Background: an optimization exercise with open tools, aiming at small area, a short achievable clock period and few clock cycles per item. Do not read the settings as production practice.
RTL that was checked went through simulation tests only; none was proved equivalent to the original.
Not every run is shown, and edits may drop behaviour that the tests do not exercise.
The RTL of runs 2 to 11 was laid out without a check of its function.

--- flow/design.v: outline only ---
// module me_fa: 4 lines
// module me_ha: 4 lines
// module me_sq: 1425 lines
// module me_mul: 3147 lines
// module me_suma: 389 lines
// module me_sumb: 191 lines
// module me_esct: 295 lines
// module me_por: 83 lines
// module mandel_engine: 181 lines
module mandel_engine (
    input             clk,
    input             reset,      
    input             start,      
    input  [31:0]     x,          
    input  [31:0]     y,          
    input  [20:0]     delta,      
    output            busy,       
    output reg        wr_en,      
    output reg [8:0]  wr_addr,    
    output reg [15:0] wr_data     
);
  // ...
==> flow/flow/run.sh <==
#!/bin/bash
# Standard ORFS layout, with timing repair aimed below the design's period:
# the SDC is unchanged (20 ns); repair_timing is asked to leave MARGIN ns of
# setup slack, so it optimises the paths as if the clock were faster.
set -euo pipefail
MARGIN=${MARGIN:-15}
bash standard.sh synth > synth.log 2>&1
bash standard.sh SETUP_SLACK_MARGIN=$MARGIN finish > layout.log 2>&1
==> flow/standard.sh <==
#!/bin/bash
# synth_recipe.tcl (not shown) runs the flow's synth.tcl, then flattens the netlist and writes it again
# the make line also repeats each setting of config.mk as NAME=value (left out here)
make -C /OpenROAD-flow-scripts/flow DESIGN_CONFIG=/design/flow/config.mk WORK_HOME=/design/flow/orfs CLKGATE_MAP_FILE= SYNTH_SCRIPT=/design/flow/synth_recipe.tcl "${@:-finish}"
==> flow/config.mk <==
export PLATFORM = sky130hd
export DESIGN_NAME = mandel_engine
export DESIGN_NICKNAME = mandel_engine
export VERILOG_FILES = /design/flow/design.v
export SDC_FILE = /design/flow/constraint.sdc
export NUM_CORES = 4
export LEC_CHECK = 0
export CAP_MARGIN = 20
export CORE_MARGIN = 2
export CORE_UTILIZATION = 40
export CTS_CLUSTER_DIAMETER = 100
export CTS_CLUSTER_SIZE = 30
export SLEW_MARGIN = 20
export SYNTH_HIERARCHICAL = 1
export SYNTH_MINIMUM_KEEP_SIZE = 0
==> flow/constraint.sdc <==
create_clock -name core_clock -period 20.0 [get_ports {clk}]
set_input_delay 4.0000 -clock core_clock [delete_from_list [all_inputs] [get_ports {clk}]]
set_output_delay 4.0000 -clock core_clock [all_outputs]
set_load 0.01 [all_outputs]
Figure 1. Top view of the die (run 1).
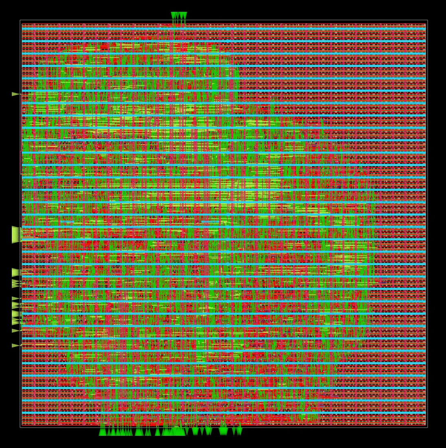
row count: 162
design area: 81700 um2
drt total wl: 239 mm
die span in x: 448 um
number of I/O pins: 115

Figure 2. Wires after detailed routing (run 1).
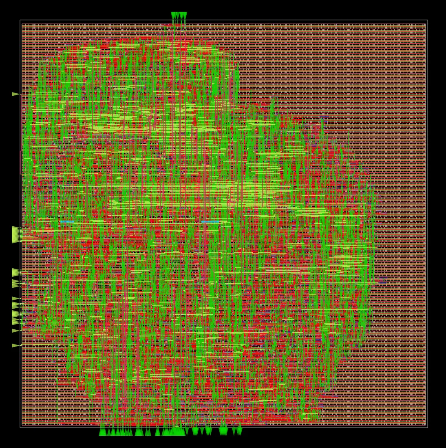
vias: 53400
met3 wire len: 17.6 mm
met1 wire length: 101 mm
Total Routing Usage GR: 24.0%

Figure 3. Logic cells by family (run 1).
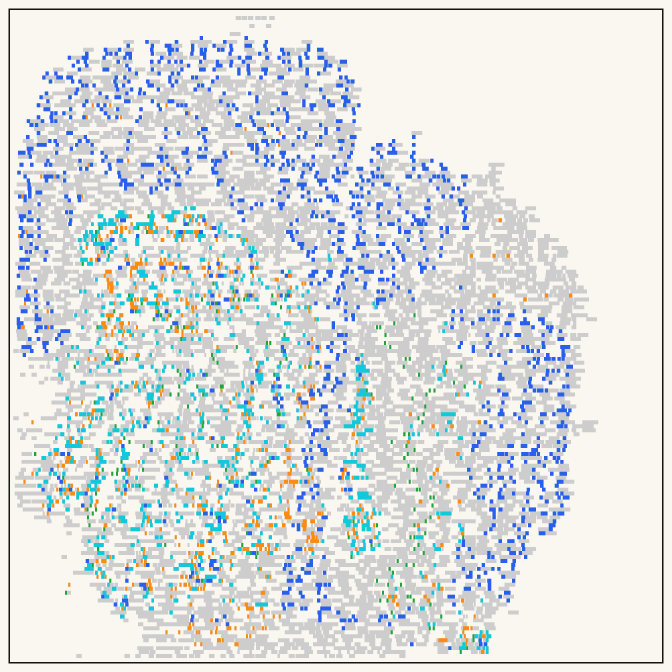
NAND gates: shown in orange, cells 607, most used nand2_1. inverters: shown in green, cells 205, most used inv_1. inverting AOI/OAI gates: shown in cyan, cells 767, most used a21oi_1. AND and OR gates: shown in blue, cells 1391, most used and2_1, where widely spread.

==> flow_summary_export.csv, run 1 <==
group,metric,value,unit
run_status,status,"timing/DRC/antenna clean",
clocking,cts_tree,"done",
placed_design,hpwl,175,mm
timing,post-route-period-util,25.9,%
worst_setup_path,critPathCaptureType,"output pin",
synthesis,syn_area_per_cell,10.5,um2
timing,relSlewSlack,25.6,%
timing,final_max_slew_viol_count,0,
detailed_routing,viasPerCell,5.53,
floorplanning,core_region_area,195000,um2
timing,fmax,193,MHz
clocking,clk_latency,0.71,ns
cells_and_area,area_growth,3.83,%
cells_and_area,fillers,18500,
worst_setup_path,critPathSlowestCell,"dfxtp_4",
clocking,cts-root-buf,"clkbuf_16",
clocking,cts_num_sinks,767,
clocking,clk_pin_slew,0.11,ns
detailed_routing,wl_per_cell,24.7,um
detailed_routing,ant_nets,0,
detailed_routing,drt_iter0_drc,4521,
worst_setup_path,worstSetupPathType,"register to output pin",
timing,fin_tns_setup,0,ns
timing,clock_skew,0.0865,ns
placed_design,dp_worst_setup_slack,14.20,ns
job,maxCapViolations,0,
worst_setup_path,critPathLaunchType,"register",
placed_design,gp_congestion,0.896,
worst_setup_path,ff2ff_path_depth,22,
placed_design,dpl.cell_count,9542,
grt,grt_pass1_vias,56500,
worst_setup_path,worstPathRequired,16.00,ns
worst_setup_path,r2r_slack,14.92,ns
grt,grt_max_degree,100,
worst_setup_path,path_depth,1,
clocking,htreeDepth,2,
worst_setup_path,max_stage_delay,0.37,ns
timing,finalHoldWorstSlack,0.315,ns
detailed_routing,firstDrtPassIters,5,
grt,overflow,0,
cells_and_area,post-route-util,41.9,%
clocking,cts_buffer_depth,3,
timing,setup_viol,0,
hold_path,min_path_cells,0,
timing,setup_slack,14.82,ns
timing,rsz0062_at_grt,"true",
hold_path,hp-class,"register to register",
grt,antenna_found_initial,23,
worst_setup_path,cp_cell_sequence,"buf_6",
worst_setup_path,cp_top_family,"flip-flops",
cells_and_area,stdcell_count,9655,
synthesis,synthCells,7467,
floorplanning,start_util,40.3,%
worst_setup_path,path_buf_inv,1,
worst_setup_path,cp_max_fo,2,
grt,grt_pass1_wl,360,mm
placed_design,placed_area,79200,um2
placed_design,io_buffer_count,114,
clocking,numCtsBuffers,41,
timing,hold_violations,0,
detailed_routing,drc,0,
cells_and_area,nets,8777,
timing,finalCriticalPeriod,5.18,ns
floorplanning,die_area,200000,um2
synthesis,yosys_warnings,7,
worst_setup_path,worstPathArrival,1.18,ns
timing,tightestPinTransition,1.11,ns
cells_and_area,drive_above_1_share,9.54,%
synthesis,synth_area,78700,um2
Testbench counts for the RTL of run 1, summed over its fixed seeds: cycles 4,239,862, pixels 98,304.
[run 1: cell type report]
cell class	instances	area [um2]	area share, %
multi-input cells	5738	57200	70.0
flip-flops and latches	767	16800	20.5
well taps	2624	3280	4.02
repair buffers	229	2050	2.51
clock buffers	49	1120	1.37
inverters	205	769	0.942
clock inverters	24	467	0.571
diodes	19	47.5	0.0582
[run 1: layout by cell type (no fill, tap or decap), drive strengths merged, types with 24 or more instances in the layout]
cell              n
a31oi            37
ha              404
fa             1303
nand3            87
dfxtp           641
clkdlybuf4s50    87
clkbuf           49
nor2b            31
o31ai            77
a21o            104
mux2i            42
nor4             39
mux2             82
xor2            159
edfxtp          126
o21a             33
nand2           417
and3             37
or3              31
buf             142
nor2            382
xnor2           247
nor3             57
o21ai           173
and2           1261
nand4            45
inv             216
a211oi           36
nand2b           24
a21oi           319
[run 1: layer usage]
metal  vias up  routed length (um)  global-route usage, %
met1     27700              101000                   32.1
li1      23200                   -                      -
met3       431               17600                   4.55
met2      2043              111000                   38.6
met5         -                  30                  0.147
met4         4                9920                   9.20
[run 1: worst reg2reg max path: cells and delay by family, from the launching register on]
| kind | cells | cell delay [ns] |
|---|---|---|
| buf+inv | 2 | 0.10 |
| simple gates | 1 | 0.26 |
| fa+ha+maj | 6 | 2.07 |
| compound gates | 12 | 2.10 |
| flops | 1 | 0.36 |
| xor+xnor | 1 | 0.09 |
[run 1: timing repair]
action                     CTS  global route
setup endpoints to repair  125           107
hold buffers                 0             0
buffers inserted             9            12
gates resized for setup    198           125
pin swaps                   32            33
## Run 2: large edit since run 1, in outline
flow/design.v: 5719 -> 7270 lines; modules unchanged: 3
  me_fa1: new, 4 lines
  me_sq: edited, 1425 -> 1425 lines
  me_sqc: new, 1459 lines
  me_mulc: new, 3147 lines
  me_suma: edited, 389 -> 389 lines
  me_sumnb: new, 193 lines
  me_esct: edited, 295 -> 295 lines
  me_pand: new, 83 lines
  mandel_engine: edited, 181 -> 184 lines
  removed: me_mul, me_sumb
==> module me_esct as of run 2 <==
module me_esct (input [31:0] xa, input [31:0] ya, input [31:0] xbn, input [31:0] ybn, input ca, input cb, output [33:0] U, output [33:0] V);
wire u_s0;
wire u_c1;
wire u_s2;
wire u_c3;
wire u_s4;
wire u_c5;
wire u_s6;
wire u_c7;
wire u_s8;
wire u_c9;
wire u_s10;
wire u_c11;
wire u_s12;
wire u_c13;
wire u_s14;
wire u_c15;
wire u_s16;
wire u_c17;
wire u_s18;
wire u_c19;
wire u_s20;
wire u_c21;
wire u_s22;
wire u_c23;
wire u_s24;
wire u_c25;
wire u_s26;
wire u_c27;
wire u_s28;
wire u_c29;
wire u_s30;
wire u_c31;
wire u_s32;
wire u_c33;
wire u_s34;
wire u_c35;
wire u_s36;
wire u_c37;
wire u_s38;
wire u_c39;
wire u_s40;
wire u_c41;
wire u_s42;
wire u_c43;
wire u_s44;
wire u_c45;
wire u_s46;
wire u_c47;
wire u_s48;
wire u_c49;
wire u_s50;
wire u_c51;
wire u_s52;
wire u_c53;
wire u_s54;
wire u_c55;
wire u_s56;
wire u_c57;
wire u_s58;
wire u_c59;
wire u_s60;
wire u_c61;
wire u_s62;
wire u_c63;
wire u_s64;
wire u_c65;
wire u_s66;
wire u_c67;
wire u_s68;
wire u_c69;
wire u_s70;
wire u_c71;
wire u_s72;
wire u_c73;
wire u_s74;
wire u_c75;
wire u_s76;
wire u_c77;
wire u_s78;
wire u_c79;
wire u_s80;
wire u_c81;
wire u_s82;
wire u_c83;
wire u_s84;
wire u_c85;
wire u_s86;
wire u_c87;
wire u_s88;
wire u_c89;
wire u_s90;
wire u_c91;
wire u_s92;
wire u_c93;
wire u_s94;
wire u_c95;
wire u_s96;
wire u_c97;
wire u_s98;
wire u_c99;
wire u_s100;
wire u_c101;
wire u_s102;
wire u_c103;
wire u_s104;
wire u_c105;
wire u_s106;
wire u_c107;
wire u_s108;
wire u_c109;
wire u_s110;
wire u_c111;
wire u_s112;
wire u_c113;
wire u_s114;
wire u_c115;
wire u_s116;
wire u_c117;
wire u_s118;
wire u_c119;
wire u_s120;
wire u_c121;
wire u_s122;
wire u_c123;
wire u_s124;
wire u_c125;
wire u_s126;
wire u_c127;
wire u_s128;
wire u_c129;
wire u_s130;
wire u_c131;
wire u_s132;
wire u_c133;
wire u_s134;
wire u_c135;
wire u_s136;
wire u_c137;
wire u_s138;
wire u_c139;
wire u_s140;
wire u_c141;
wire u_s142;
wire u_c143;
wire u_s144;
wire u_c145;
wire u_s146;
wire u_c147;
wire u_s148;
wire u_c149;
wire u_s150;
wire u_c151;
wire u_s152;
wire u_c153;
wire u_s154;
wire u_c155;
wire u_s156;
wire u_c157;
wire u_s158;
wire u_c159;
wire u_s160;
wire u_c161;
wire u_s162;
wire u_c163;
wire u_s164;
wire u_c165;
wire u_s166;
wire u_c167;
wire u_s168;
wire u_c169;
wire u_s170;
wire u_c171;
wire u_s172;
wire u_c173;
wire u_s174;
wire u_c175;
wire u_s176;
wire u_c177;
wire u_s178;
wire u_c179;
wire u_s180;
wire u_c181;
wire u_s182;
wire u_c183;
wire u_s184;
wire u_c185;
wire u_s186;
wire u_c187;
wire u_s188;
wire u_c189;
wire u_s190;
wire u_c191;
wire u_s192;
wire u_c193;
me_fa fu_s0 (.a(xa[0]), .b(ya[0]), .c(~xbn[0]), .s(u_s0), .co(u_c1));
me_ha hu_s2 (.a(xa[1]), .b(ya[1]), .s(u_s2), .co(u_c3));
me_ha hu_s4 (.a(xa[2]), .b(ya[2]), .s(u_s4), .co(u_c5));
me_ha hu_s6 (.a(xa[3]), .b(ya[3]), .s(u_s6), .co(u_c7));
me_ha hu_s8 (.a(xa[4]), .b(ya[4]), .s(u_s8), .co(u_c9));
me_ha hu_s10 (.a(xa[5]), .b(ya[5]), .s(u_s10), .co(u_c11));
me_ha hu_s12 (.a(xa[6]), .b(ya[6]), .s(u_s12), .co(u_c13));
me_ha hu_s14 (.a(xa[7]), .b(ya[7]), .s(u_s14), .co(u_c15));
me_ha hu_s16 (.a(xa[8]), .b(ya[8]), .s(u_s16), .co(u_c17));
me_ha hu_s18 (.a(xa[9]), .b(ya[9]), .s(u_s18), .co(u_c19));
me_ha hu_s20 (.a(xa[10]), .b(ya[10]), .s(u_s20), .co(u_c21));
me_ha hu_s22 (.a(xa[11]), .b(ya[11]), .s(u_s22), .co(u_c23));
me_ha hu_s24 (.a(xa[12]), .b(ya[12]), .s(u_s24), .co(u_c25));
me_ha hu_s26 (.a(xa[13]), .b(ya[13]), .s(u_s26), .co(u_c27));
me_ha hu_s28 (.a(xa[14]), .b(ya[14]), .s(u_s28), .co(u_c29));
me_ha hu_s30 (.a(xa[15]), .b(ya[15]), .s(u_s30), .co(u_c31));
me_ha hu_s32 (.a(xa[16]), .b(ya[16]), .s(u_s32), .co(u_c33));
me_ha hu_s34 (.a(xa[17]), .b(ya[17]), .s(u_s34), .co(u_c35));
me_ha hu_s36 (.a(xa[18]), .b(ya[18]), .s(u_s36), .co(u_c37));
me_ha hu_s38 (.a(xa[19]), .b(ya[19]), .s(u_s38), .co(u_c39));
me_ha hu_s40 (.a(xa[20]), .b(ya[20]), .s(u_s40), .co(u_c41));
me_ha hu_s42 (.a(xa[21]), .b(ya[21]), .s(u_s42), .co(u_c43));
me_ha hu_s44 (.a(xa[22]), .b(ya[22]), .s(u_s44), .co(u_c45));
me_ha hu_s46 (.a(xa[23]), .b(ya[23]), .s(u_s46), .co(u_c47));
me_ha hu_s48 (.a(xa[24]), .b(ya[24]), .s(u_s48), .co(u_c49));
me_ha hu_s50 (.a(xa[25]), .b(ya[25]), .s(u_s50), .co(u_c51));
me_ha hu_s52 (.a(xa[26]), .b(ya[26]), .s(u_s52), .co(u_c53));
me_ha hu_s54 (.a(xa[27]), .b(ya[27]), .s(u_s54), .co(u_c55));
me_ha hu_s56 (.a(xa[28]), .b(ya[28]), .s(u_s56), .co(u_c57));
me_ha hu_s58 (.a(xa[29]), .b(ya[29]), .s(u_s58), .co(u_c59));
me_ha hu_s60 (.a(xa[30]), .b(ya[30]), .s(u_s60), .co(u_c61));
me_ha hu_s62 (.a(xa[31]), .b(ya[31]), .s(u_s62), .co(u_c63));
me_ha hu_s64 (.a(~ybn[0]), .b(ca), .s(u_s64), .co(u_c65));
me_fa fu_s66 (.a(~xbn[1]), .b(~ybn[1]), .c(u_s2), .s(u_s66), .co(u_c67));
me_fa fu_s68 (.a(~xbn[2]), .b(~ybn[2]), .c(u_c3), .s(u_s68), .co(u_c69));
me_fa fu_s70 (.a(~xbn[3]), .b(~ybn[3]), .c(u_c5), .s(u_s70), .co(u_c71));
me_fa fu_s72 (.a(~xbn[4]), .b(~ybn[4]), .c(u_c7), .s(u_s72), .co(u_c73));
me_fa fu_s74 (.a(~xbn[5]), .b(~ybn[5]), .c(u_c9), .s(u_s74), .co(u_c75));
me_fa fu_s76 (.a(~xbn[6]), .b(~ybn[6]), .c(u_c11), .s(u_s76), .co(u_c77));
me_fa fu_s78 (.a(~xbn[7]), .b(~ybn[7]), .c(u_c13), .s(u_s78), .co(u_c79));
me_fa fu_s80 (.a(~xbn[8]), .b(~ybn[8]), .c(u_c15), .s(u_s80), .co(u_c81));
me_fa fu_s82 (.a(~xbn[9]), .b(~ybn[9]), .c(u_c17), .s(u_s82), .co(u_c83));
me_fa fu_s84 (.a(~xbn[10]), .b(~ybn[10]), .c(u_c19), .s(u_s84), .co(u_c85));
me_fa fu_s86 (.a(~xbn[11]), .b(~ybn[11]), .c(u_c21), .s(u_s86), .co(u_c87));
me_fa fu_s88 (.a(~xbn[12]), .b(~ybn[12]), .c(u_c23), .s(u_s88), .co(u_c89));
me_fa fu_s90 (.a(~xbn[13]), .b(~ybn[13]), .c(u_c25), .s(u_s90), .co(u_c91));
me_fa fu_s92 (.a(~xbn[14]), .b(~ybn[14]), .c(u_c27), .s(u_s92), .co(u_c93));
me_fa fu_s94 (.a(~xbn[15]), .b(~ybn[15]), .c(u_c29), .s(u_s94), .co(u_c95));
me_fa fu_s96 (.a(~xbn[16]), .b(~ybn[16]), .c(u_c31), .s(u_s96), .co(u_c97));
me_fa fu_s98 (.a(~xbn[17]), .b(~ybn[17]), .c(u_c33), .s(u_s98), .co(u_c99));
me_fa fu_s100 (.a(~xbn[18]), .b(~ybn[18]), .c(u_c35), .s(u_s100), .co(u_c101));
me_fa fu_s102 (.a(~xbn[19]), .b(~ybn[19]), .c(u_c37), .s(u_s102), .co(u_c103));
me_fa fu_s104 (.a(~xbn[20]), .b(~ybn[20]), .c(u_c39), .s(u_s104), .co(u_c105));
me_fa fu_s106 (.a(~xbn[21]), .b(~ybn[21]), .c(u_c41), .s(u_s106), .co(u_c107));
me_fa fu_s108 (.a(~xbn[22]), .b(~ybn[22]), .c(u_c43), .s(u_s108), .co(u_c109));
me_fa fu_s110 (.a(~xbn[23]), .b(~ybn[23]), .c(u_c45), .s(u_s110), .co(u_c111));
me_fa fu_s112 (.a(~xbn[24]), .b(~ybn[24]), .c(u_c47), .s(u_s112), .co(u_c113));
me_fa fu_s114 (.a(~xbn[25]), .b(~ybn[25]), .c(u_c49), .s(u_s114), .co(u_c115));
me_fa fu_s116 (.a(~xbn[26]), .b(~ybn[26]), .c(u_c51), .s(u_s116), .co(u_c117));
me_fa fu_s118 (.a(~xbn[27]), .b(~ybn[27]), .c(u_c53), .s(u_s118), .co(u_c119));
me_fa fu_s120 (.a(~xbn[28]), .b(~ybn[28]), .c(u_c55), .s(u_s120), .co(u_c121));
me_fa fu_s122 (.a(~xbn[29]), .b(~ybn[29]), .c(u_c57), .s(u_s122), .co(u_c123));
me_fa fu_s124 (.a(~xbn[30]), .b(~ybn[30]), .c(u_c59), .s(u_s124), .co(u_c125));
me_fa fu_s126 (.a(~xbn[31]), .b(~ybn[31]), .c(u_c61), .s(u_s126), .co(u_c127));
me_ha hu_s128 (.a(cb), .b(u_s64), .s(u_s128), .co(u_c129));
me_fa fu_s130 (.a(u_c65), .b(u_c1), .c(u_s66), .s(u_s130), .co(u_c131));
me_fa fu_s132 (.a(u_s4), .b(u_s68), .c(u_c67), .s(u_s132), .co(u_c133));
me_fa fu_s134 (.a(u_s6), .b(u_c69), .c(u_s70), .s(u_s134), .co(u_c135));
me_fa fu_s136 (.a(u_s8), .b(u_c71), .c(u_s72), .s(u_s136), .co(u_c137));
me_fa fu_s138 (.a(u_s10), .b(u_c73), .c(u_s74), .s(u_s138), .co(u_c139));
me_fa fu_s140 (.a(u_s12), .b(u_c75), .c(u_s76), .s(u_s140), .co(u_c141));
me_fa fu_s142 (.a(u_s14), .b(u_c77), .c(u_s78), .s(u_s142), .co(u_c143));
me_fa fu_s144 (.a(u_s16), .b(u_c79), .c(u_s80), .s(u_s144), .co(u_c145));
me_fa fu_s146 (.a(u_s18), .b(u_c81), .c(u_s82), .s(u_s146), .co(u_c147));
me_fa fu_s148 (.a(u_s20), .b(u_c83), .c(u_s84), .s(u_s148), .co(u_c149));
me_fa fu_s150 (.a(u_s22), .b(u_c85), .c(u_s86), .s(u_s150), .co(u_c151));
me_fa fu_s152 (.a(u_s24), .b(u_c87), .c(u_s88), .s(u_s152), .co(u_c153));
me_fa fu_s154 (.a(u_s26), .b(u_c89), .c(u_s90), .s(u_s154), .co(u_c155));
me_fa fu_s156 (.a(u_s28), .b(u_c91), .c(u_s92), .s(u_s156), .co(u_c157));
me_fa fu_s158 (.a(u_s30), .b(u_c93), .c(u_s94), .s(u_s158), .co(u_c159));
me_fa fu_s160 (.a(u_s32), .b(u_c95), .c(u_s96), .s(u_s160), .co(u_c161));
me_fa fu_s162 (.a(u_s34), .b(u_c97), .c(u_s98), .s(u_s162), .co(u_c163));
me_fa fu_s164 (.a(u_s36), .b(u_c99), .c(u_s100), .s(u_s164), .co(u_c165));
me_fa fu_s166 (.a(u_s38), .b(u_c101), .c(u_s102), .s(u_s166), .co(u_c167));
me_fa fu_s168 (.a(u_s40), .b(u_c103), .c(u_s104), .s(u_s168), .co(u_c169));
me_fa fu_s170 (.a(u_s42), .b(u_c105), .c(u_s106), .s(u_s170), .co(u_c171));
me_fa fu_s172 (.a(u_s44), .b(u_c107), .c(u_s108), .s(u_s172), .co(u_c173));
me_fa fu_s174 (.a(u_s46), .b(u_c109), .c(u_s110), .s(u_s174), .co(u_c175));
me_fa fu_s176 (.a(u_s48), .b(u_c111), .c(u_s112), .s(u_s176), .co(u_c177));
me_fa fu_s178 (.a(u_s50), .b(u_c113), .c(u_s114), .s(u_s178), .co(u_c179));
me_fa fu_s180 (.a(u_s52), .b(u_c115), .c(u_s116), .s(u_s180), .co(u_c181));
me_fa fu_s182 (.a(u_s54), .b(u_c117), .c(u_s118), .s(u_s182), .co(u_c183));
me_fa fu_s184 (.a(u_s56), .b(u_c119), .c(u_s120), .s(u_s184), .co(u_c185));
me_fa fu_s186 (.a(u_s58), .b(u_c121), .c(u_s122), .s(u_s186), .co(u_c187));
me_fa fu_s188 (.a(u_s60), .b(u_c123), .c(u_s124), .s(u_s188), .co(u_c189));
me_fa fu_s190 (.a(u_s62), .b(u_c125), .c(u_s126), .s(u_s190), .co(u_c191));
me_ha hu_s192 (.a(u_c63), .b(u_c127), .s(u_s192), .co(u_c193));
assign U = {u_c193, u_s192, u_s190, u_s188, u_s186, u_s184, u_s182, u_s180, u_s178, u_s176, u_s174, u_s172, u_s170, u_s168, u_s166, u_s164, u_s162, u_s160, u_s158, u_s156, u_s154, u_s152, u_s150, u_s148, u_s146, u_s144, u_s142, u_s140, u_s138, u_s136, u_s134, u_s132, u_s130, u_s0};
assign V = {1'b0, u_c191, u_c189, u_c187, u_c185, u_c183, u_c181, u_c179, u_c177, u_c175, u_c173, u_c171, u_c169, u_c167, u_c165, u_c163, u_c161, u_c159, u_c157, u_c155, u_c153, u_c151, u_c149, u_c147, u_c145, u_c143, u_c141, u_c139, u_c137, u_c135, u_c133, u_c131, u_c129, u_s128};
endmodule
==> module me_pand as of run 2 <==
module me_pand (input [31:0] x, output [31:0] P);
wire o0_1 = x[1] & x[0];
wire o0_3 = x[3] & x[2];
wire o0_5 = x[5] & x[4];
wire o0_7 = x[7] & x[6];
wire o0_9 = x[9] & x[8];
wire o0_11 = x[11] & x[10];
wire o0_13 = x[13] & x[12];
wire o0_15 = x[15] & x[14];
wire o0_17 = x[17] & x[16];
wire o0_19 = x[19] & x[18];
wire o0_21 = x[21] & x[20];
wire o0_23 = x[23] & x[22];
wire o0_25 = x[25] & x[24];
wire o0_27 = x[27] & x[26];
wire o0_29 = x[29] & x[28];
wire o0_31 = x[31] & x[30];
wire o1_2 = x[2] & o0_1;
wire o1_3 = o0_3 & o0_1;
wire o1_6 = x[6] & o0_5;
wire o1_7 = o0_7 & o0_5;
wire o1_10 = x[10] & o0_9;
wire o1_11 = o0_11 & o0_9;
wire o1_14 = x[14] & o0_13;
wire o1_15 = o0_15 & o0_13;
wire o1_18 = x[18] & o0_17;
wire o1_19 = o0_19 & o0_17;
wire o1_22 = x[22] & o0_21;
wire o1_23 = o0_23 & o0_21;
wire o1_26 = x[26] & o0_25;
wire o1_27 = o0_27 & o0_25;
wire o1_30 = x[30] & o0_29;
wire o1_31 = o0_31 & o0_29;
wire o2_4 = x[4] & o1_3;
wire o2_5 = o0_5 & o1_3;
wire o2_6 = o1_6 & o1_3;
wire o2_7 = o1_7 & o1_3;
wire o2_12 = x[12] & o1_11;
wire o2_13 = o0_13 & o1_11;
wire o2_14 = o1_14 & o1_11;
wire o2_15 = o1_15 & o1_11;
wire o2_20 = x[20] & o1_19;
wire o2_21 = o0_21 & o1_19;
wire o2_22 = o1_22 & o1_19;
wire o2_23 = o1_23 & o1_19;
wire o2_28 = x[28] & o1_27;
wire o2_29 = o0_29 & o1_27;
wire o2_30 = o1_30 & o1_27;
wire o2_31 = o1_31 & o1_27;
wire o3_8 = x[8] & o2_7;
wire o3_9 = o0_9 & o2_7;
wire o3_10 = o1_10 & o2_7;
wire o3_11 = o1_11 & o2_7;
wire o3_12 = o2_12 & o2_7;
wire o3_13 = o2_13 & o2_7;
wire o3_14 = o2_14 & o2_7;
wire o3_15 = o2_15 & o2_7;
wire o3_24 = x[24] & o2_23;
wire o3_25 = o0_25 & o2_23;
wire o3_26 = o1_26 & o2_23;
wire o3_27 = o1_27 & o2_23;
wire o3_28 = o2_28 & o2_23;
wire o3_29 = o2_29 & o2_23;
wire o3_30 = o2_30 & o2_23;
wire o3_31 = o2_31 & o2_23;
wire o4_16 = x[16] & o3_15;
wire o4_17 = o0_17 & o3_15;
wire o4_18 = o1_18 & o3_15;
wire o4_19 = o1_19 & o3_15;
wire o4_20 = o2_20 & o3_15;
wire o4_21 = o2_21 & o3_15;
wire o4_22 = o2_22 & o3_15;
wire o4_23 = o2_23 & o3_15;
wire o4_24 = o3_24 & o3_15;
wire o4_25 = o3_25 & o3_15;
wire o4_26 = o3_26 & o3_15;
wire o4_27 = o3_27 & o3_15;
wire o4_28 = o3_28 & o3_15;
wire o4_29 = o3_29 & o3_15;
wire o4_30 = o3_30 & o3_15;
wire o4_31 = o3_31 & o3_15;
assign P = {o4_30, o4_29, o4_28, o4_27, o4_26, o4_25, o4_24, o4_23, o4_22, o4_21, o4_20, o4_19, o4_18, o4_17, o4_16, o3_15, o3_14, o3_13, o3_12, o3_11, o3_10, o3_9, o3_8, o2_7, o2_6, o2_5, o2_4, o1_3, o1_2, o0_1, x[0], 1'b1};
endmodule
==> module me_fa1 as of run 2 <==
module me_fa1 (input a, input b, output s, output co);
assign s = ~(a ^ b);
assign co = a | b;
endmodule
--- a/flow/config.mk
+++ b/flow/config.mk
@@ -9,6 +9,4 @@
 export CORE_MARGIN = 2
 export CORE_UTILIZATION = 40
-export CTS_CLUSTER_DIAMETER = 100
-export CTS_CLUSTER_SIZE = 30
 export SLEW_MARGIN = 20
 export SYNTH_HIERARCHICAL = 1
Figure 4. Logic cells by family (run 2).
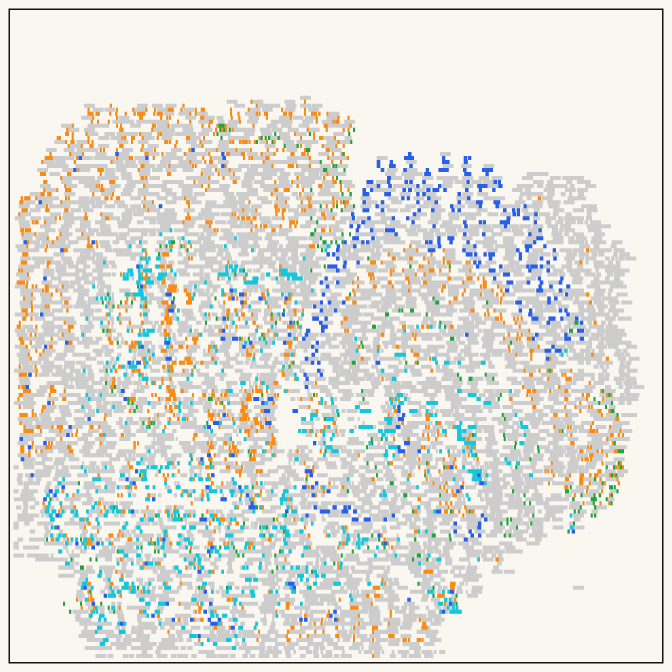
inverting AOI/OAI gates: shown in cyan, cells 713, most used a21oi_1. inverters: shown in green, cells 333, most used inv_1. AND and OR gates: shown in blue, cells 464, most used and2_1. NAND gates: shown in orange, cells 1565, most used nand2_1, where widely spread.

Figure 5. M1 wires (run 2).
Supply wires on this layer in grey.
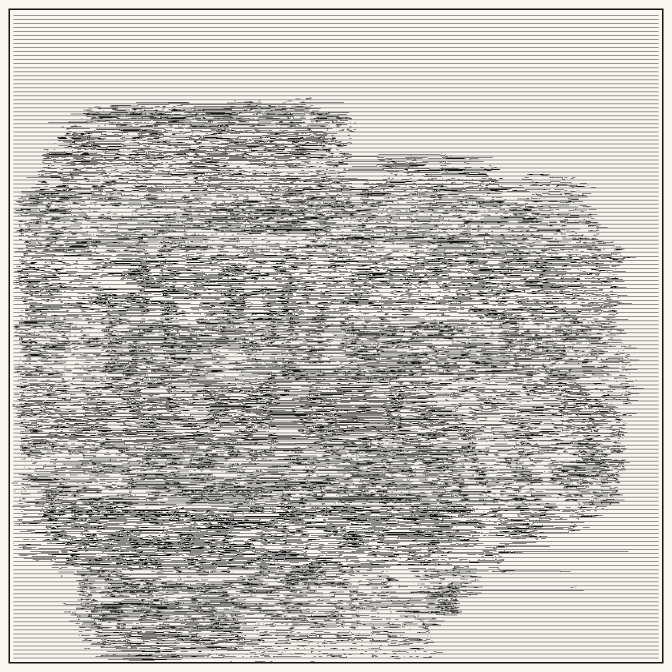
The longest straight run is 95.7 um. 8175 nets have wire on it. The wires run mostly horizontal.

==> flow_summary_export.csv, run 2 <==
group,metric,value,unit
run_status,status,"timing/DRC/antenna clean",
timing,setup_viol,0,
worst_setup_path,cp_top_family,"flip-flops",
clocking,cts_num_sinks,767,
placed_design,hpwl,176,mm
clocking,postCtsHoldBufs,0,
clocking,cts-root-buf,"clkbuf_16",
floorplanning,core_region_area,190000,um2
floorplanning,die_x,442,um
grt,grt_pass1_wl,368,mm
grt,antenna_found_initial,17,
timing,relSlewSlack,16.7,%
worst_setup_path,worstPathArrival,1.17,ns
hold_path,min_path_cells,0,
clocking,cts_buffer_depth,3,
hold_path,hp-class,"register to register",
timing,clock_skew,0.0671,ns
clocking,htreeDepth,3,
worst_setup_path,cp_max_fo,2,
worst_setup_path,worstSetupPathType,"register to output pin",
cells_and_area,nets,8950,
synthesis,yosys_warnings,7,
synthesis,synthCells,7567,
cells_and_area,drive_above_1_share,9.98,%
cells_and_area,area_growth,6.31,%
detailed_routing,drt-total-wl,245,mm
synthesis,syn_area_per_cell,10.1,um2
worst_setup_path,path_depth,1,
worst_setup_path,r2r_slack,14.84,ns
worst_setup_path,cp_cell_sequence,"buf_6",
worst_setup_path,ff2ff_path_depth,19,
timing,fin_tns_setup,0,ns
grt,overflow,0,
job,maxCapViolations,0,
placed_design,gp_congestion,0.956,
clocking,cts_tree,"done",
timing,fmax,193,MHz
placed_design,io_buffer_count,114,
floorplanning,dieHeight,442,um
clocking,numCtsBuffers,88,
timing,final_max_slew_viol_count,0,
grt,grt_usage,25.2,%
floorplanning,start_util,40.3,%
timing,rsz0062_at_grt,"true",
detailed_routing,vias,54600,
grt,grt_max_degree,102,
clocking,clk_latency,0.75,ns
worst_setup_path,worstPathRequired,16.00,ns
timing,finalCriticalPeriod,5.17,ns
timing,tightestPinTransition,1.25,ns
cells_and_area,layout_commonest_cell,"nand2_1",
grt,grt_pass1_vias,58100,
worst_setup_path,path_buf_inv,1,
detailed_routing,wl_per_cell,25.1,um
detailed_routing,viasPerCell,5.61,
cells_and_area,final_cell_mix,"1351 x nand2_1, 1292 x fa_1, 565 x dfxtp_1, 393 x ha_1, 330 x nor2_1",
detailed_routing,ant_nets,0,
clocking,clk_pin_slew,0.08,ns
detailed_routing,drc,0,
worst_setup_path,critPathSlowestCell,"dfxtp_2",
floorplanning,design.portCount,115,
timing,hold_violations,0,
timing,post-route-period-util,25.9,%
detailed_routing,firstDrtPassIters,6,
detailed_routing,drt_iter0_drc,4631,
worst_setup_path,max_stage_delay,0.33,ns
timing,finalHoldWorstSlack,0.304,ns
floorplanning,die_area,195000,um2
worst_setup_path,critPathCaptureType,"output pin",
floorplanning,num_rows,160,
synthesis,synth_area,76600,um2
worst_setup_path,critPathLaunchType,"register",
Figure 6. Metal 4 (run 2).
Supply wires on this layer in grey.
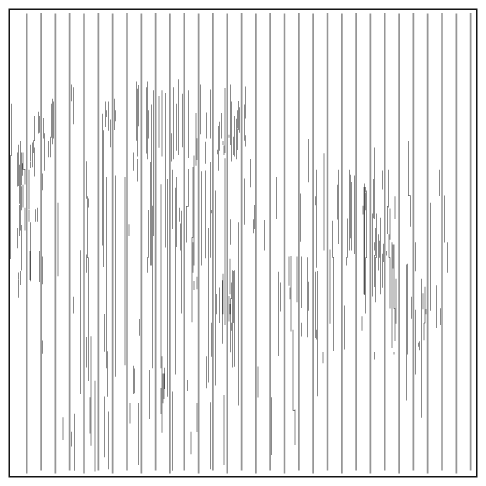
The layer holds 5.3% of the routed length. 161 nets have wire on it. The layer carries 12900 um of wire.

## run 2: cell types whose count changed in the layout (fill, tap and decap cells not counted), moves of 21 or more
cell       previous run  this run
a21oi_1             297       254
and2_1             1180       326
and2_2               79        21
buf_4               102       138
clkbuf_16            44        93
dfxtp_2              84        63
inv_1               193       325
nand2_1             407      1351
nand2b_1             23        57
nand3_1              84        63
nor2_1              379       330
o21ai_1              20        61
o31ai_1              73        11
## run 2: layout make-up
type / count / area, um2
Tap cell: 2511 / 3140
Clock buffer: 115 / 2540
Timing Repair Buffer: 277 / 2510
Multi-Input combinational cell: 5688 / 54600
Fill cell: 18100 / 109000
Clock inverter: 48 / 644
Antenna cell: 5 / 12.5
Inverter: 333 / 1250
Sequential cell: 767 / 16700
## run 2: layer usage
layer  vias up  part of all wire [%]  GRT usage (%)
li1      23300                     -              -
met1     28100                    41           33.7
met2      2551                    46           39.8
met3       586                   8.1           4.54
met4         2                   5.3           11.8
met5         -                0.0074              0
## run 2: repair_timing
item / in CTS / in global routing
cloned: 2 / 1
buffers inserted: 33 / 24
pin swaps: 80 / 56
endpoints found under the setup margin: 152 / 128
gates resized for setup: 286 / 104
endpoints found under the hold margin: 0 / 0
## run 2: stage by stage
stage	worst slack [ns]	utilization, %	area (um2)	std cells
2_1_floorplan	14.98	-	76600	7567
3_3_place_gp	14.16	40.3	76700	9513
3_5_place_dp	14.07	40.3	76700	9513
4_1_cts	14.78	42.5	80700	9711
5_1_grt	14.64	42.8	81400	9739
6_report	14.83	42.8	81400	9744
==> run 3: changes to the inputs <==
--- a/flow/config.mk
+++ b/flow/config.mk
@@ -8,6 +8,8 @@
 export CAP_MARGIN = 20
 export CORE_MARGIN = 2
 export CORE_UTILIZATION = 40
+export CTS_CLUSTER_DIAMETER = 100
+export CTS_CLUSTER_SIZE = 25
 export SLEW_MARGIN = 20
 export SYNTH_HIERARCHICAL = 1
 export SYNTH_MINIMUM_KEEP_SIZE = 0
Figure 7. M1 wires (run 3).
Supply wires on this layer in grey.
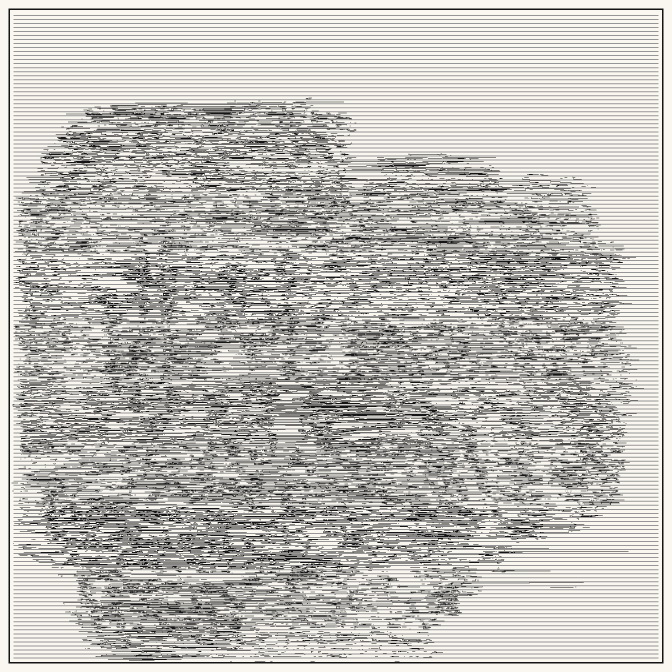
The layer holds 41% of the routed length. The longest straight run is 150 um. The wires run mostly horizontal.

Figure 8. Top view of the die (run 3).
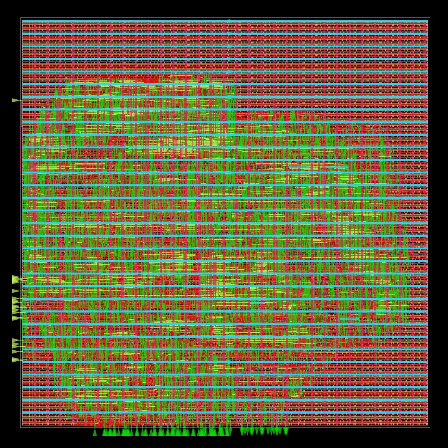
Finished Layout Cells: 9641
Core Util, Final: 41.9%

==> flow_summary_export.csv, run 3 <==
group,metric,value,unit
floorplanning,die_x,442,um
clocking,clk_latency,0.69,ns
worst_setup_path,cp_cell_sequence,"buf_6",
cells_and_area,area_growth,4.08,%
hold_path,min_path_cells,0,
clocking,cts_tree,"done",
floorplanning,dieHeight,442,um
timing,post-route-period-util,25.7,%
grt,grt_max_degree,102,
detailed_routing,drc,0,
timing,relSlewSlack,19.8,%
clocking,htreeDepth,2,
worst_setup_path,worstPathRequired,16.00,ns
clocking,numCtsBuffers,39,
worst_setup_path,ff2ff_path_depth,22,
cells_and_area,nets,8897,
cells_and_area,drive_above_1_share,9.11,%
grt,grt_pass1_wl,365,mm
detailed_routing,drt_iter0_drc,4569,
clocking,cts_num_sinks,767,
floorplanning,core_region_area,190000,um2
floorplanning,design.portCount,115,
worst_setup_path,cp_max_fo,2,
detailed_routing,firstDrtPassIters,7,
floorplanning,die_area,195000,um2
worst_setup_path,worstSetupPathType,"register to output pin",
cells_and_area,layout_commonest_cell,"nand2_1",
timing,finalHoldWorstSlack,0.324,ns
clocking,cts-root-buf,"clkbuf_16",
timing,tightestPinTransition,1.19,ns
hold_path,hp-class,"register to register",
worst_setup_path,critPathSlowestCell,"dfxtp_2",
timing,clock_skew,0.0617,ns
synthesis,synth_area,76600,um2
detailed_routing,viasPerCell,5.62,
worst_setup_path,max_stage_delay,0.34,ns
cells_and_area,fillers,18200,
worst_setup_path,critPathLaunchType,"register",
cells_and_area,final_cell_mix,"1344 x nand2_1, 1290 x fa_1, 559 x dfxtp_1, 388 x ha_1, 331 x nor2_1",
detailed_routing,drt-total-wl,243,mm
worst_setup_path,r2r_slack,14.86,ns
timing,hold_violations,0,
grt,grt_pass1_vias,57500,
synthesis,yosys_warnings,7,
placed_design,hpwl,176,mm
floorplanning,start_util,40.3,%
detailed_routing,wl_per_cell,25.2,um
job,maxCapViolations,0,
timing,finalCriticalPeriod,5.14,ns
timing,setup_viol,0,
timing,fmax,195,MHz
clocking,cts_buffer_depth,3,
clocking,clk_pin_slew,0.11,ns
timing,final_max_slew_viol_count,0,
grt,overflow,0,
timing,fin_tns_setup,0,ns
synthesis,synthCells,7567,
worst_setup_path,cp_top_family,"flip-flops",
worst_setup_path,worstPathArrival,1.14,ns
grt,grt_usage,24.9,%
detailed_routing,vias,54200,
detailed_routing,ant_nets,0,
worst_setup_path,path_depth,1,
worst_setup_path,path_buf_inv,1,
grt,antenna_found_initial,21,
floorplanning,num_rows,160,
placed_design,gp_congestion,0.956,
synthesis,syn_area_per_cell,10.1,um2
run_status,status,"timing/DRC/antenna clean",
worst_setup_path,critPathCaptureType,"output pin",
placed_design,io_buffer_count,114,
timing,rsz0062_at_grt,"true",
Figure 9. Metal 4 (run 3).
Supply wires on this layer in grey.
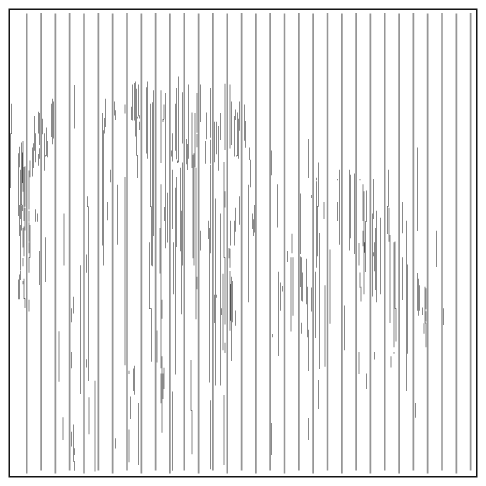
The wires run mostly vertical. The layer holds 4.8% of the routed length. The layer carries 11700 um of wire. 163 nets have wire on it.

==> run 3: metrics by stage <==
step                instance area, um2  setup WS [ns]  utilization (%)  std cells
finish                           79700          14.86             41.9       9641
global placement                 76700          14.16             40.3       9513
global route                     79700          14.68             41.9       9634
CTS                              78700          14.82             41.4       9604
detailed placement               76700          14.07             40.3       9513
floorplan                        76600          14.98                -       7567
==> run 3: layout make-up <==
| class | count | area (um2) | area share [%] |
|---|---|---|---|
| Inverter | 333 | 1250 | 1.57 |
| Clock buffer | 52 | 1070 | 1.34 |
| Multi-Input combinational cell | 5688 | 54800 | 68.8 |
| Clock inverter | 10 | 143 | 0.179 |
| Sequential cell | 767 | 16800 | 21.0 |
| Antenna cell | 7 | 17.5 | 0.0220 |
| Timing Repair Buffer | 273 | 2500 | 3.14 |
| Tap cell | 2511 | 3140 | 3.94 |
==> run 3: timing repair <==
item,CTS,global route
setup buffers,27,26
gates cloned,2,1
setup endpoints to repair,152,142
pin swaps,72,86
resized for setup,289,177
hold buffers,0,0
==> run 3: routing by layer <==
metal,track usage [%],vias to the layer above,routed length (um)
met4,10.4,8,11700
met1,33.6,27900,99600
li1,-,23200,-
met3,4.11,585,19700
met2,39.9,2470,112000
met5,0,-,72
==> run 4: changes to the inputs <==
--- a/flow/config.mk
+++ b/flow/config.mk
@@ -8,8 +8,8 @@
 export CAP_MARGIN = 20
 export CORE_MARGIN = 2
 export CORE_UTILIZATION = 40
-export CTS_CLUSTER_DIAMETER = 100
-export CTS_CLUSTER_SIZE = 25
+export CTS_CLUSTER_DIAMETER = 70
+export CTS_CLUSTER_SIZE = 30
 export SLEW_MARGIN = 20
 export SYNTH_HIERARCHICAL = 1
 export SYNTH_MINIMUM_KEEP_SIZE = 0
Figure 10. M1 wires (run 4).
Supply wires on this layer in grey.
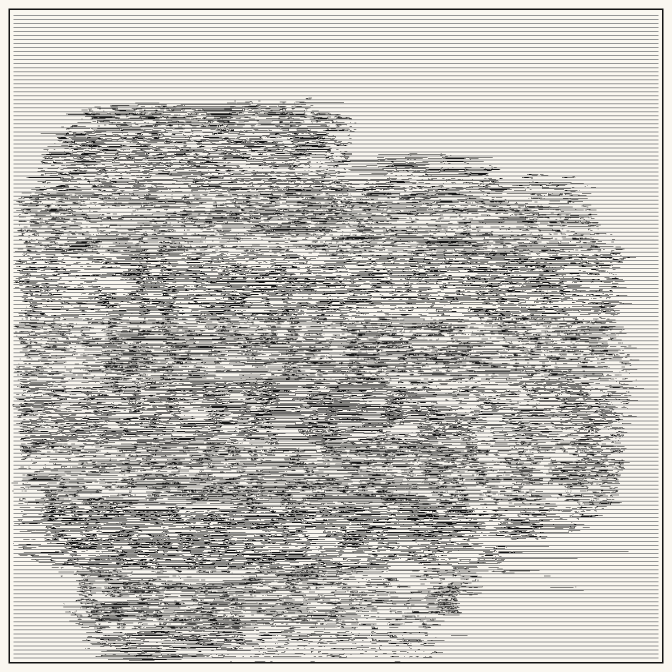
The layer carries 100 mm of wire. The longest straight run is 116 um. 8129 nets have wire on it. The wires run mostly horizontal.

Figure 11. Metal 4 (run 4).
Supply wires on this layer in grey.
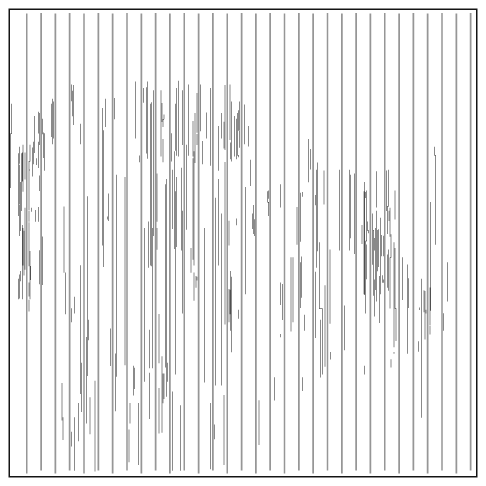
The longest straight run is 206 um. The layer carries 12200 um of wire. The wires run mostly vertical. 160 nets have wire on it.

==> flow_summary_export.csv, run 4 <==
group,metric,value,unit
timing,finalCriticalPeriod,5.17,ns
timing,post-route-period-util,25.9,%
floorplanning,core_region_area,190000,um2
detailed_routing,wl_per_cell,25.1,um
clocking,cts_num_sinks,767,
detailed_routing,drc,0,
detailed_routing,drt-total-wl,243,mm
hold_path,hp-class,"register to register",
floorplanning,die_area,195000,um2
clocking,clk_latency,0.73,ns
worst_setup_path,path_depth,1,
worst_setup_path,critPathCaptureType,"output pin",
worst_setup_path,max_stage_delay,0.34,ns
placed_design,gp_congestion,0.956,
placed_design,io_buffer_count,114,
floorplanning,dieHeight,442,um
synthesis,syn_area_per_cell,10.1,um2
detailed_routing,drt_iter0_drc,4642,
cells_and_area,fillers,18100,
timing,fmax,193,MHz
timing,clock_skew,0.0699,ns
timing,tightestPinTransition,1.25,ns
cells_and_area,nets,8914,
placed_design,hpwl,176,mm
timing,hold_violations,0,
worst_setup_path,cp_top_family,"flip-flops",
worst_setup_path,critPathLaunchType,"register",
clocking,postCtsHoldBufs,0,
worst_setup_path,path_buf_inv,1,
detailed_routing,firstDrtPassIters,5,
grt,grt_pass1_wl,366,mm
worst_setup_path,critPathSlowestCell,"dfxtp_2",
hold_path,min_path_cells,0,
worst_setup_path,ff2ff_path_depth,20,
cells_and_area,final_cell_mix,"1337 x nand2_1, 1290 x fa_1, 559 x dfxtp_1, 391 x ha_1, 330 x nor2_1",
detailed_routing,vias,54200,
floorplanning,design.portCount,115,
cells_and_area,layout_commonest_cell,"nand2_1",
clocking,clk_pin_slew,0.10,ns
clocking,cts-root-buf,"clkbuf_16",
synthesis,synthCells,7567,
timing,setup_viol,0,
clocking,numCtsBuffers,53,
grt,grt_usage,25.0,%
worst_setup_path,worstSetupPathType,"register to output pin",
cells_and_area,fin_area,80600,um2
worst_setup_path,cp_max_fo,2,
detailed_routing,ant_nets,0,
worst_setup_path,worstPathArrival,1.17,ns
job,maxCapViolations,0,
worst_setup_path,cp_cell_sequence,"buf_6",
placed_design,placed_area,76700,um2
run_status,status,"timing/DRC/antenna clean",
grt,overflow,0,
cells_and_area,area_growth,5.22,%
timing,relSlewSlack,16.6,%
detailed_routing,viasPerCell,5.60,
timing,rsz0062_at_grt,"true",
timing,final_max_slew_viol_count,0,
clocking,cts_buffer_depth,3,
grt,grt_max_degree,102,
synthesis,synth_area,76600,um2
grt,antenna_found_initial,19,
cells_and_area,drive_above_1_share,9.65,%
timing,fin_tns_setup,0,ns
worst_setup_path,worstPathRequired,16.00,ns
floorplanning,num_rows,160,
grt,grt_pass1_vias,57800,
clocking,htreeDepth,2,
floorplanning,die_x,442,um
clocking,cts_tree,"done",
floorplanning,start_util,40.3,%
synthesis,yosys_warnings,7,
worst_setup_path,r2r_slack,14.87,ns
Figure 12. Wiring by layer (run 4).
Two of the layers only.
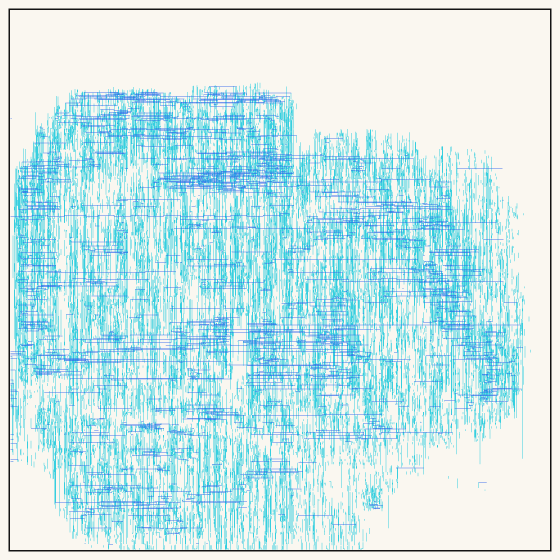
met2: shown in cyan, wire length 112 mm. met3: shown in blue, wire length 19000 um.

==> run 4: cell count changes in the layout (fill, tap and decap cells not counted), sizes merged <==
cell      previous run  this run
inv                338       356
diode                7         9
bufinv               1         2
buf                185       188
clkinvlp             0         2
clkinv               4        15
clkbuf              53        58
==> run 4: repair_timing <==
item / CTS / global route
setup endpoints to repair: 152 / 126
gates resized for setup: 339 / 118
pin swaps: 92 / 73
gates cloned: 3 / 1
endpoints found under the hold margin: 0 / 0
setup buffers: 37 / 19
==> run 4: stage by stage <==
step | hold slack (ns) | setup WS, ns | util [%] | cells
detailed placement | 0.312 | 14.07 | 40.3 | 9513
floorplan | 0.310 | 14.98 | - | 7567
CTS | 0.326 | 14.79 | 42.0 | 9652
global route | 0.334 | 14.66 | 42.4 | 9674
finish | 0.323 | 14.83 | 42.4 | 9683
global placement | 0.310 | 14.16 | 40.3 | 9513
==> run 4: cell type report <==
type / count / area, um2 / area share (%)
flip-flops and latches: 767 / 16800 / 20.8
inverters: 333 / 1250 / 1.56
repair buffers: 276 / 2530 / 3.14
clock buffers: 57 / 1420 / 1.76
diodes: 9 / 22.5 / 0.0279
well taps: 2511 / 3140 / 3.90
clock inverters: 42 / 743 / 0.922
multi-input cells: 5688 / 54700 / 67.9
==> run 4: layer usage <==
metal  up-vias  wire length [um]  GRT usage [%]
li1      23200                 -              -
met1     27900            100000           33.6
met2      2472            112000           39.7
met3       573             19000           4.18
met4         6             12200           11.3
met5         -                38              0
==> run 5: changes to the inputs <==
--- a/flow/design.v
+++ b/flow/design.v
@@ -6041,7 +6041,7 @@
 assign X = {t_s1873, t_s1871, t_s1869, t_s1867, t_s1865, t_s1863, t_s1861, t_s1859, t_s1857, t_s1855, t_s1853, t_s1851, t_s1849, t_s1847, t_s1845, t_s1843, t_s1841, t_s1839, t_s1837, t_s1835, t_s1833, t_s1831, t_s1829, t_s1827, t_s1825, t_s1823, t_s1821, t_s1819, t_s1817, t_s1815, t_s1813, t_s1811, t_s1809, t_s1739};
 assign Y = {t_c1872, t_c1870, t_c1868, t_c1866, t_c1864, t_c1862, t_c1860, t_c1858, t_c1856, t_c1854, t_c1852, t_c1850, t_c1848, t_c1846, t_c1844, t_c1842, t_c1840, t_c1838, t_c1836, t_c1834, t_c1832, t_c1830, t_c1828, t_c1826, t_c1824, t_c1822, t_c1820, t_c1818, t_c1816, t_c1814, t_c1812, t_c1810, t_c1808, t_s1807};
 endmodule
-module me_suma (input [31:0] xa, input [31:0] ya, input [31:0] xbn, input [31:0] ybn, input [31:0] c, input ca, input cbn, output [31:0] S);
+module me_suma (input [31:0] xa, input [31:0] ya, input [31:0] xbn, input [31:0] ybn, input [31:0] c, input ca, input cbn, output [31:0] U, output [31:0] V);
 wire u_s0;
 wire u_c1;
 wire u_s2;
@@ -6426,11 +6426,10 @@
 me_fa fu_s250 (.a(u_s116), .b(u_c185), .c(u_s186), .s(u_s250), .co(u_c251));
 me_fa fu_s252 (.a(u_s120), .b(u_c187), .c(u_s188), .s(u_s252), .co(u_c253));
 me_fa fu_s254 (.a(u_s124), .b(u_c189), .c(u_s190), .s(u_s254), .co(u_c255));
-wire [31:0] X = {u_s254, u_s252, u_s250, u_s248, u_s246, u_s244, u_s242, u_s240, u_s238, u_s236, u_s234, u_s232, u_s230, u_s228, u_s226, u_s224, u_s222, u_s220, u_s218, u_s216, u_s214, u_s212, u_s210, u_s208, u_s206, u_s204, u_s202, u_s200, u_s198, u_s196, u_s194, u_s2};
-wire [31:0] Y = {u_c253, u_c251, u_c249, u_c247, u_c245, u_c243, u_c241, u_c239, u_c237, u_c235, u_c233, u_c231, u_c229, u_c227, u_c225, u_c223, u_c221, u_c219, u_c217, u_c215, u_c213, u_c211, u_c209, u_c207, u_c205, u_c203, u_c201, u_c199, u_c197, u_c195, u_c193, u_s192};
-assign S = X + Y;
+assign U = {u_s254, u_s252, u_s250, u_s248, u_s246, u_s244, u_s242, u_s240, u_s238, u_s236, u_s234, u_s232, u_s230, u_s228, u_s226, u_s224, u_s222, u_s220, u_s218, u_s216, u_s214, u_s212, u_s210, u_s208, u_s206, u_s204, u_s202, u_s200, u_s198, u_s196, u_s194, u_s2};
+assign V = {u_c253, u_c251, u_c249, u_c247, u_c245, u_c243, u_c241, u_c239, u_c237, u_c235, u_c233, u_c231, u_c229, u_c227, u_c225, u_c223, u_c221, u_c219, u_c217, u_c215, u_c213, u_c211, u_c209, u_c207, u_c205, u_c203, u_c201, u_c199, u_c197, u_c195, u_c193, u_s192};
 endmodule
-module me_sumnb (input [30:0] xn, input [30:0] yn, input [31:0] dn, input cabn, output [31:0] S);
+module me_sumnb (input [30:0] xn, input [30:0] yn, input [31:0] dn, input cabn, output [31:0] U, output [31:0] V);
 wire u_s0;
 wire u_s1;
 wire u_c2;
@@ -6619,9 +6618,8 @@
 me_fa fu_s119 (.a(dn[29]), .b(u_c56), .c(u_s57), .s(u_s119), .co(u_c120));
 me_fa fu_s121 (.a(dn[30]), .b(u_c58), .c(u_s59), .s(u_s121), .co(u_c122));
 me_fa fu_s123 (.a(dn[31]), .b(u_c60), .c(u_s61), .s(u_s123), .co(u_c124));
-wire [31:0] X = {u_s123, u_s121, u_s119, u_s117, u_s115, u_s113, u_s111, u_s109, u_s107, u_s105, u_s103, u_s101, u_s99, u_s97, u_s95, u_s93, u_s91, u_s89, u_s87, u_s85, u_s83, u_s81, u_s79, u_s77, u_s75, u_s73, u_s71, u_s69, u_s67, u_s65, u_s1, 1'b1};
-wire [31:0] Y = {u_c122, u_c120, u_c118, u_c116, u_c114, u_c112, u_c110, u_c108, u_c106, u_c104, u_c102, u_c100, u_c98, u_c96, u_c94, u_c92, u_c90, u_c88, u_c86, u_c84, u_c82, u_c80, u_c78, u_c76, u_c74, u_c72, u_c70, u_c68, u_c66, u_c64, u_s63, dn[0]};
-assign S = X + Y;
+assign U = {u_s123, u_s121, u_s119, u_s117, u_s115, u_s113, u_s111, u_s109, u_s107, u_s105, u_s103, u_s101, u_s99, u_s97, u_s95, u_s93, u_s91, u_s89, u_s87, u_s85, u_s83, u_s81, u_s79, u_s77, u_s75, u_s73, u_s71, u_s69, u_s67, u_s65, u_s1, 1'b1};
+assign V = {u_c122, u_c120, u_c118, u_c116, u_c114, u_c112, u_c110, u_c108, u_c106, u_c104, u_c102, u_c100, u_c98, u_c96, u_c94, u_c92, u_c90, u_c88, u_c86, u_c84, u_c82, u_c80, u_c78, u_c76, u_c74, u_c72, u_c70, u_c68, u_c66, u_c64, u_s63, dn[0]};
 endmodule
 module me_esct (input [31:0] xa, input [31:0] ya, input [31:0] xbn, input [31:0] ybn, input ca, input cb, output [33:0] U, output [33:0] V);
 wire u_s0;
@@ -7001,6 +6999,15 @@
 wire o4_31 = o3_31 | o3_15;
 assign P = {o4_30, o4_29, o4_28, o4_27, o4_26, o4_25, o4_24, o4_23, o4_22, o4_21, o4_20, o4_19, o4_18, o4_17, o4_16, o3_15, o3_14, o3_13, o3_12, o3_11, o3_10, o3_9, o3_8, o2_7, o2_6, o2_5, o2_4, o1_3, o1_2, o0_1, x[0], 1'b0};
 endmodule
+module me_addp (input [31:0] x, input [31:0] y, output [31:0] S, output [31:0] P);
+assign S = x + y;
+wire [31:0] h = x ^ y;
+wire [31:0] o = x | y;
+wire [31:0] t = h ^ {o[30:0], 1'b0};    
+wire [31:0] q;
+me_por pq (.x(t), .P(q));
+assign P = q;
+endmodule
 module me_pand (input [31:0] x, output [31:0] P);
 wire o0_1 = x[1] & x[0];
 wire o0_3 = x[3] & x[2];
@@ -7155,22 +7162,24 @@
 wire [33:0] eu, ev;
 me_esct esct (.xa(xa), .ya(ya), .xbn(xbn), .ybn(ybn), .ca(ca), .cb(cb), .U(eu), .V(ev));
 wire [29:0] e29 = {1'b0, eu[28:0]} + {1'b0, ev[28:0]};
-wire [4:0]  eh  = eu[33:29] + ev[33:29] + {4'd0, e29[29]};
+wire [4:0]  eh0 = eu[33:29] + ev[33:29];
+wire [4:0]  eh1 = eu[33:29] + ev[33:29] + 5'd1;
 wire [32:0] oa32 = {1'b0, xa} + {1'b0, ya} + {32'd0, ca};
 wire [32:0] ob32 = {1'b0, xbn} + {1'b0, ybn} + {32'd0, ~cb};
 wire oa = oa32[32];
 wire ob = ~ob32[32];
-wire esc = (eh != {oa & ob, oa ^ ob, 3'd0});
-wire [31:0] an, nbn;
-me_suma  suma  (.xa(xa), .ya(ya), .xbn(xbn), .ybn(ybn), .c(c1), .ca(ca), .cbn(~cb), .S(an));
-me_sumnb sumnb (.xn(xabn), .yn(yabn), .dn(d1), .cabn(~cab), .S(nbn));    
-wire [31:0] pan, pnb;
-me_por pora (.x(an), .P(pan));
-me_por porb (.x(nbn), .P(pnb));
+wire [4:0] ek = {oa & ob, oa ^ ob, 3'd0};
+wire esc = e29[29] ? (eh1 != ek) : (eh0 != ek);
+wire [31:0] au, av, bu, bv;
+me_suma  suma  (.xa(xa), .ya(ya), .xbn(xbn), .ybn(ybn), .c(c1), .ca(ca), .cbn(~cb), .U(au), .V(av));
+me_sumnb sumnb (.xn(xabn), .yn(yabn), .dn(d1), .cabn(~cab), .U(bu), .V(bv));
+wire [31:0] an, nbn, pan, pnb;
+me_addp adda (.x(au), .y(av), .S(an), .P(pan));      
+me_addp addb (.x(bu), .y(bv), .S(nbn), .P(pnb));     
 wire [31:0] bn = nbn ^ pnb;                        
-wire [30:0] an_abs = an[30:0] ^ ({31{an[31]}} & pan[30:0]);
-wire [30:0] bn_abs = bn[31] ? nbn[30:0] : bn[30:0];
-wire [31:0] dab_n  = an[31] ? nbn : bn;
+wire [30:0] an_abs = an[30:0]  ^ ({31{an[31]}}  & pan[30:0]);
+wire [30:0] bn_abs = nbn[30:0] ^ ({31{nbn[31]}} & pnb[30:0]);    
+wire [31:0] dab_n  = nbn ^ ({32{~an[31]}} & pnb);                
 wire done = act1 & (e1 | cyc1 | (k1 == 8'd255));
 wire last = (pi1 == 2'd3);
 wire take = (~act1 | (done & last)) & gv;
--- a/flow/config.mk
+++ b/flow/config.mk
@@ -8,8 +8,8 @@
 export CAP_MARGIN = 20
 export CORE_MARGIN = 2
 export CORE_UTILIZATION = 40
-export CTS_CLUSTER_DIAMETER = 70
-export CTS_CLUSTER_SIZE = 30
+export CTS_CLUSTER_DIAMETER = 100
+export CTS_CLUSTER_SIZE = 25
 export SLEW_MARGIN = 20
 export SYNTH_HIERARCHICAL = 1
 export SYNTH_MINIMUM_KEEP_SIZE = 0
Figure 13. Metal 4 (run 5).
Supply wires on this layer in grey.
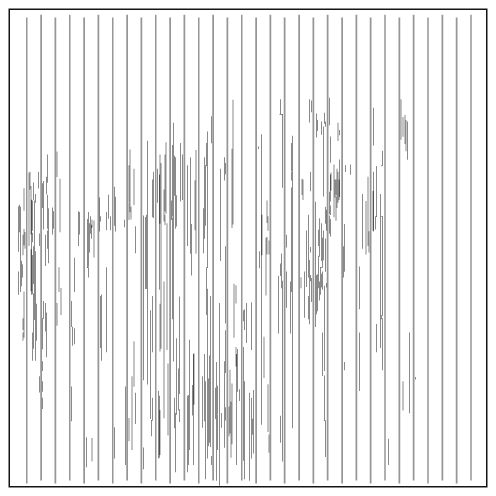
The longest straight run is 277 um. The layer holds 5.4% of the routed length. The wires run mostly vertical. The layer carries 13700 um of wire. 181 nets have wire on it.

Figure 14. Wiring by layer (run 5).
Two of the layers only.
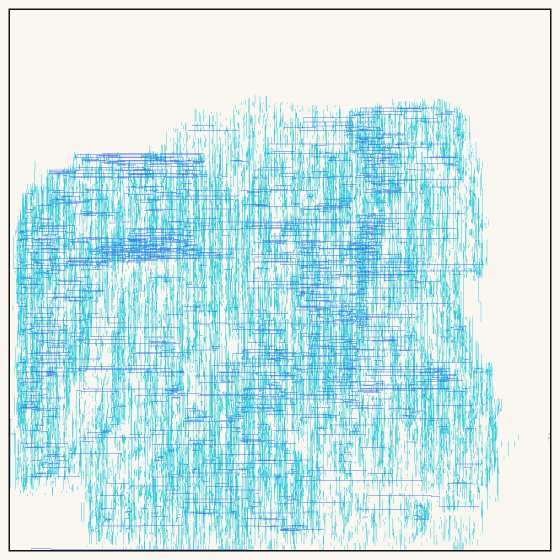
met3: shown in blue, wire length 21.3 mm. met2: shown in cyan, wire length 116 mm.

==> flow_summary_export.csv, run 5 <==
group,metric,value,unit
grt,grt_max_degree,106,
floorplanning,design.portCount,115,
worst_setup_path,cp_max_fo,2,
worst_setup_path,max_stage_delay,0.37,ns
floorplanning,die_x,451,um
clocking,cts_buffer_depth,3,
clocking,clk_pin_slew,0.11,ns
timing,clock_skew,0.0617,ns
worst_setup_path,worstPathRequired,16.00,ns
clocking,postCtsHoldBufs,0,
worst_setup_path,critPathCaptureType,"output pin",
grt,grt_pass1_vias,59000,
cells_and_area,fillers,19200,
worst_setup_path,cp_top_family,"flip-flops",
worst_setup_path,path_buf_inv,2,
hold_path,hp-class,"register to register",
detailed_routing,vias,56100,
floorplanning,num_rows,163,
timing,fin_tns_setup,0,ns
floorplanning,die_area,203000,um2
grt,antenna_found_initial,15,
grt,grt_pass1_wl,379,mm
cells_and_area,layout_commonest_cell,"nand2_1",
detailed_routing,drt_iter0_drc,5418,
timing,tightestPinTransition,1.15,ns
detailed_routing,wl_per_cell,25.2,um
floorplanning,start_util,40.4,%
clocking,cts-root-buf,"clkbuf_16",
timing,rsz0062_at_grt,"true",
placed_design,hpwl,186,mm
cells_and_area,drive_above_1_share,6.31,%
floorplanning,core_region_area,198000,um2
synthesis,synthCells,8027,
run_status,status,"timing/DRC/antenna clean",
synthesis,yosys_warnings,7,
detailed_routing,drc,0,
clocking,numCtsBuffers,46,
placed_design,gp_congestion,0.962,
placed_design,io_buffer_count,114,
detailed_routing,drt-total-wl,254,mm
worst_setup_path,critPathSlowestCell,"dfxtp_4",
worst_setup_path,ff2ff_path_depth,12,
hold_path,min_path_cells,0,
worst_setup_path,critPathLaunchType,"register",
clocking,cts_num_sinks,767,
timing,setup_viol,0,
timing,final_max_slew_viol_count,0,
clocking,cts_tree,"done",
job,maxCapViolations,0,
detailed_routing,ant_nets,0,
worst_setup_path,worstPathArrival,1.29,ns
timing,relSlewSlack,23.2,%
clocking,clk_latency,0.71,ns
worst_setup_path,cp_cell_sequence,"buf_12 > buf_6",
detailed_routing,firstDrtPassIters,6,
clocking,htreeDepth,2,
cells_and_area,nets,9244,
timing,finalHoldWorstSlack,0.318,ns
floorplanning,dieHeight,451,um
worst_setup_path,r2r_slack,15.08,ns
synthesis,synth_area,79800,um2
timing,hold_violations,0,
grt,overflow,0,
synthesis,syn_area_per_cell,9.94,um2
worst_setup_path,path_depth,2,
cells_and_area,final_cell_mix,"1339 x nand2_1, 1297 x fa_1, 597 x dfxtp_1, 474 x ha_1, 440 x inv_1",
timing,post-route-period-util,26.4,%
timing,fmax,189,MHz
detailed_routing,viasPerCell,5.58,
worst_setup_path,worstSetupPathType,"register to output pin",
grt,grt_usage,24.7,%
timing,finalCriticalPeriod,5.29,ns
cells_and_area,area_growth,1.43,%
Figure 15. Logic cells by family (run 5).
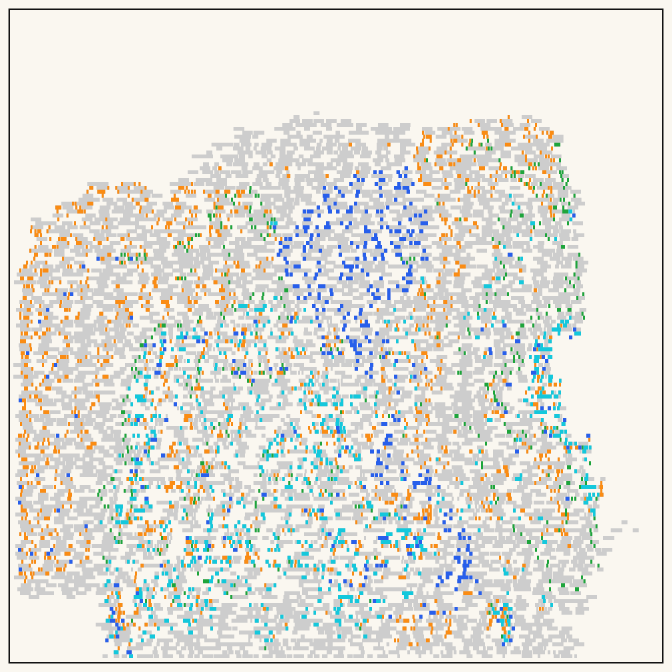
inverters: shown in green, cells 446, most used inv_1. AND and OR gates: shown in blue, cells 485, most used and2_1. inverting AOI/OAI gates: shown in cyan, cells 739, most used a21oi_1. NAND gates: shown in orange, cells 1549, most used nand2_1.

==> run 5: cell type report <==
cell class              instances  area (um2)  area share (%)
diodes                          8        20.0          0.0247
clock buffers                  53        1200            1.48
clock inverters                24         383           0.473
inverters                     446        1670            2.07
multi-input cells            5886       55600            68.6
flip-flops and latches        767       16700            20.6
well taps                    2640        3300            4.08
repair buffers                238        2150            2.66
==> run 5: what timing repair did <==
action / 4_1_cts / 5_1_grt
resized for setup: 138 / 32
gates cloned: 2 / 0
endpoints found under the setup margin: 63 / 99
buffers inserted: 2 / 2
==> run 5: per-stage QoR <==
stage	utilization (%)	area [um2]	instances	worst slack, ns
floorplan	-	79800	8027	15.02
global placement	40.0	79200	9970	14.42
detailed placement	40.0	79200	9970	14.48
CTS	40.8	80800	10100	14.66
global route	40.9	81000	10100	14.66
finish	40.9	81000	10100	14.71
==> run 5: layer usage <==
metal,up-vias,global-route usage (%),part of all wire [%]
met5,-,0.142,0.022
met4,8,11.3,5.4
met3,692,4.27,8.4
met2,2774,39.7,46
met1,28600,32.7,41
li1,24000,-,-
==> run 5: worst reg2reg max path, stage by stage (launching register included) <==
cell and delay (ns):
dfxtp_1 0.60, buf_6 0.43, nand2_1 0.12, inv_1 0.08, ha_1 0.14, inv_1 0.05
fa_1 0.51, fa_1 0.48, fa_1 0.54, fa_1 0.44, fa_1 0.40, fa_1 0.54
fa_1 0.41
==> run 6: changes to the inputs <==
--- a/flow/config.mk
+++ b/flow/config.mk
@@ -8,8 +8,8 @@
 export CAP_MARGIN = 20
 export CORE_MARGIN = 2
 export CORE_UTILIZATION = 40
-export CTS_CLUSTER_DIAMETER = 100
-export CTS_CLUSTER_SIZE = 25
+export CTS_CLUSTER_DIAMETER = 70
+export CTS_CLUSTER_SIZE = 30
 export SLEW_MARGIN = 20
 export SYNTH_HIERARCHICAL = 1
 export SYNTH_MINIMUM_KEEP_SIZE = 0
Figure 16. Metal 4 (run 6).
Supply wires on this layer in grey.
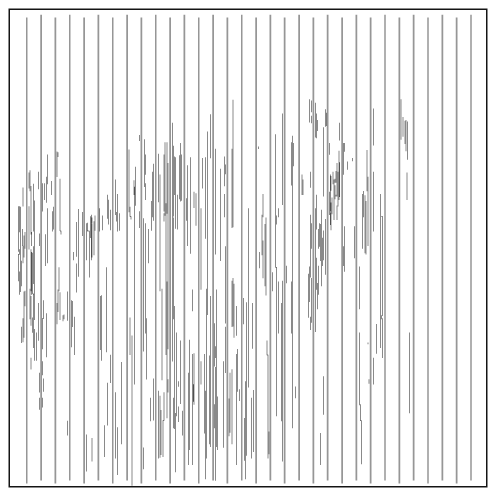
The layer carries 14100 um of wire. The layer holds 5.6% of the routed length. 183 nets have wire on it. The longest straight run is 277 um.

Figure 17. Wiring by layer (run 6).
Two of the layers only.
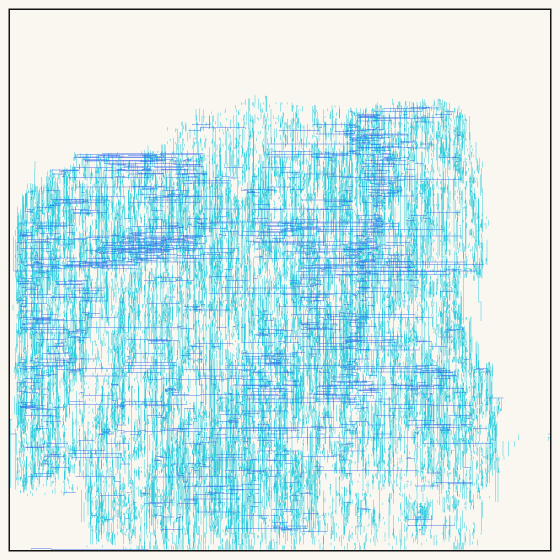
met3: shown in blue, wire length 20.2 mm. met2: shown in cyan, wire length 116 mm.

==> flow_summary_export.csv, run 6 <==
group,metric,value,unit
run_status,status,"timing/DRC/antenna clean",
placed_design,hpwl,186,mm
worst_setup_path,worstSetupPathType,"register to output pin",
floorplanning,die_area,203000,um2
grt,grt_usage,24.9,%
timing,clock_skew,0.0447,ns
clocking,htreeDepth,3,
cells_and_area,seqCellArea,16700,um2
clocking,clk_pin_slew,0.10,ns
grt,antenna_found_initial,11,
timing,setup_viol,0,
worst_setup_path,critPathLaunchType,"register",
cells_and_area,fillers,19100,
cells_and_area,drive_above_1_share,6.95,%
detailed_routing,viasPerCell,5.56,
timing,hold_violations,0,
detailed_routing,drc,0,
floorplanning,num_rows,163,
detailed_routing,drt_iter0_drc,5846,
clocking,postCtsHoldBufs,0,
hold_path,min_path_cells,0,
clocking,cts-root-buf,"clkbuf_16",
floorplanning,die_x,451,um
detailed_routing,ant_nets,0,
worst_setup_path,worstPathArrival,1.30,ns
timing,finalCriticalPeriod,5.30,ns
grt,grt_pass1_wl,380,mm
placed_design,io_buffer_count,114,
timing,relSlewSlack,23.9,%
clocking,cts_num_sinks,767,
cells_and_area,nets,9267,
worst_setup_path,critPathCaptureType,"output pin",
clocking,cts_tree,"done",
cells_and_area,area_growth,2.66,%
cells_and_area,multi_input_area,55600,um2
timing,fin_tns_setup,0,ns
clocking,cts_buffer_depth,3,
timing,post-route-period-util,26.5,%
grt,grt_max_degree,106,
synthesis,synthCells,8027,
synthesis,syn_area_per_cell,9.94,um2
clocking,clk_latency,0.71,ns
worst_setup_path,r2r_slack,15.07,ns
hold_path,hp-class,"register to register",
timing,fmax,189,MHz
cells_and_area,final_cell_mix,"1339 x nand2_1, 1297 x fa_1, 596 x dfxtp_1, 474 x ha_1, 440 x inv_1",
grt,grt_pass1_vias,59300,
floorplanning,dieHeight,451,um
clocking,numCtsBuffers,69,
synthesis,synth_area,79800,um2
worst_setup_path,ff2ff_path_depth,8,
placed_design,gp_congestion,0.962,
timing,rsz0062_at_grt,"true",
job,maxCapViolations,0,
grt,overflow,0,
detailed_routing,firstDrtPassIters,6,
cells_and_area,layout_commonest_cell,"nand2_1",
worst_setup_path,worstPathRequired,16.00,ns
floorplanning,design.portCount,115,
detailed_routing,vias,56300,
detailed_routing,wl_per_cell,25.1,um
synthesis,yosys_warnings,7,
floorplanning,start_util,40.4,%
timing,final_max_slew_viol_count,0,
floorplanning,core_region_area,198000,um2
worst_setup_path,cp_max_fo,2,
Figure 18. Logic cells by family (run 6).
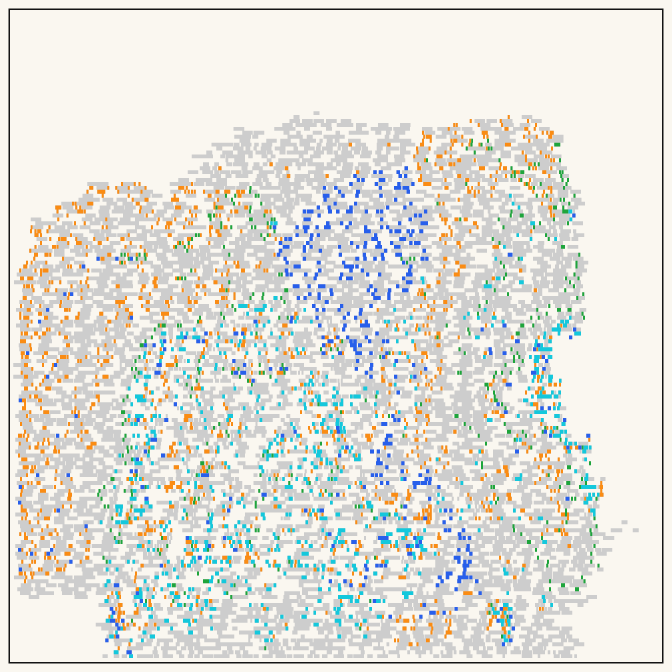
NAND gates: shown in orange, cells 1549, most used nand2_1. inverting AOI/OAI gates: shown in cyan, cells 739, most used a21oi_1. AND and OR gates: shown in blue, cells 485, most used and2_1. inverters: shown in green, cells 446, most used inv_1.

run 6: per-layer routing:
metal  wire length, um  track usage (%)  up-vias  share of wire, %
met5                39                0        -             0.015
met4             14100             11.7        4               5.5
met3             20200             4.74      721               7.9
met2            116000             39.7     2631                46
met1            104000             32.5    28800                41
li1                  -                -    24100                 -
run 6: critical path: stages (launching register included):
cell and delay [ns]:
dfxtp_4 0.36, buf_12 0.12, buf_6 0.11
run 6: repair_timing:
item	in CTS	in global routing
gates cloned	2	0
buffers inserted	4	0
gates resized for setup	136	35
endpoints found under the setup margin	64	101
endpoints found under the hold margin	0	0
run 6: area by class of cell:
cell class              instances  share of cell area, %
diodes                          8                 0.0244
clock buffers                  74                   2.16
clock inverters                52                  0.992
inverters                     446                   2.04
multi-input cells            5886                   67.8
flip-flops and latches        767                   20.4
well taps                    2640                   4.03
repair buffers                238                   2.61
run 6: per-stage QoR:
step                      cell area [um2]  util, %  setup WS [ns]  cells  hold slack [ns]
after floorplan                     79800        -          15.02   8027            0.310
after global placement              79200     40.0          14.42   9970            0.310
after detailed placement            79200     40.0          14.48   9970            0.312
after CTS                           81800     41.4          14.66  10100            0.296
after global routing                81900     41.4          14.65  10100            0.294
final                               82000     41.4          14.70  10100            0.301
==> run 7: changes to the inputs <==
--- a/flow/design.v
+++ b/flow/design.v
@@ -7107,7 +7107,6 @@
 reg        ini;           
 reg [31:0] gc;            
 reg [31:0] gdn;           
-reg [31:0] cs;            
 reg [20:0] dr;            
 reg [8:0]  gw;            
 reg        gv;            
@@ -7226,13 +7225,21 @@
     end
     sv0 <= sv1;
     pi0 <= take ? 2'd0 : (done ? pi1 + 2'd1 : pi1);
-    wa0 <= take ? gw : wa1;
+    wa0 <= take ? gwa : wa1;
     p30 <= done ? {p31[7:0], pix} : p31;
     act0 <= reset ? 1'b0 : (take | (act1 & ~(done & last)));
     wr_en   <= ~reset & done & last;
     wr_addr <= wa1;
     wr_data <= {p31, pix};
 end
+wire       row_end = (gw[3:0] == 4'd15);
+wire       dir     = gw[4];
+wire [8:0] gwa     = {gw[8:4], dir ? ~gw[3:0] : gw[3:0]};
+wire        cneg = ini | dir;
+wire [31:0] cm   = ini ? {6'd0, dr, 5'd0} : {9'd0, dr, 2'd0};
+wire [31:0] gc_n = gc + (cm ^ {32{cneg}}) + {31'd0, cneg};
+wire [31:0] dm   = ini ? {7'd0, dr, 4'd0} : {11'd0, dr};
+wire [31:0] gd_n = gdn + (dm ^ {32{ini}}) + {31'd0, ini};
 always @(posedge clk) begin
     if (reset) begin
         running <= 1'b0;
@@ -7256,24 +7263,18 @@
 end
 always @(posedge clk) begin
     if (!running) begin
-        gc <= x;
+        gc  <= x;
         gdn <= ~y;
-        dr <= delta;
-    end else if (ini) begin
-        gc <= gc - {6'd0, dr, 5'd0};
-        cs <= gc - {6'd0, dr, 5'd0};
-        gdn <= gdn - {7'd0, dr, 4'd0};
-        gw <= 9'd0;
+        dr  <= delta;
     end else begin
-        if (take) begin
+        if (ini || (take && !row_end))
+            gc <= gc_n;
+        if (ini || (take && row_end))
+            gdn <= gd_n;
+        if (ini)
+            gw <= 9'd0;
+        else if (take)
             gw <= gw + 9'd1;
-            if (gw[3:0] == 4'd15) begin
-                gc <= cs;
-                gdn <= gdn + {11'd0, dr};
-            end else begin
-                gc <= gc + {9'd0, dr, 2'd0};
-            end
-        end
     end
 end
 endmodule
==> flow/flow/run.sh (replaced) <==
#!/bin/bash
# Standard ORFS layout, with two changes to how it is made (the SDC, the
# period and the constraints are the standard flow's, unchanged):
#  - timing repair is asked to leave MARGIN ns of setup slack, so it
#    optimises the paths as if the clock were faster than the 20 ns it is
#    signed off at;
#  - the port buffers that the standard flow inserts on every input and
#    output are plain buf cells (buffer_ports -buffer_cell).
# Each make run writes its full output to its own log here; ORFS keeps the
# per-step logs under orfs/logs.
set -euo pipefail
MARGIN=${MARGIN:-15}
PORTBUF=${PORTBUF:-sky130_fd_sc_hd__buf_1}
bash standard.sh synth > synth.log 2>&1
bash standard.sh SETUP_SLACK_MARGIN=$MARGIN "BUFFER_PORTS_ARGS=-buffer_cell $PORTBUF" finish > layout.log 2>&1
--- a/flow/config.mk
+++ b/flow/config.mk
@@ -8,8 +8,8 @@
 export CAP_MARGIN = 20
 export CORE_MARGIN = 2
 export CORE_UTILIZATION = 40
-export CTS_CLUSTER_DIAMETER = 70
-export CTS_CLUSTER_SIZE = 30
+export CTS_CLUSTER_DIAMETER = 100
+export CTS_CLUSTER_SIZE = 25
 export SLEW_MARGIN = 20
 export SYNTH_HIERARCHICAL = 1
 export SYNTH_MINIMUM_KEEP_SIZE = 0
Figure 19. M1 wires (run 7).
Supply wires on this layer in grey.
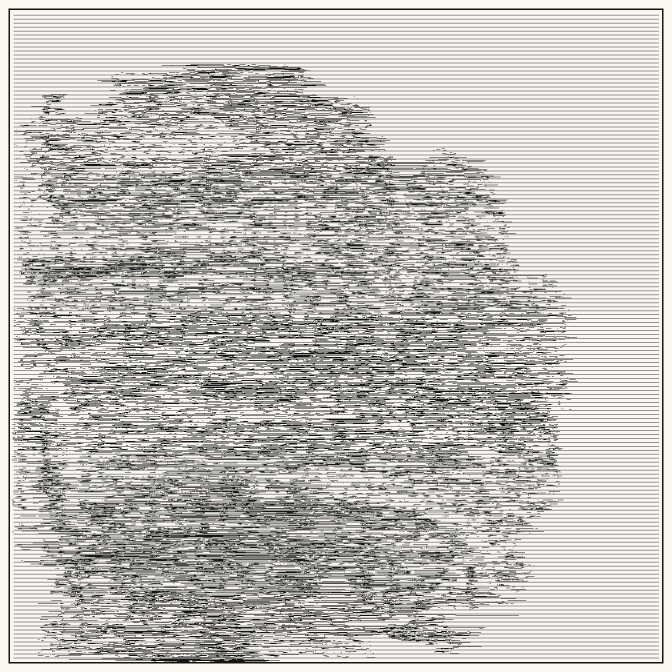
The wires run mostly horizontal. 8079 nets have wire on it. The layer carries 96.8 mm of wire. The longest straight run is 111 um.

Figure 20. Wiring by layer (run 7).
Two of the layers only.
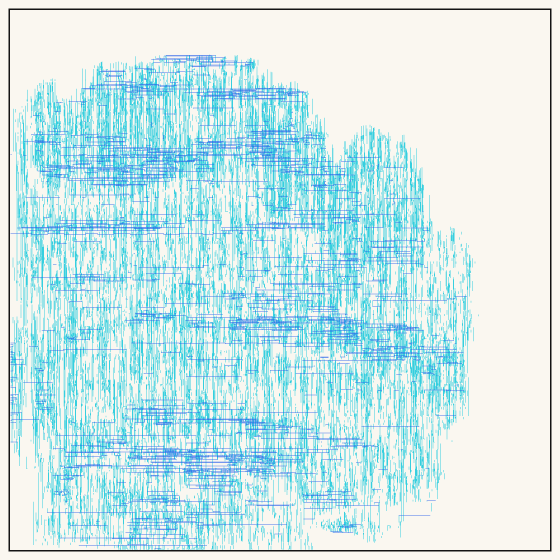
met3: shown in blue, wire length 18100 um. met2: shown in cyan, wire length 105 mm.

==> flow_summary_export.csv, run 7 <==
group,metric,value,unit
grt,overflow,0,
detailed_routing,ant_nets,0,
detailed_routing,wl_per_cell,24.0,um
clocking,cts_buffer_depth,3,
placed_design,gp_congestion,0.950,
detailed_routing,drc,0,
detailed_routing,dr_wl_met2,105,mm
timing,finalCriticalPeriod,5.17,ns
worst_setup_path,critPathLaunchType,"register",
timing,fmax,193,MHz
worst_setup_path,cp_cell_sequence,"buf_6",
detailed_routing,routed.top_layer,"met5",
floorplanning,dieHeight,444,um
clocking,clk_pin_slew,0.10,ns
cells_and_area,final_cell_mix,"1316 x nand2_1, 1294 x fa_1, 602 x dfxtp_1, 453 x ha_1, 421 x inv_1",
cells_and_area,drive_above_1_share,6.59,%
placed_design,placed_area,75800,um2
synthesis,synth_area,77500,um2
timing,relSlewSlack,23.1,%
clocking,cts-root-buf,"clkbuf_16",
synthesis,syn_area_per_cell,10.0,um2
worst_setup_path,cp_top_family,"flip-flops",
placed_design,hpwl,174,mm
detailed_routing,vias,52800,
timing,post-route-period-util,25.8,%
cells_and_area,fin_area,77600,um2
grt,grt_pass1_vias,56400,
clocking,cts_num_sinks,735,
cells_and_area,layout_commonest_cell,"nand2_1",
job,maxCapViolations,0,
run_status,status,"timing/DRC/antenna clean",
synthesis,yosys_warnings,7,
worst_setup_path,worstPathRequired,16.00,ns
worst_setup_path,worstSetupPathType,"register to output pin",
clocking,numCtsBuffers,42,
timing,fin_tns_setup,0,ns
floorplanning,design.portCount,115,
clocking,clk_latency,0.67,ns
hold_path,hp-class,"register to register",
worst_setup_path,path_depth,1,
detailed_routing,drt_iter0_drc,4702,
worst_setup_path,critPathCaptureType,"output pin",
floorplanning,num_rows,161,
worst_setup_path,path_buf_inv,1,
worst_setup_path,critPathSlowestCell,"dfxtp_4",
cells_and_area,area_growth,0.129,%
timing,rsz0062_at_grt,"true",
timing,tightestPinTransition,1.15,ns
grt,grt_usage,23.5,%
detailed_routing,drt-total-wl,231,mm
timing,final_max_slew_viol_count,0,
worst_setup_path,cp_max_fo,1,
worst_setup_path,worstPathArrival,1.17,ns
floorplanning,die_area,197000,um2
clocking,postCtsHoldBufs,0,
worst_setup_path,max_stage_delay,0.38,ns
clocking,cts_tree,"done",
detailed_routing,met1_length,96.8,mm
placed_design,io_buffer_count,114,
hold_path,min_path_cells,0,
timing,hold_violations,0,
grt,grt_max_degree,112,
synthesis,synthCells,7736,
worst_setup_path,ff2ff_path_depth,14,
detailed_routing,wl_met3,18.1,mm
timing,clock_skew,0.0416,ns
floorplanning,die_x,444,um
grt,grt_pass1_wl,353,mm
grt,antenna_found_initial,4,
floorplanning,core_region_area,193000,um2
worst_setup_path,r2r_slack,15.07,ns
clocking,htreeDepth,2,
cells_and_area,nets,8910,
detailed_routing,firstDrtPassIters,5,
floorplanning,start_util,40.2,%
timing,setup_viol,0,
detailed_routing,viasPerCell,5.49,
Figure 21. Metal 4 (run 7).
Supply wires on this layer in grey.
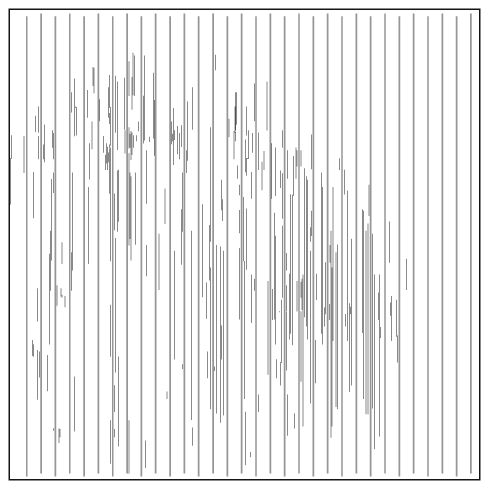
The wires run mostly vertical. 134 nets have wire on it. The longest straight run is 196 um. The layer holds 4.9% of the routed length. The layer carries 11200 um of wire.

run 7: timing repair:
action / in CTS / in global routing
buffers inserted: 0 / 4
pin swaps: 0 / 1
setup endpoints to repair: 92 / 108
gates resized for setup: 68 / 41
cloned: 0 / 1
run 7: metal layers:
metal | vias to the layer above | GRT usage [%]
met5 | - | 0
met3 | 492 | 4.08
li1 | 22900 | -
met2 | 2252 | 37.0
met4 | 4 | 9.51
met1 | 27200 | 32.1
run 7: area by class of cell:
cell class	instances	area (um2)
timing repair buffer	219	1490
antenna	4	10.0
clock inverter	19	250
inverter	426	1600
sequential	735	15700
multi-input combinational	5651	54200
tap	2526	3160
fill	18700	115000
clock buffer	51	1120
run 7: worst reg2reg max path, delay by kind of cell, from the launching register on:
family | cells | cell delay (ns)
AND/OR/NAND/NOR | 5 | 1.50
flip-flops | 1 | 0.76
AO/OA/AOI/OAI | 6 | 1.65
XOR/XNOR | 2 | 0.47
adder cells (fa/ha/maj) | 1 | 0.43
run 7: per-stage QoR:
step	setup WS (ns)	hold slack, ns	util [%]	cells
final	14.83	0.315	40.3	9631
after global routing	14.80	0.310	40.3	9627
after CTS	14.80	0.314	40.2	9621
after detailed placement	14.67	0.312	39.4	9551
after global placement	14.72	0.310	39.4	9551
after floorplan	15.28	0.310	-	7736
==> run 8: changes to the inputs <==
--- a/flow/design.v
+++ b/flow/design.v
@@ -7103,7 +7103,8 @@
     output reg [8:0]  wr_addr,    
     output reg [15:0] wr_data     
 );
-reg        running;
+reg        running;       
+reg        idle;          
 reg        ini;           
 reg [31:0] gc;            
 reg [31:0] gdn;           
@@ -7243,11 +7244,13 @@
 always @(posedge clk) begin
     if (reset) begin
         running <= 1'b0;
+        idle    <= 1'b1;
         ini     <= 1'b0;
         gv      <= 1'b0;
-    end else if (!running) begin
+    end else if (idle) begin
         if (start) begin
             running <= 1'b1;
+            idle    <= 1'b0;
             ini     <= 1'b1;
         end
     end else begin
@@ -7257,12 +7260,14 @@
         end else if (take && gw == 9'd511) begin
             gv <= 1'b0;
         end
-        if (!ini && !gv && !act0 && !act1)
+        if (!ini && !gv && !act0 && !act1) begin
             running <= 1'b0;
+            idle    <= 1'b1;
+        end
     end
 end
 always @(posedge clk) begin
-    if (!running) begin
+    if (idle) begin
         gc  <= x;
         gdn <= ~y;
         dr  <= delta;
--- a/flow/config.mk
+++ b/flow/config.mk
@@ -7,7 +7,7 @@
 export LEC_CHECK = 0
 export CAP_MARGIN = 20
 export CORE_MARGIN = 2
-export CORE_UTILIZATION = 40
+export CORE_UTILIZATION = 55
 export CTS_CLUSTER_DIAMETER = 100
 export CTS_CLUSTER_SIZE = 25
 export SLEW_MARGIN = 20
Figure 22. Top view of the die (run 8).
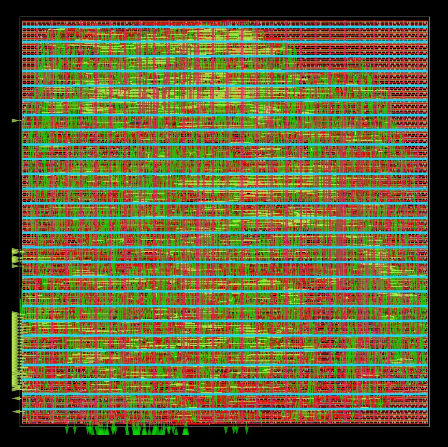
die span in x: 379 um
drt total wl: 236 mm
Core Util, Final: 55.0%
row count: 137
Die ar.: 144000 um2

Figure 23. Wiring by layer (run 8).
Two of the layers only.
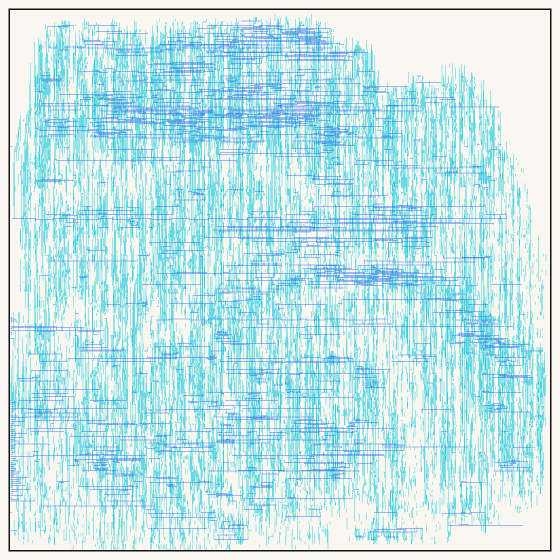
met2: shown in cyan, wire length 108 mm. met3: shown in blue, wire length 19900 um.

==> flow_summary_export.csv, run 8 <==
group,metric,value,unit
cells_and_area,fillers,12400,
timing,fmax,193,MHz
cells_and_area,area_growth,-0.801,%
floorplanning,design.portCount,115,
detailed_routing,vias,53500,
detailed_routing,drc,0,
grt,grt_usage,33.5,%
worst_setup_path,path_depth,1,
cells_and_area,multi_input_area,54100,um2
synthesis,syn_area_per_cell,9.95,um2
clocking,cts_buffer_depth,3,
grt,grt_max_degree,75,
worst_setup_path,critPathLaunchType,"register",
timing,setup_viol,0,
timing,rsz0062_at_grt,"true",
cells_and_area,final_cell_mix,"1294 x fa_1, 1280 x nand2_1, 598 x dfxtp_1, 452 x ha_1, 430 x inv_1",
grt,met1_usage,44.7,%
timing,post-route-period-util,25.9,%
timing,clock_skew,0.0554,ns
worst_setup_path,worstSetupPathType,"register to output pin",
cells_and_area,stdcell_count,9024,
timing,fin_tns_setup,0,ns
clocking,clk_latency,0.70,ns
worst_setup_path,path_buf_inv,1,
clocking,clk_pin_slew,0.11,ns
detailed_routing,wl_per_cell,26.1,um
floorplanning,start_util,55.4,%
grt,overflow,0,
timing,finalCriticalPeriod,5.18,ns
cells_and_area,nets,8945,
clocking,cts_num_sinks,736,
worst_setup_path,r2r_slack,15.08,ns
synthesis,yosys_warnings,7,
grt,grt_pass1_vias,56300,
grt,antenna_found_initial,11,
placed_design,gp_congestion,0.976,
clocking,cts_tree,"done",
grt,met2_usage,52.7,%
timing,tightestPinTransition,1.09,ns
worst_setup_path,worstPathArrival,1.18,ns
synthesis,synthCells,7782,
worst_setup_path,critPathCaptureType,"output pin",
hold_path,hp-class,"register to register",
clocking,htreeDepth,2,
grt,top_usage_layer,"met2",
grt,grt_pass1_wl,357,mm
cells_and_area,layout_commonest_cell,"fa_1",
job,maxCapViolations,0,
timing,final_max_slew_viol_count,0,
grt,met3_usage,6.79,%
hold_path,min_path_cells,0,
cells_and_area,seqCellArea,15800,um2
worst_setup_path,max_stage_delay,0.37,ns
detailed_routing,firstDrtPassIters,6,
clocking,numCtsBuffers,42,
detailed_routing,drt_iter0_drc,4461,
worst_setup_path,ff2ff_path_depth,10,
detailed_routing,viasPerCell,5.93,
worst_setup_path,worstPathRequired,16.00,ns
run_status,status,"timing/DRC/antenna clean",
worst_setup_path,cp_cell_sequence,"buf_6",
timing,relSlewSlack,27.5,%
placed_design,dpl.cell_count,8937,
clocking,postCtsHoldBufs,0,
floorplanning,core_region_area,140000,um2
placed_design,hpwl,175,mm
worst_setup_path,cp_top_family,"flip-flops",
placed_design,io_buffer_count,114,
timing,hold_violations,0,
worst_setup_path,critPathSlowestCell,"dfxtp_2",
synthesis,synth_area,77500,um2
detailed_routing,ant_nets,0,
worst_setup_path,cp_max_fo,1,
clocking,cts-root-buf,"clkbuf_16",
cells_and_area,drive_above_1_share,6.21,%
Figure 24. M1 wires (run 8).
Supply wires on this layer in grey.
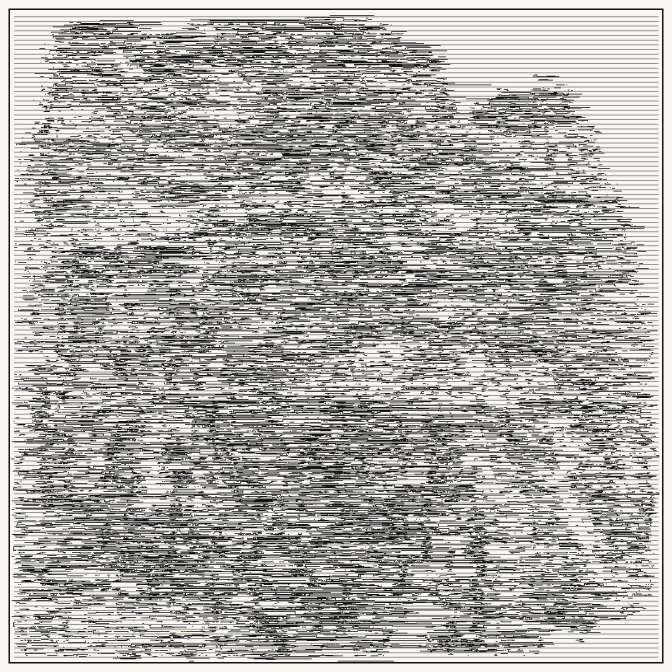
8095 nets have wire on it. The longest straight run is 116 um. The wires run mostly horizontal.

-- run 8: per-layer routing --
| metal | share of wire (%) | vias to the layer above |
|---|---|---|
| met1 | 40 | 27300 |
| li1 | - | 23100 |
| met5 | 0 | - |
| met2 | 46 | 2409 |
| met4 | 5.5 | 0 |
| met3 | 8.5 | 597 |
-- run 8: layout make-up --
cell class	count	share of cell area [%]
clock buffer	52	1.44
timing repair buffer	221	1.97
clock inverter	20	0.422
antenna	10	0.0326
multi-input combinational	5673	70.4
inverter	436	2.13
tap	1876	3.05
sequential	736	20.5
-- run 8: per-stage QoR --
| stage | hold slack (ns) | util [%] | worst slack [ns] | cell area, um2 |
|---|---|---|---|---|
| 2_1_floorplan | 0.310 | - | 15.12 | 77500 |
| 3_3_place_gp | 0.310 | 53.6 | 14.48 | 74900 |
| 3_5_place_dp | 0.312 | 53.7 | 14.54 | 75000 |
| 4_1_cts | 0.311 | 54.9 | 14.78 | 76600 |
| 5_1_grt | 0.327 | 55.0 | 14.77 | 76800 |
| 6_report | 0.322 | 55.0 | 14.82 | 76800 |
-- run 8: timing repair --
item	in CTS	in global routing
endpoints found under the hold margin	0	0
endpoints found under the setup margin	63	101
gates resized for setup	69	43
pin swaps	0	1
buffers inserted	2	3
==> run 9: changes to the inputs <==
--- a/flow/config.mk
+++ b/flow/config.mk
@@ -7,7 +7,7 @@
 export LEC_CHECK = 0
 export CAP_MARGIN = 20
 export CORE_MARGIN = 2
-export CORE_UTILIZATION = 55
+export CORE_UTILIZATION = 65
 export CTS_CLUSTER_DIAMETER = 100
 export CTS_CLUSTER_SIZE = 25
 export SLEW_MARGIN = 20
Figure 25. Logic cells by family (run 9).
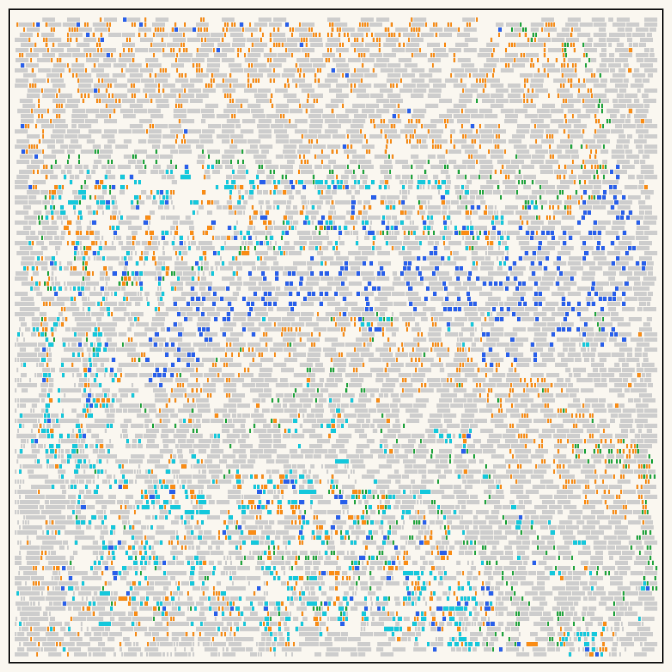
inverting AOI/OAI gates: shown in cyan, cells 730, most used a21oi_1, where widely spread. AND and OR gates: shown in blue, cells 498, most used and2_1. inverters: shown in green, cells 436, most used inv_1, where widely spread. NAND gates: shown in orange, cells 1475, most used nand2_1, where widely spread.

Figure 26. Wires after detailed routing (run 9).
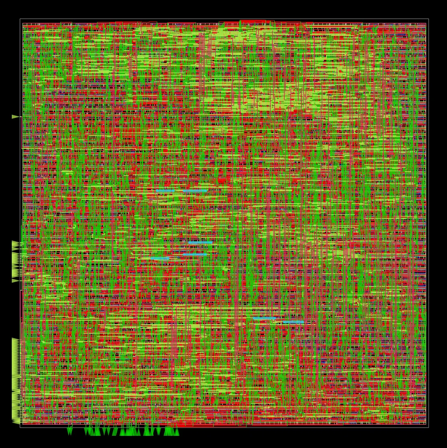
vias: 53800
WL per Instance: 26.4 um

==> flow_summary_export.csv, run 9 <==
group,metric,value,unit
grt,overflow,0,
synthesis,syn_area_per_cell,9.95,um2
cells_and_area,stdcell_count,8690,
worst_setup_path,cp_cell_sequence,"buf_6",
timing,fin_tns_setup,0,ns
cells_and_area,layout_commonest_cell,"fa_1",
floorplanning,die_area,122000,um2
clocking,postCtsHoldBufs,0,
clocking,cts_tree,"done",
timing,hold_violations,0,
placed_design,gp_congestion,0.976,
worst_setup_path,critPathSlowestCell,"dfxtp_4",
detailed_routing,viasPerCell,6.19,
worst_setup_path,cp_max_fo,1,
floorplanning,start_util,65.6,%
clocking,cts-root-buf,"clkbuf_16",
worst_setup_path,critPathCaptureType,"output pin",
worst_setup_path,path_depth,1,
timing,setup_viol,0,
placed_design,dpl.cell_count,8607,
placed_design,io_buffer_count,114,
detailed_routing,firstDrtPassIters,8,
clocking,cts_num_sinks,736,
detailed_routing,drc,0,
hold_path,hp-class,"register to register",
timing,clock_skew,0.0443,ns
clocking,cts_buffer_depth,3,
detailed_routing,drt-total-wl,229,mm
detailed_routing,drt_iter0_drc,4960,
worst_setup_path,ff2ff_path_depth,9,
timing,final_max_slew_viol_count,0,
worst_setup_path,critPathLaunchType,"register",
hold_path,min_path_cells,0,
grt,antenna_found_initial,22,
worst_setup_path,worstPathArrival,1.16,ns
timing,relSlewSlack,18.8,%
cells_and_area,post-route-util,64.7,%
worst_setup_path,worstSetupPathType,"register to output pin",
grt,grt_max_degree,113,
cells_and_area,drive_above_1_share,6.54,%
worst_setup_path,max_stage_delay,0.38,ns
floorplanning,core_region_area,118000,um2
worst_setup_path,path_buf_inv,1,
floorplanning,dieHeight,349,um
worst_setup_path,worstPathRequired,16.00,ns
timing,rsz0062_at_grt,"true",
synthesis,yosys_warnings,7,
timing,tightestPinTransition,1.22,ns
timing,fmax,194,MHz
timing,finalCriticalPeriod,5.16,ns
clocking,numCtsBuffers,42,
worst_setup_path,r2r_slack,15.08,ns
grt,grt_pass1_wl,348,mm
clocking,clk_pin_slew,0.10,ns
cells_and_area,nets,8952,
detailed_routing,ant_nets,0,
clocking,clk_latency,0.67,ns
worst_setup_path,cp_top_family,"flip-flops",
synthesis,synth_area,77500,um2
run_status,status,"timing/DRC/antenna clean",
clocking,htreeDepth,2,
grt,grt_pass1_vias,56100,
floorplanning,die_x,349,um
cells_and_area,final_cell_mix,"1294 x fa_1, 1280 x nand2_1, 588 x dfxtp_1, 452 x ha_1, 430 x inv_1",
timing,post-route-period-util,25.8,%
cells_and_area,area_growth,-1.33,%
job,maxCapViolations,0,
floorplanning,design.portCount,115,
floorplanning,num_rows,126,
placed_design,hpwl,170,mm
synthesis,synthCells,7782,
grt,grt_usage,38.3,%
Figure 27. Metal 4 (run 9).
Supply wires on this layer in grey.
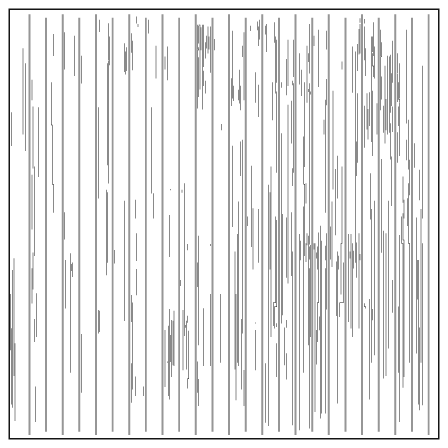
The longest straight run is 197 um. The layer holds 6.0% of the routed length. The wires run mostly vertical.

-- run 9: per-layer routing --
layer / global-route usage [%] / wire length [um] / up-vias
met5: 0 / 115 / -
met4: 18.9 / 13800 / 14
met3: 8.25 / 22600 / 659
met2: 58.4 / 102000 / 2761
met1: 52.2 / 91000 / 27200
li1: - / - / 23100
-- run 9: what timing repair did --
item                                    in CTS  in global routing
pin swaps                                    0                  1
cloned                                       0                  1
resized for setup                           61                 53
endpoints found under the setup margin      99                 98
buffers inserted                             0                  1
-- run 9: area by class of cell --
class / count / area (um2)
fill: 9685 / 41700
antenna: 8 / 20.0
clock buffer: 52 / 1160
clock inverter: 21 / 278
sequential: 736 / 15800
multi-input combinational: 5673 / 54100
tap: 1536 / 1920
timing repair buffer: 228 / 1510
inverter: 436 / 1640
-- run 9: metrics by stage --
stage               hold WS (ns)  instance area (um2)  setup slack (ns)
finish                     0.313                76400             14.84
CTS                        0.320                76200             14.82
detailed placement         0.312                74600             14.44
global route               0.320                76400             14.82
global placement           0.310                74600             14.42
floorplan                  0.310                77500             15.12
==> run 10: changes to the inputs <==
--- a/flow/design.v
+++ b/flow/design.v
@@ -7,8 +7,14 @@
 assign co = a & b;
 endmodule
 module me_fa1 (input a, input b, output s, output co);
-assign s = ~(a ^ b);
-assign co = a | b;
+me_xnor2 xs (.a(a), .b(b), .y(s));
+me_or2 xc (.a(a), .b(b), .y(co));
+endmodule
+module me_xnor2 (input a, input b, output y);
+assign y = ~(a ^ b);
+endmodule
+module me_or2 (input a, input b, output y);
+assign y = a | b;
 endmodule
 module me_sq (input [30:0] r, output [33:0] X, output [33:0] Y);
 wire t_p0;
--- a/flow/config.mk
+++ b/flow/config.mk
@@ -7,9 +7,9 @@
 export LEC_CHECK = 0
 export CAP_MARGIN = 20
 export CORE_MARGIN = 2
-export CORE_UTILIZATION = 65
-export CTS_CLUSTER_DIAMETER = 100
-export CTS_CLUSTER_SIZE = 25
+export CORE_UTILIZATION = 60
+export CTS_CLUSTER_DIAMETER = 60
+export CTS_CLUSTER_SIZE = 40
 export SLEW_MARGIN = 20
 export SYNTH_HIERARCHICAL = 1
 export SYNTH_MINIMUM_KEEP_SIZE = 0
Figure 28. Top view of the die (run 10).
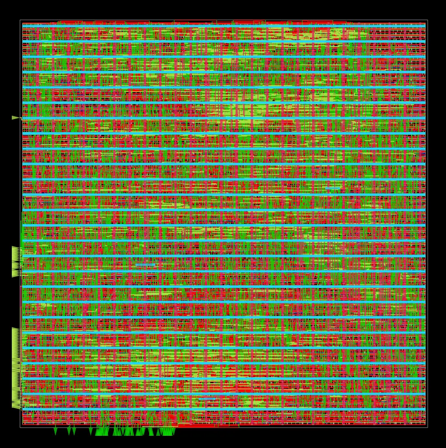
die span in x: 362 um
Die ar.: 131000 um2
design area: 77600 um2
drt total wl: 229 mm
Core Util, Final: 60.9%

Figure 29. M1 wires (run 10).
Supply wires on this layer in grey.
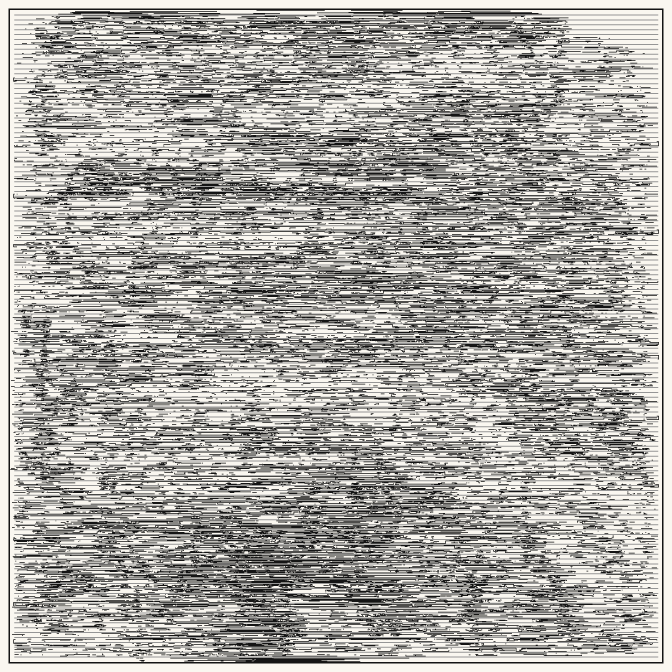
The layer holds 41% of the routed length. The longest straight run is 141 um.

==> flow_summary_export.csv, run 10 <==
group,metric,value,unit
run_status,status,"timing/DRC/antenna clean",
grt,grt_usage,35.9,%
worst_setup_path,critPathCaptureType,"output pin",
worst_setup_path,critPathLaunchType,"register",
timing,hold_violations,0,
timing,fmax,194,MHz
worst_setup_path,path_depth,1,
clocking,cts_buffer_depth,3,
worst_setup_path,cp_cell_sequence,"buf_6",
timing,post-route-period-util,25.8,%
floorplanning,start_util,60.3,%
floorplanning,design.portCount,115,
worst_setup_path,worstPathRequired,16.00,ns
detailed_routing,drt_iter0_drc,4714,
synthesis,yosys_warnings,7,
grt,grt_pass1_wl,349,mm
timing,tightestPinTransition,1.11,ns
grt,grt_pass1_vias,54900,
timing,fin_tns_setup,0,ns
timing,finalCriticalPeriod,5.17,ns
detailed_routing,ant_nets,0,
worst_setup_path,cp_max_fo,2,
detailed_routing,firstDrtPassIters,7,
timing,setup_viol,0,
clocking,numCtsBuffers,84,
placed_design,io_buffer_count,114,
detailed_routing,wl_per_cell,26.1,um
detailed_routing,drc,0,
job,maxCapViolations,0,
synthesis,syn_area_per_cell,10.0,um2
detailed_routing,routed.top_layer,"met5",
timing,final_max_slew_viol_count,0,
clocking,clk_latency,0.72,ns
hold_path,min_path_cells,0,
detailed_routing,viasPerCell,5.99,
floorplanning,core_region_area,127000,um2
clocking,cts-root-buf,"clkbuf_16",
synthesis,synthCells,7674,
detailed_routing,vias,52700,
grt,antenna_found_initial,13,
grt,overflow,0,
grt,grt_max_degree,86,
timing,rsz0062_at_grt,"true",
worst_setup_path,max_stage_delay,0.33,ns
clocking,clk_pin_slew,0.08,ns
cells_and_area,nets,8865,
clocking,cts_tree,"done",
cells_and_area,layout_commonest_cell,"nand2_1",
worst_setup_path,worstSetupPathType,"register to output pin",
worst_setup_path,cp_top_family,"flip-flops",
cells_and_area,fillers,10700,
timing,clock_skew,0.0573,ns
worst_setup_path,r2r_slack,15.08,ns
cells_and_area,area_growth,0.954,%
worst_setup_path,ff2ff_path_depth,8,
placed_design,gp_congestion,0.970,
clocking,postCtsHoldBufs,0,
cells_and_area,final_cell_mix,"1337 x nand2_1, 1294 x fa_1, 593 x dfxtp_1, 426 x ha_1, 357 x nor2_1",
clocking,cts_num_sinks,736,
cells_and_area,drive_above_1_share,7.49,%
timing,relSlewSlack,26.1,%
detailed_routing,met1_length,95.0,mm
detailed_routing,wl_met3,21.1,mm
detailed_routing,dr_wl_met2,104,mm
worst_setup_path,worstPathArrival,1.17,ns
floorplanning,num_rows,131,
clocking,htreeDepth,3,
placed_design,hpwl,170,mm
hold_path,hp-class,"register to register",
worst_setup_path,critPathSlowestCell,"dfxtp_2",
synthesis,synth_area,76800,um2
worst_setup_path,path_buf_inv,1,
Figure 30. Wiring by layer (run 10).
Two of the layers only.
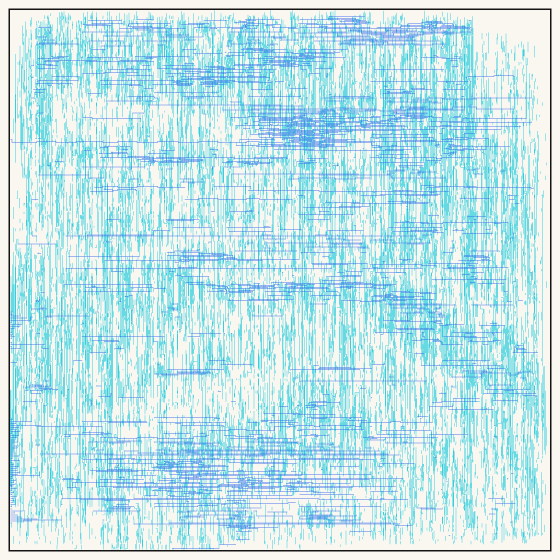
met2: shown in cyan, wire length 104 mm. met3: shown in blue, wire length 21.1 mm.

[run 10: cell types whose count changed in the layout (fill, tap and decap cells not counted), sizes merged, moves of 8 or more]
cell / previous run / this run
nor2: 346 / 367
xnor2: 320 / 329
a31oi: 85 / 19
a21oi: 277 / 286
clkinv: 10 / 25
ha: 453 / 426
xor2: 119 / 175
nand2: 1282 / 1340
a211oi: 29 / 21
or3: 52 / 20
or2: 20 / 46
inv: 446 / 345
clkbuf: 53 / 89
[run 10: routing by layer]
metal	vias up	GRT usage [%]
met2	2497	55.1
met1	26900	50.4
li1	22800	-
met3	499	7.73
met5	-	0
met4	6	12.6
[run 10: worst register-to-register path, cell delays in order, from the launching register on]
cell,delay (ns)
dfxtp_2,1.06
nand2_1,0.24
fa_1,0.59
fa_1,0.45
fa_1,0.55
fa_1,0.44
fa_1,0.42
fa_1,0.56
fa_1,0.45
[run 10: area by class of cell]
| cell class | instances | area, um2 | share of cell area, % |
|---|---|---|---|
| Timing Repair Buffer | 223 | 1510 | 1.95 |
| Antenna cell | 8 | 20.0 | 0.0258 |
| Tap cell | 1662 | 2080 | 2.68 |
| Clock inverter | 67 | 906 | 1.17 |
| Inverter | 309 | 1160 | 1.50 |
| Sequential cell | 736 | 15800 | 20.3 |
| Clock buffer | 89 | 2140 | 2.76 |
| Multi-Input combinational cell | 5703 | 54000 | 69.6 |
[run 10: timing repair]
action	4_1_cts	5_1_grt
buffers inserted	1	4
setup endpoints to repair	63	80
resized for setup	74	46
[run 10: per-stage QoR]
| step | utilization [%] | hold WS, ns | area (um2) | std cells | setup slack, ns |
|---|---|---|---|---|---|
| floorplan | - | 0.310 | 76800 | 7674 | 15.40 |
| global placement | 58.2 | 0.310 | 74100 | 8628 | 14.35 |
| detailed placement | 58.2 | 0.312 | 74100 | 8628 | 14.34 |
| CTS | 60.7 | 0.310 | 77300 | 8785 | 14.79 |
| global route | 60.9 | 0.303 | 77500 | 8791 | 14.79 |
| finish | 60.9 | 0.309 | 77600 | 8797 | 14.83 |
==> run 11: changes to the inputs <==
--- a/flow/config.mk
+++ b/flow/config.mk
@@ -8,8 +8,8 @@
 export CAP_MARGIN = 20
 export CORE_MARGIN = 2
 export CORE_UTILIZATION = 60
-export CTS_CLUSTER_DIAMETER = 60
-export CTS_CLUSTER_SIZE = 40
+export CTS_CLUSTER_DIAMETER = 80
+export CTS_CLUSTER_SIZE = 35
 export SLEW_MARGIN = 20
 export SYNTH_HIERARCHICAL = 1
 export SYNTH_MINIMUM_KEEP_SIZE = 0
Figure 31. Wiring by layer (run 11).
Two of the layers only.
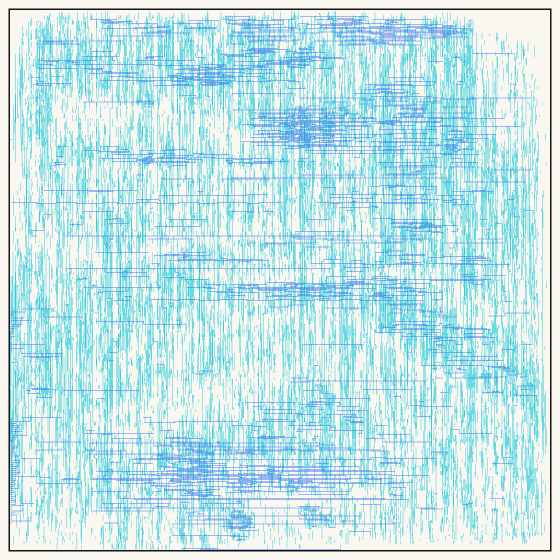
met3: shown in blue, wire length 20.4 mm. met2: shown in cyan, wire length 104 mm.

Figure 32. Metal 4 (run 11).
Supply wires on this layer in grey.
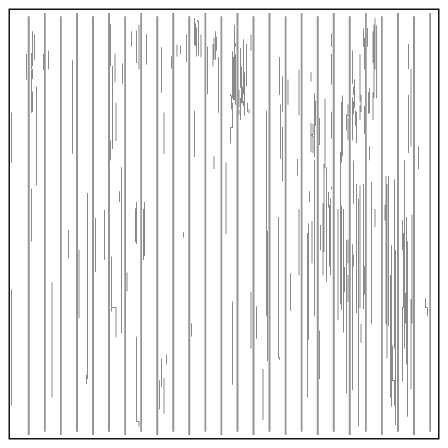
The wires run mostly vertical. 120 nets have wire on it. The longest straight run is 192 um. The layer carries 8940 um of wire. The layer holds 3.9% of the routed length.

==> flow_summary_export.csv, run 11 <==
group,metric,value,unit
run_status,status,"timing/DRC/antenna clean",
clocking,numCtsBuffers,52,
placed_design,hpwl,170,mm
cells_and_area,fillers,10800,
worst_setup_path,ff2ff_path_depth,9,
timing,fin_tns_setup,0,ns
grt,top_usage_layer,"met2",
grt,grt_pass1_wl,347,mm
floorplanning,start_util,60.3,%
hold_path,min_path_cells,0,
floorplanning,core_region_area,127000,um2
grt,grt_max_degree,86,
floorplanning,design.portCount,115,
worst_setup_path,path_depth,1,
timing,finalHoldWorstSlack,0.322,ns
timing,clock_skew,0.0603,ns
synthesis,yosys_warnings,7,
cells_and_area,fin_area,76700,um2
floorplanning,die_x,362,um
synthesis,synthCells,7674,
worst_setup_path,r2r_slack,15.08,ns
placed_design,gp_congestion,0.970,
worst_setup_path,cp_max_fo,2,
worst_setup_path,critPathLaunchType,"register",
placed_design,dpl.cell_count,8628,
cells_and_area,final_cell_mix,"1337 x nand2_1, 1294 x fa_1, 593 x dfxtp_1, 426 x ha_1, 357 x nor2_1",
detailed_routing,vias,52500,
grt,met1_usage,50.5,%
clocking,htreeDepth,2,
floorplanning,num_rows,131,
worst_setup_path,cp_cell_sequence,"buf_6",
floorplanning,dieHeight,362,um
job,maxCapViolations,0,
worst_setup_path,max_stage_delay,0.35,ns
detailed_routing,viasPerCell,6.00,
synthesis,syn_area_per_cell,10.0,um2
clocking,clk_pin_slew,0.12,ns
detailed_routing,drc,0,
grt,grt_pass1_vias,54600,
timing,post-route-period-util,25.9,%
detailed_routing,firstDrtPassIters,9,
timing,fmax,193,MHz
cells_and_area,stdcell_count,8740,
clocking,cts_buffer_depth,3,
cells_and_area,layout_commonest_cell,"nand2_1",
timing,relSlewSlack,25.6,%
hold_path,hp-class,"register to register",
timing,rsz0062_at_grt,"true",
worst_setup_path,worstSetupPathType,"register to output pin",
timing,setup_slack,14.82,ns
placed_design,placed_area,74100,um2
worst_setup_path,cp_top_family,"flip-flops",
worst_setup_path,worstPathArrival,1.18,ns
cells_and_area,area_growth,-0.158,%
cells_and_area,seqCellArea,15700,um2
worst_setup_path,critPathCaptureType,"output pin",
clocking,cts_num_sinks,736,
placed_design,dp_worst_setup_slack,14.34,ns
grt,met2_usage,55.1,%
synthesis,synth_area,76800,um2
detailed_routing,drt-total-wl,228,mm
cells_and_area,nets,8836,
grt,overflow,0,
clocking,cts-root-buf,"clkbuf_16",
grt,grt_usage,35.6,%
clocking,clk_latency,0.72,ns
timing,finalCriticalPeriod,5.18,ns
grt,met3_usage,6.88,%
cells_and_area,multi_input_area,54000,um2
worst_setup_path,path_buf_inv,1,
floorplanning,die_area,131000,um2
timing,setup_viol,0,
detailed_routing,ant_nets,0,
timing,hold_violations,0,
worst_setup_path,worstPathRequired,16.00,ns
timing,tightestPinTransition,1.12,ns
cells_and_area,drive_above_1_share,6.80,%
detailed_routing,wl_per_cell,26.1,um
cells_and_area,post-route-util,60.2,%
clocking,cts_tree,"done",
grt,antenna_found_initial,10,
detailed_routing,drt_iter0_drc,4561,
worst_setup_path,critPathSlowestCell,"dfxtp_2",
timing,final_max_slew_viol_count,0,
placed_design,io_buffer_count,114,
Figure 33. Logic cells by family (run 11).
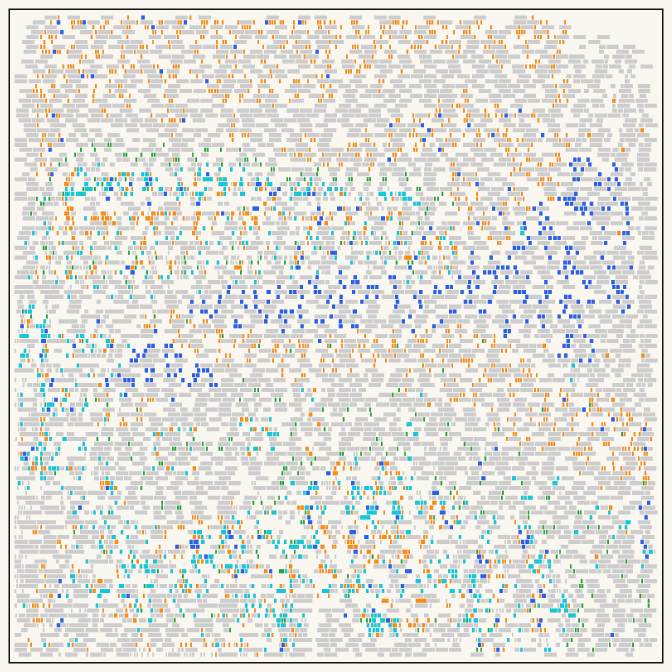
inverting AOI/OAI gates: shown in cyan, cells 666, most used a21oi_1, where widely spread. inverters: shown in green, cells 309, most used inv_1, where widely spread. NAND gates: shown in orange, cells 1534, most used nand2_1, where widely spread. AND and OR gates: shown in blue, cells 484, most used and2_1.

## run 11: what timing repair did
action,in CTS,in global routing
setup buffers,1,7
pin swaps,0,0
endpoints found under the hold margin,0,0
hold buffers,0,0
resized for setup,71,41
setup endpoints to repair,70,107
## run 11: final cells by class
class	instances	share of cell area [%]
clock inverters	44	1.13
well taps	1662	2.71
multi-input cells	5703	70.4
flip-flops and latches	736	20.5
inverters	309	1.52
repair buffers	226	1.99
diodes	7	0.0228
clock buffers	53	1.70
## run 11: per-layer routing
| layer | vias to the layer above | part of all wire, % |
|---|---|---|
| met5 | - | 0.011 |
| met4 | 4 | 3.9 |
| met3 | 432 | 8.9 |
| met2 | 2387 | 45 |
| met1 | 26900 | 42 |
| li1 | 22700 | - |
## Run 12: large edit since run 11, in outline
flow/design.v: 7291 -> 7711 lines; modules unchanged: 14
  me_addbk: new, 214 lines
  me_addbk21: new, 203 lines
  mandel_engine: edited, 192 -> 195 lines
--- a/flow/flow/run.sh
+++ b/flow/flow/run.sh
@@ -10,5 +10,5 @@
 # per-step logs under orfs/logs.
 set -euo pipefail
-MARGIN=${MARGIN:-15}
+MARGIN=${MARGIN:-14.8}
 PORTBUF=${PORTBUF:-sky130_fd_sc_hd__buf_1}
 bash standard.sh synth > synth.log 2>&1
--- a/flow/config.mk
+++ b/flow/config.mk
@@ -8,7 +8,7 @@
 export CAP_MARGIN = 20
 export CORE_MARGIN = 2
-export CORE_UTILIZATION = 60
-export CTS_CLUSTER_DIAMETER = 80
-export CTS_CLUSTER_SIZE = 35
+export CORE_UTILIZATION = 50
+export CTS_CLUSTER_DIAMETER = 100
+export CTS_CLUSTER_SIZE = 25
 export SLEW_MARGIN = 20
 export SYNTH_HIERARCHICAL = 1
Figure 34. M1 wires (run 12).
Supply wires on this layer in grey.
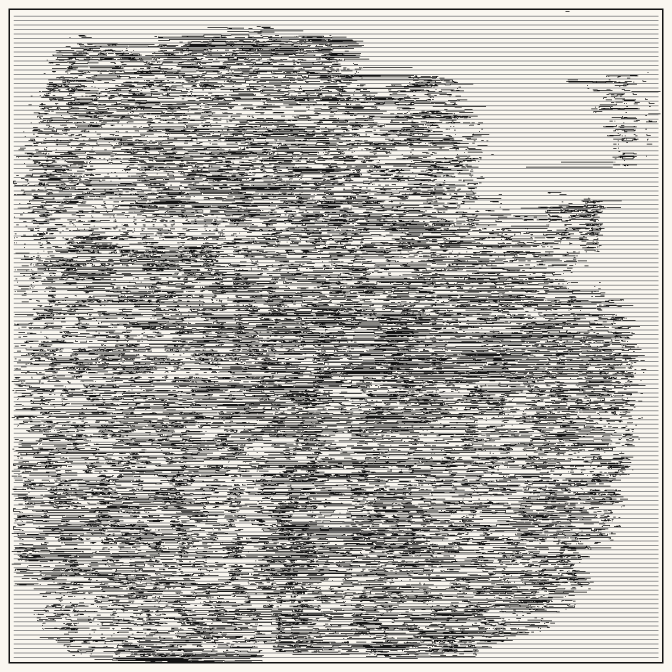
The wires run mostly horizontal. The layer carries 92.8 mm of wire. The longest straight run is 115 um.

Figure 35. Top view of the die (run 12).
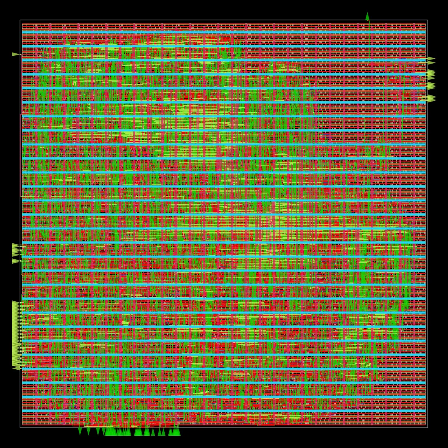
row count: 143
die span in x: 395 um
design area: 75600 um2
drt total wl: 220 mm
Core Util, Final: 49.7%

==> flow_summary_export.csv, run 12 <==
group,metric,value,unit
timing,fmax,194,MHz
timing,setup_viol,0,
grt,overflow,0,
worst_setup_path,critPathSlowestCell,"dfxtp_2",
timing,clock_skew,0.0522,ns
cells_and_area,area_growth,-1.34,%
worst_setup_path,r2r_slack,14.89,ns
worst_setup_path,cp_top_family,"flip-flops",
synthesis,synthCells,7437,
worst_setup_path,cp_cell_sequence,"buf_6",
worst_setup_path,ff2ff_path_depth,9,
timing,relSlewSlack,24.3,%
clocking,htreeDepth,2,
clocking,clk_pin_slew,0.10,ns
clocking,clk_latency,0.69,ns
grt,antenna_found_initial,7,
timing,post-route-period-util,25.8,%
detailed_routing,viasPerCell,5.66,
detailed_routing,drt_iter0_drc,3826,
timing,final_max_slew_viol_count,0,
grt,grt_pass1_wl,335,mm
job,maxCapViolations,0,
worst_setup_path,critPathLaunchType,"register",
detailed_routing,wl_per_cell,24.9,um
timing,fin_tns_setup,0,ns
detailed_routing,drc,0,
floorplanning,core_region_area,152000,um2
timing,hold_violations,0,
worst_setup_path,path_buf_inv,1,
placed_design,io_buffer_count,114,
hold_path,hp-class,"register to register",
floorplanning,start_util,50.4,%
placed_design,gp_congestion,0.929,
worst_setup_path,max_stage_delay,0.37,ns
synthesis,synth_area,76600,um2
worst_setup_path,worstPathRequired,16.00,ns
detailed_routing,vias,49900,
hold_path,min_path_cells,0,
cells_and_area,drive_above_1_share,6.20,%
cells_and_area,layout_commonest_cell,"fa_1",
timing,rsz0062_at_grt,"false",
placed_design,hpwl,164,mm
worst_setup_path,cp_max_fo,1,
grt,grt_usage,28.6,%
clocking,numCtsBuffers,42,
timing,tightestPinTransition,1.13,ns
clocking,cts_tree,"done",
timing,finalCriticalPeriod,5.16,ns
synthesis,yosys_warnings,7,
synthesis,syn_area_per_cell,10.3,um2
grt,grt_max_degree,114,
cells_and_area,final_cell_mix,"1335 x fa_1, 1266 x nand2_1, 608 x dfxtp_1, 428 x ha_1, 363 x inv_1",
clocking,cts_buffer_depth,3,
clocking,cts_num_sinks,736,
floorplanning,design.portCount,115,
grt,grt_pass1_vias,53400,
worst_setup_path,worstPathArrival,1.16,ns
run_status,status,"timing/DRC/antenna clean",
floorplanning,die_area,156000,um2
worst_setup_path,path_depth,1,
worst_setup_path,critPathCaptureType,"output pin",
clocking,cts-root-buf,"clkbuf_16",
cells_and_area,nets,8614,
worst_setup_path,worstSetupPathType,"register to output pin",
detailed_routing,firstDrtPassIters,6,
detailed_routing,ant_nets,0,
Testbench counts for the RTL of run 12, summed over its fixed seeds: cycles 4,240,632, pixels 98,304.
Figure 36. Metal 4 (run 12).
Supply wires on this layer in grey.
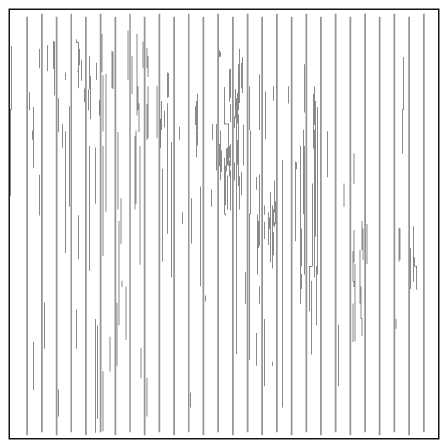
The layer carries 8040 um of wire. The longest straight run is 236 um.

## run 12: layout make-up
type | count | area, um2
antenna | 1 | 2.50
clock buffer | 48 | 1090
clock inverter | 20 | 270
fill | 13900 | 76500
inverter | 368 | 1380
multi-input combinational | 5413 | 53400
sequential | 736 | 15700
tap | 2030 | 2540
timing repair buffer | 202 | 1140
## run 12: metrics by stage
stage	setup WS, ns	hold slack, ns	area, um2	cells
after floorplan	15.47	0.310	76600	7437
after global placement	14.76	0.309	74100	8748
after detailed placement	14.75	0.312	74100	8748
after CTS	14.80	0.310	75500	8816
after global routing	14.80	0.312	75600	8818
final	14.84	0.307	75600	8818
## run 12: timing repair
item,CTS,global route
buffers inserted,0,1
setup endpoints to repair,10,14
pin swaps,0,0
gates resized for setup,13,13
hold buffers,0,0
## run 12: routing by layer
metal,up-vias,global-route usage (%),part of all wire (%)
met1,25800,39.8,42
met2,1973,45.1,46
met5,-,0,0
li1,21800,-,-
met4,0,9.24,3.7
met3,395,5.40,8.2

static timing again, ports no longer ideal:
In the flow no input, the clock included, has a driving cell. The finished layouts below were timed again as built, in two steps. Step 1, drivers: a clkbuf_16 drives clk and a buf_2 each remaining input, both assumed. Step 2, shift: input delay + t, output delay - t, t = (earliest + latest rising clock arrival at the registers) / 2. This alone moves slack from input paths to output paths. Three values: ideal ports, drivers, drivers and shift; two values: the first two.
run	shift t [ns]	slack for setup (ns)	clock arrival spread, ns	worst slew at a driven data input, ns
run 1	0.747	14.820 / 14.736 / 14.653	0.088 / 0.088	0.16
run 2	0.797	14.828 / 14.742 / 14.574	0.070 / 0.071	0.07
run 3	0.753	14.863 / 14.767 / 14.574	0.063 / 0.062	0.07
run 4	0.786	14.828 / 14.735 / 14.564	0.071 / 0.070	0.07
run 5	0.764	14.713 / 14.632 / 14.455	0.061 / 0.061	0.06
run 6	0.774	14.699 / 14.616 / 14.473	0.045 / 0.045	0.06
run 7	0.731	14.830 / 14.754 / 15.042	0.044 / 0.044	0.11
run 8	0.748	14.821 / 14.745 / 15.050	0.055 / 0.055	0.09
run 9	0.725	14.835 / 14.762 / 15.030	0.045 / 0.046	0.14
run 10	0.770	14.834 / 14.760 / 15.076	0.058 / 0.057	0.11
run 11	0.760	14.816 / 14.746 / 15.084	0.063 / 0.063	0.11
run 12	0.742	14.845 / 14.763 / 14.893	0.055 / 0.055	0.10
After both steps every run listed still meets setup and hold. For run 3, which loses most, drivers alone change the setup slack by -0.096 ns; drivers and shift together by -0.289 ns.
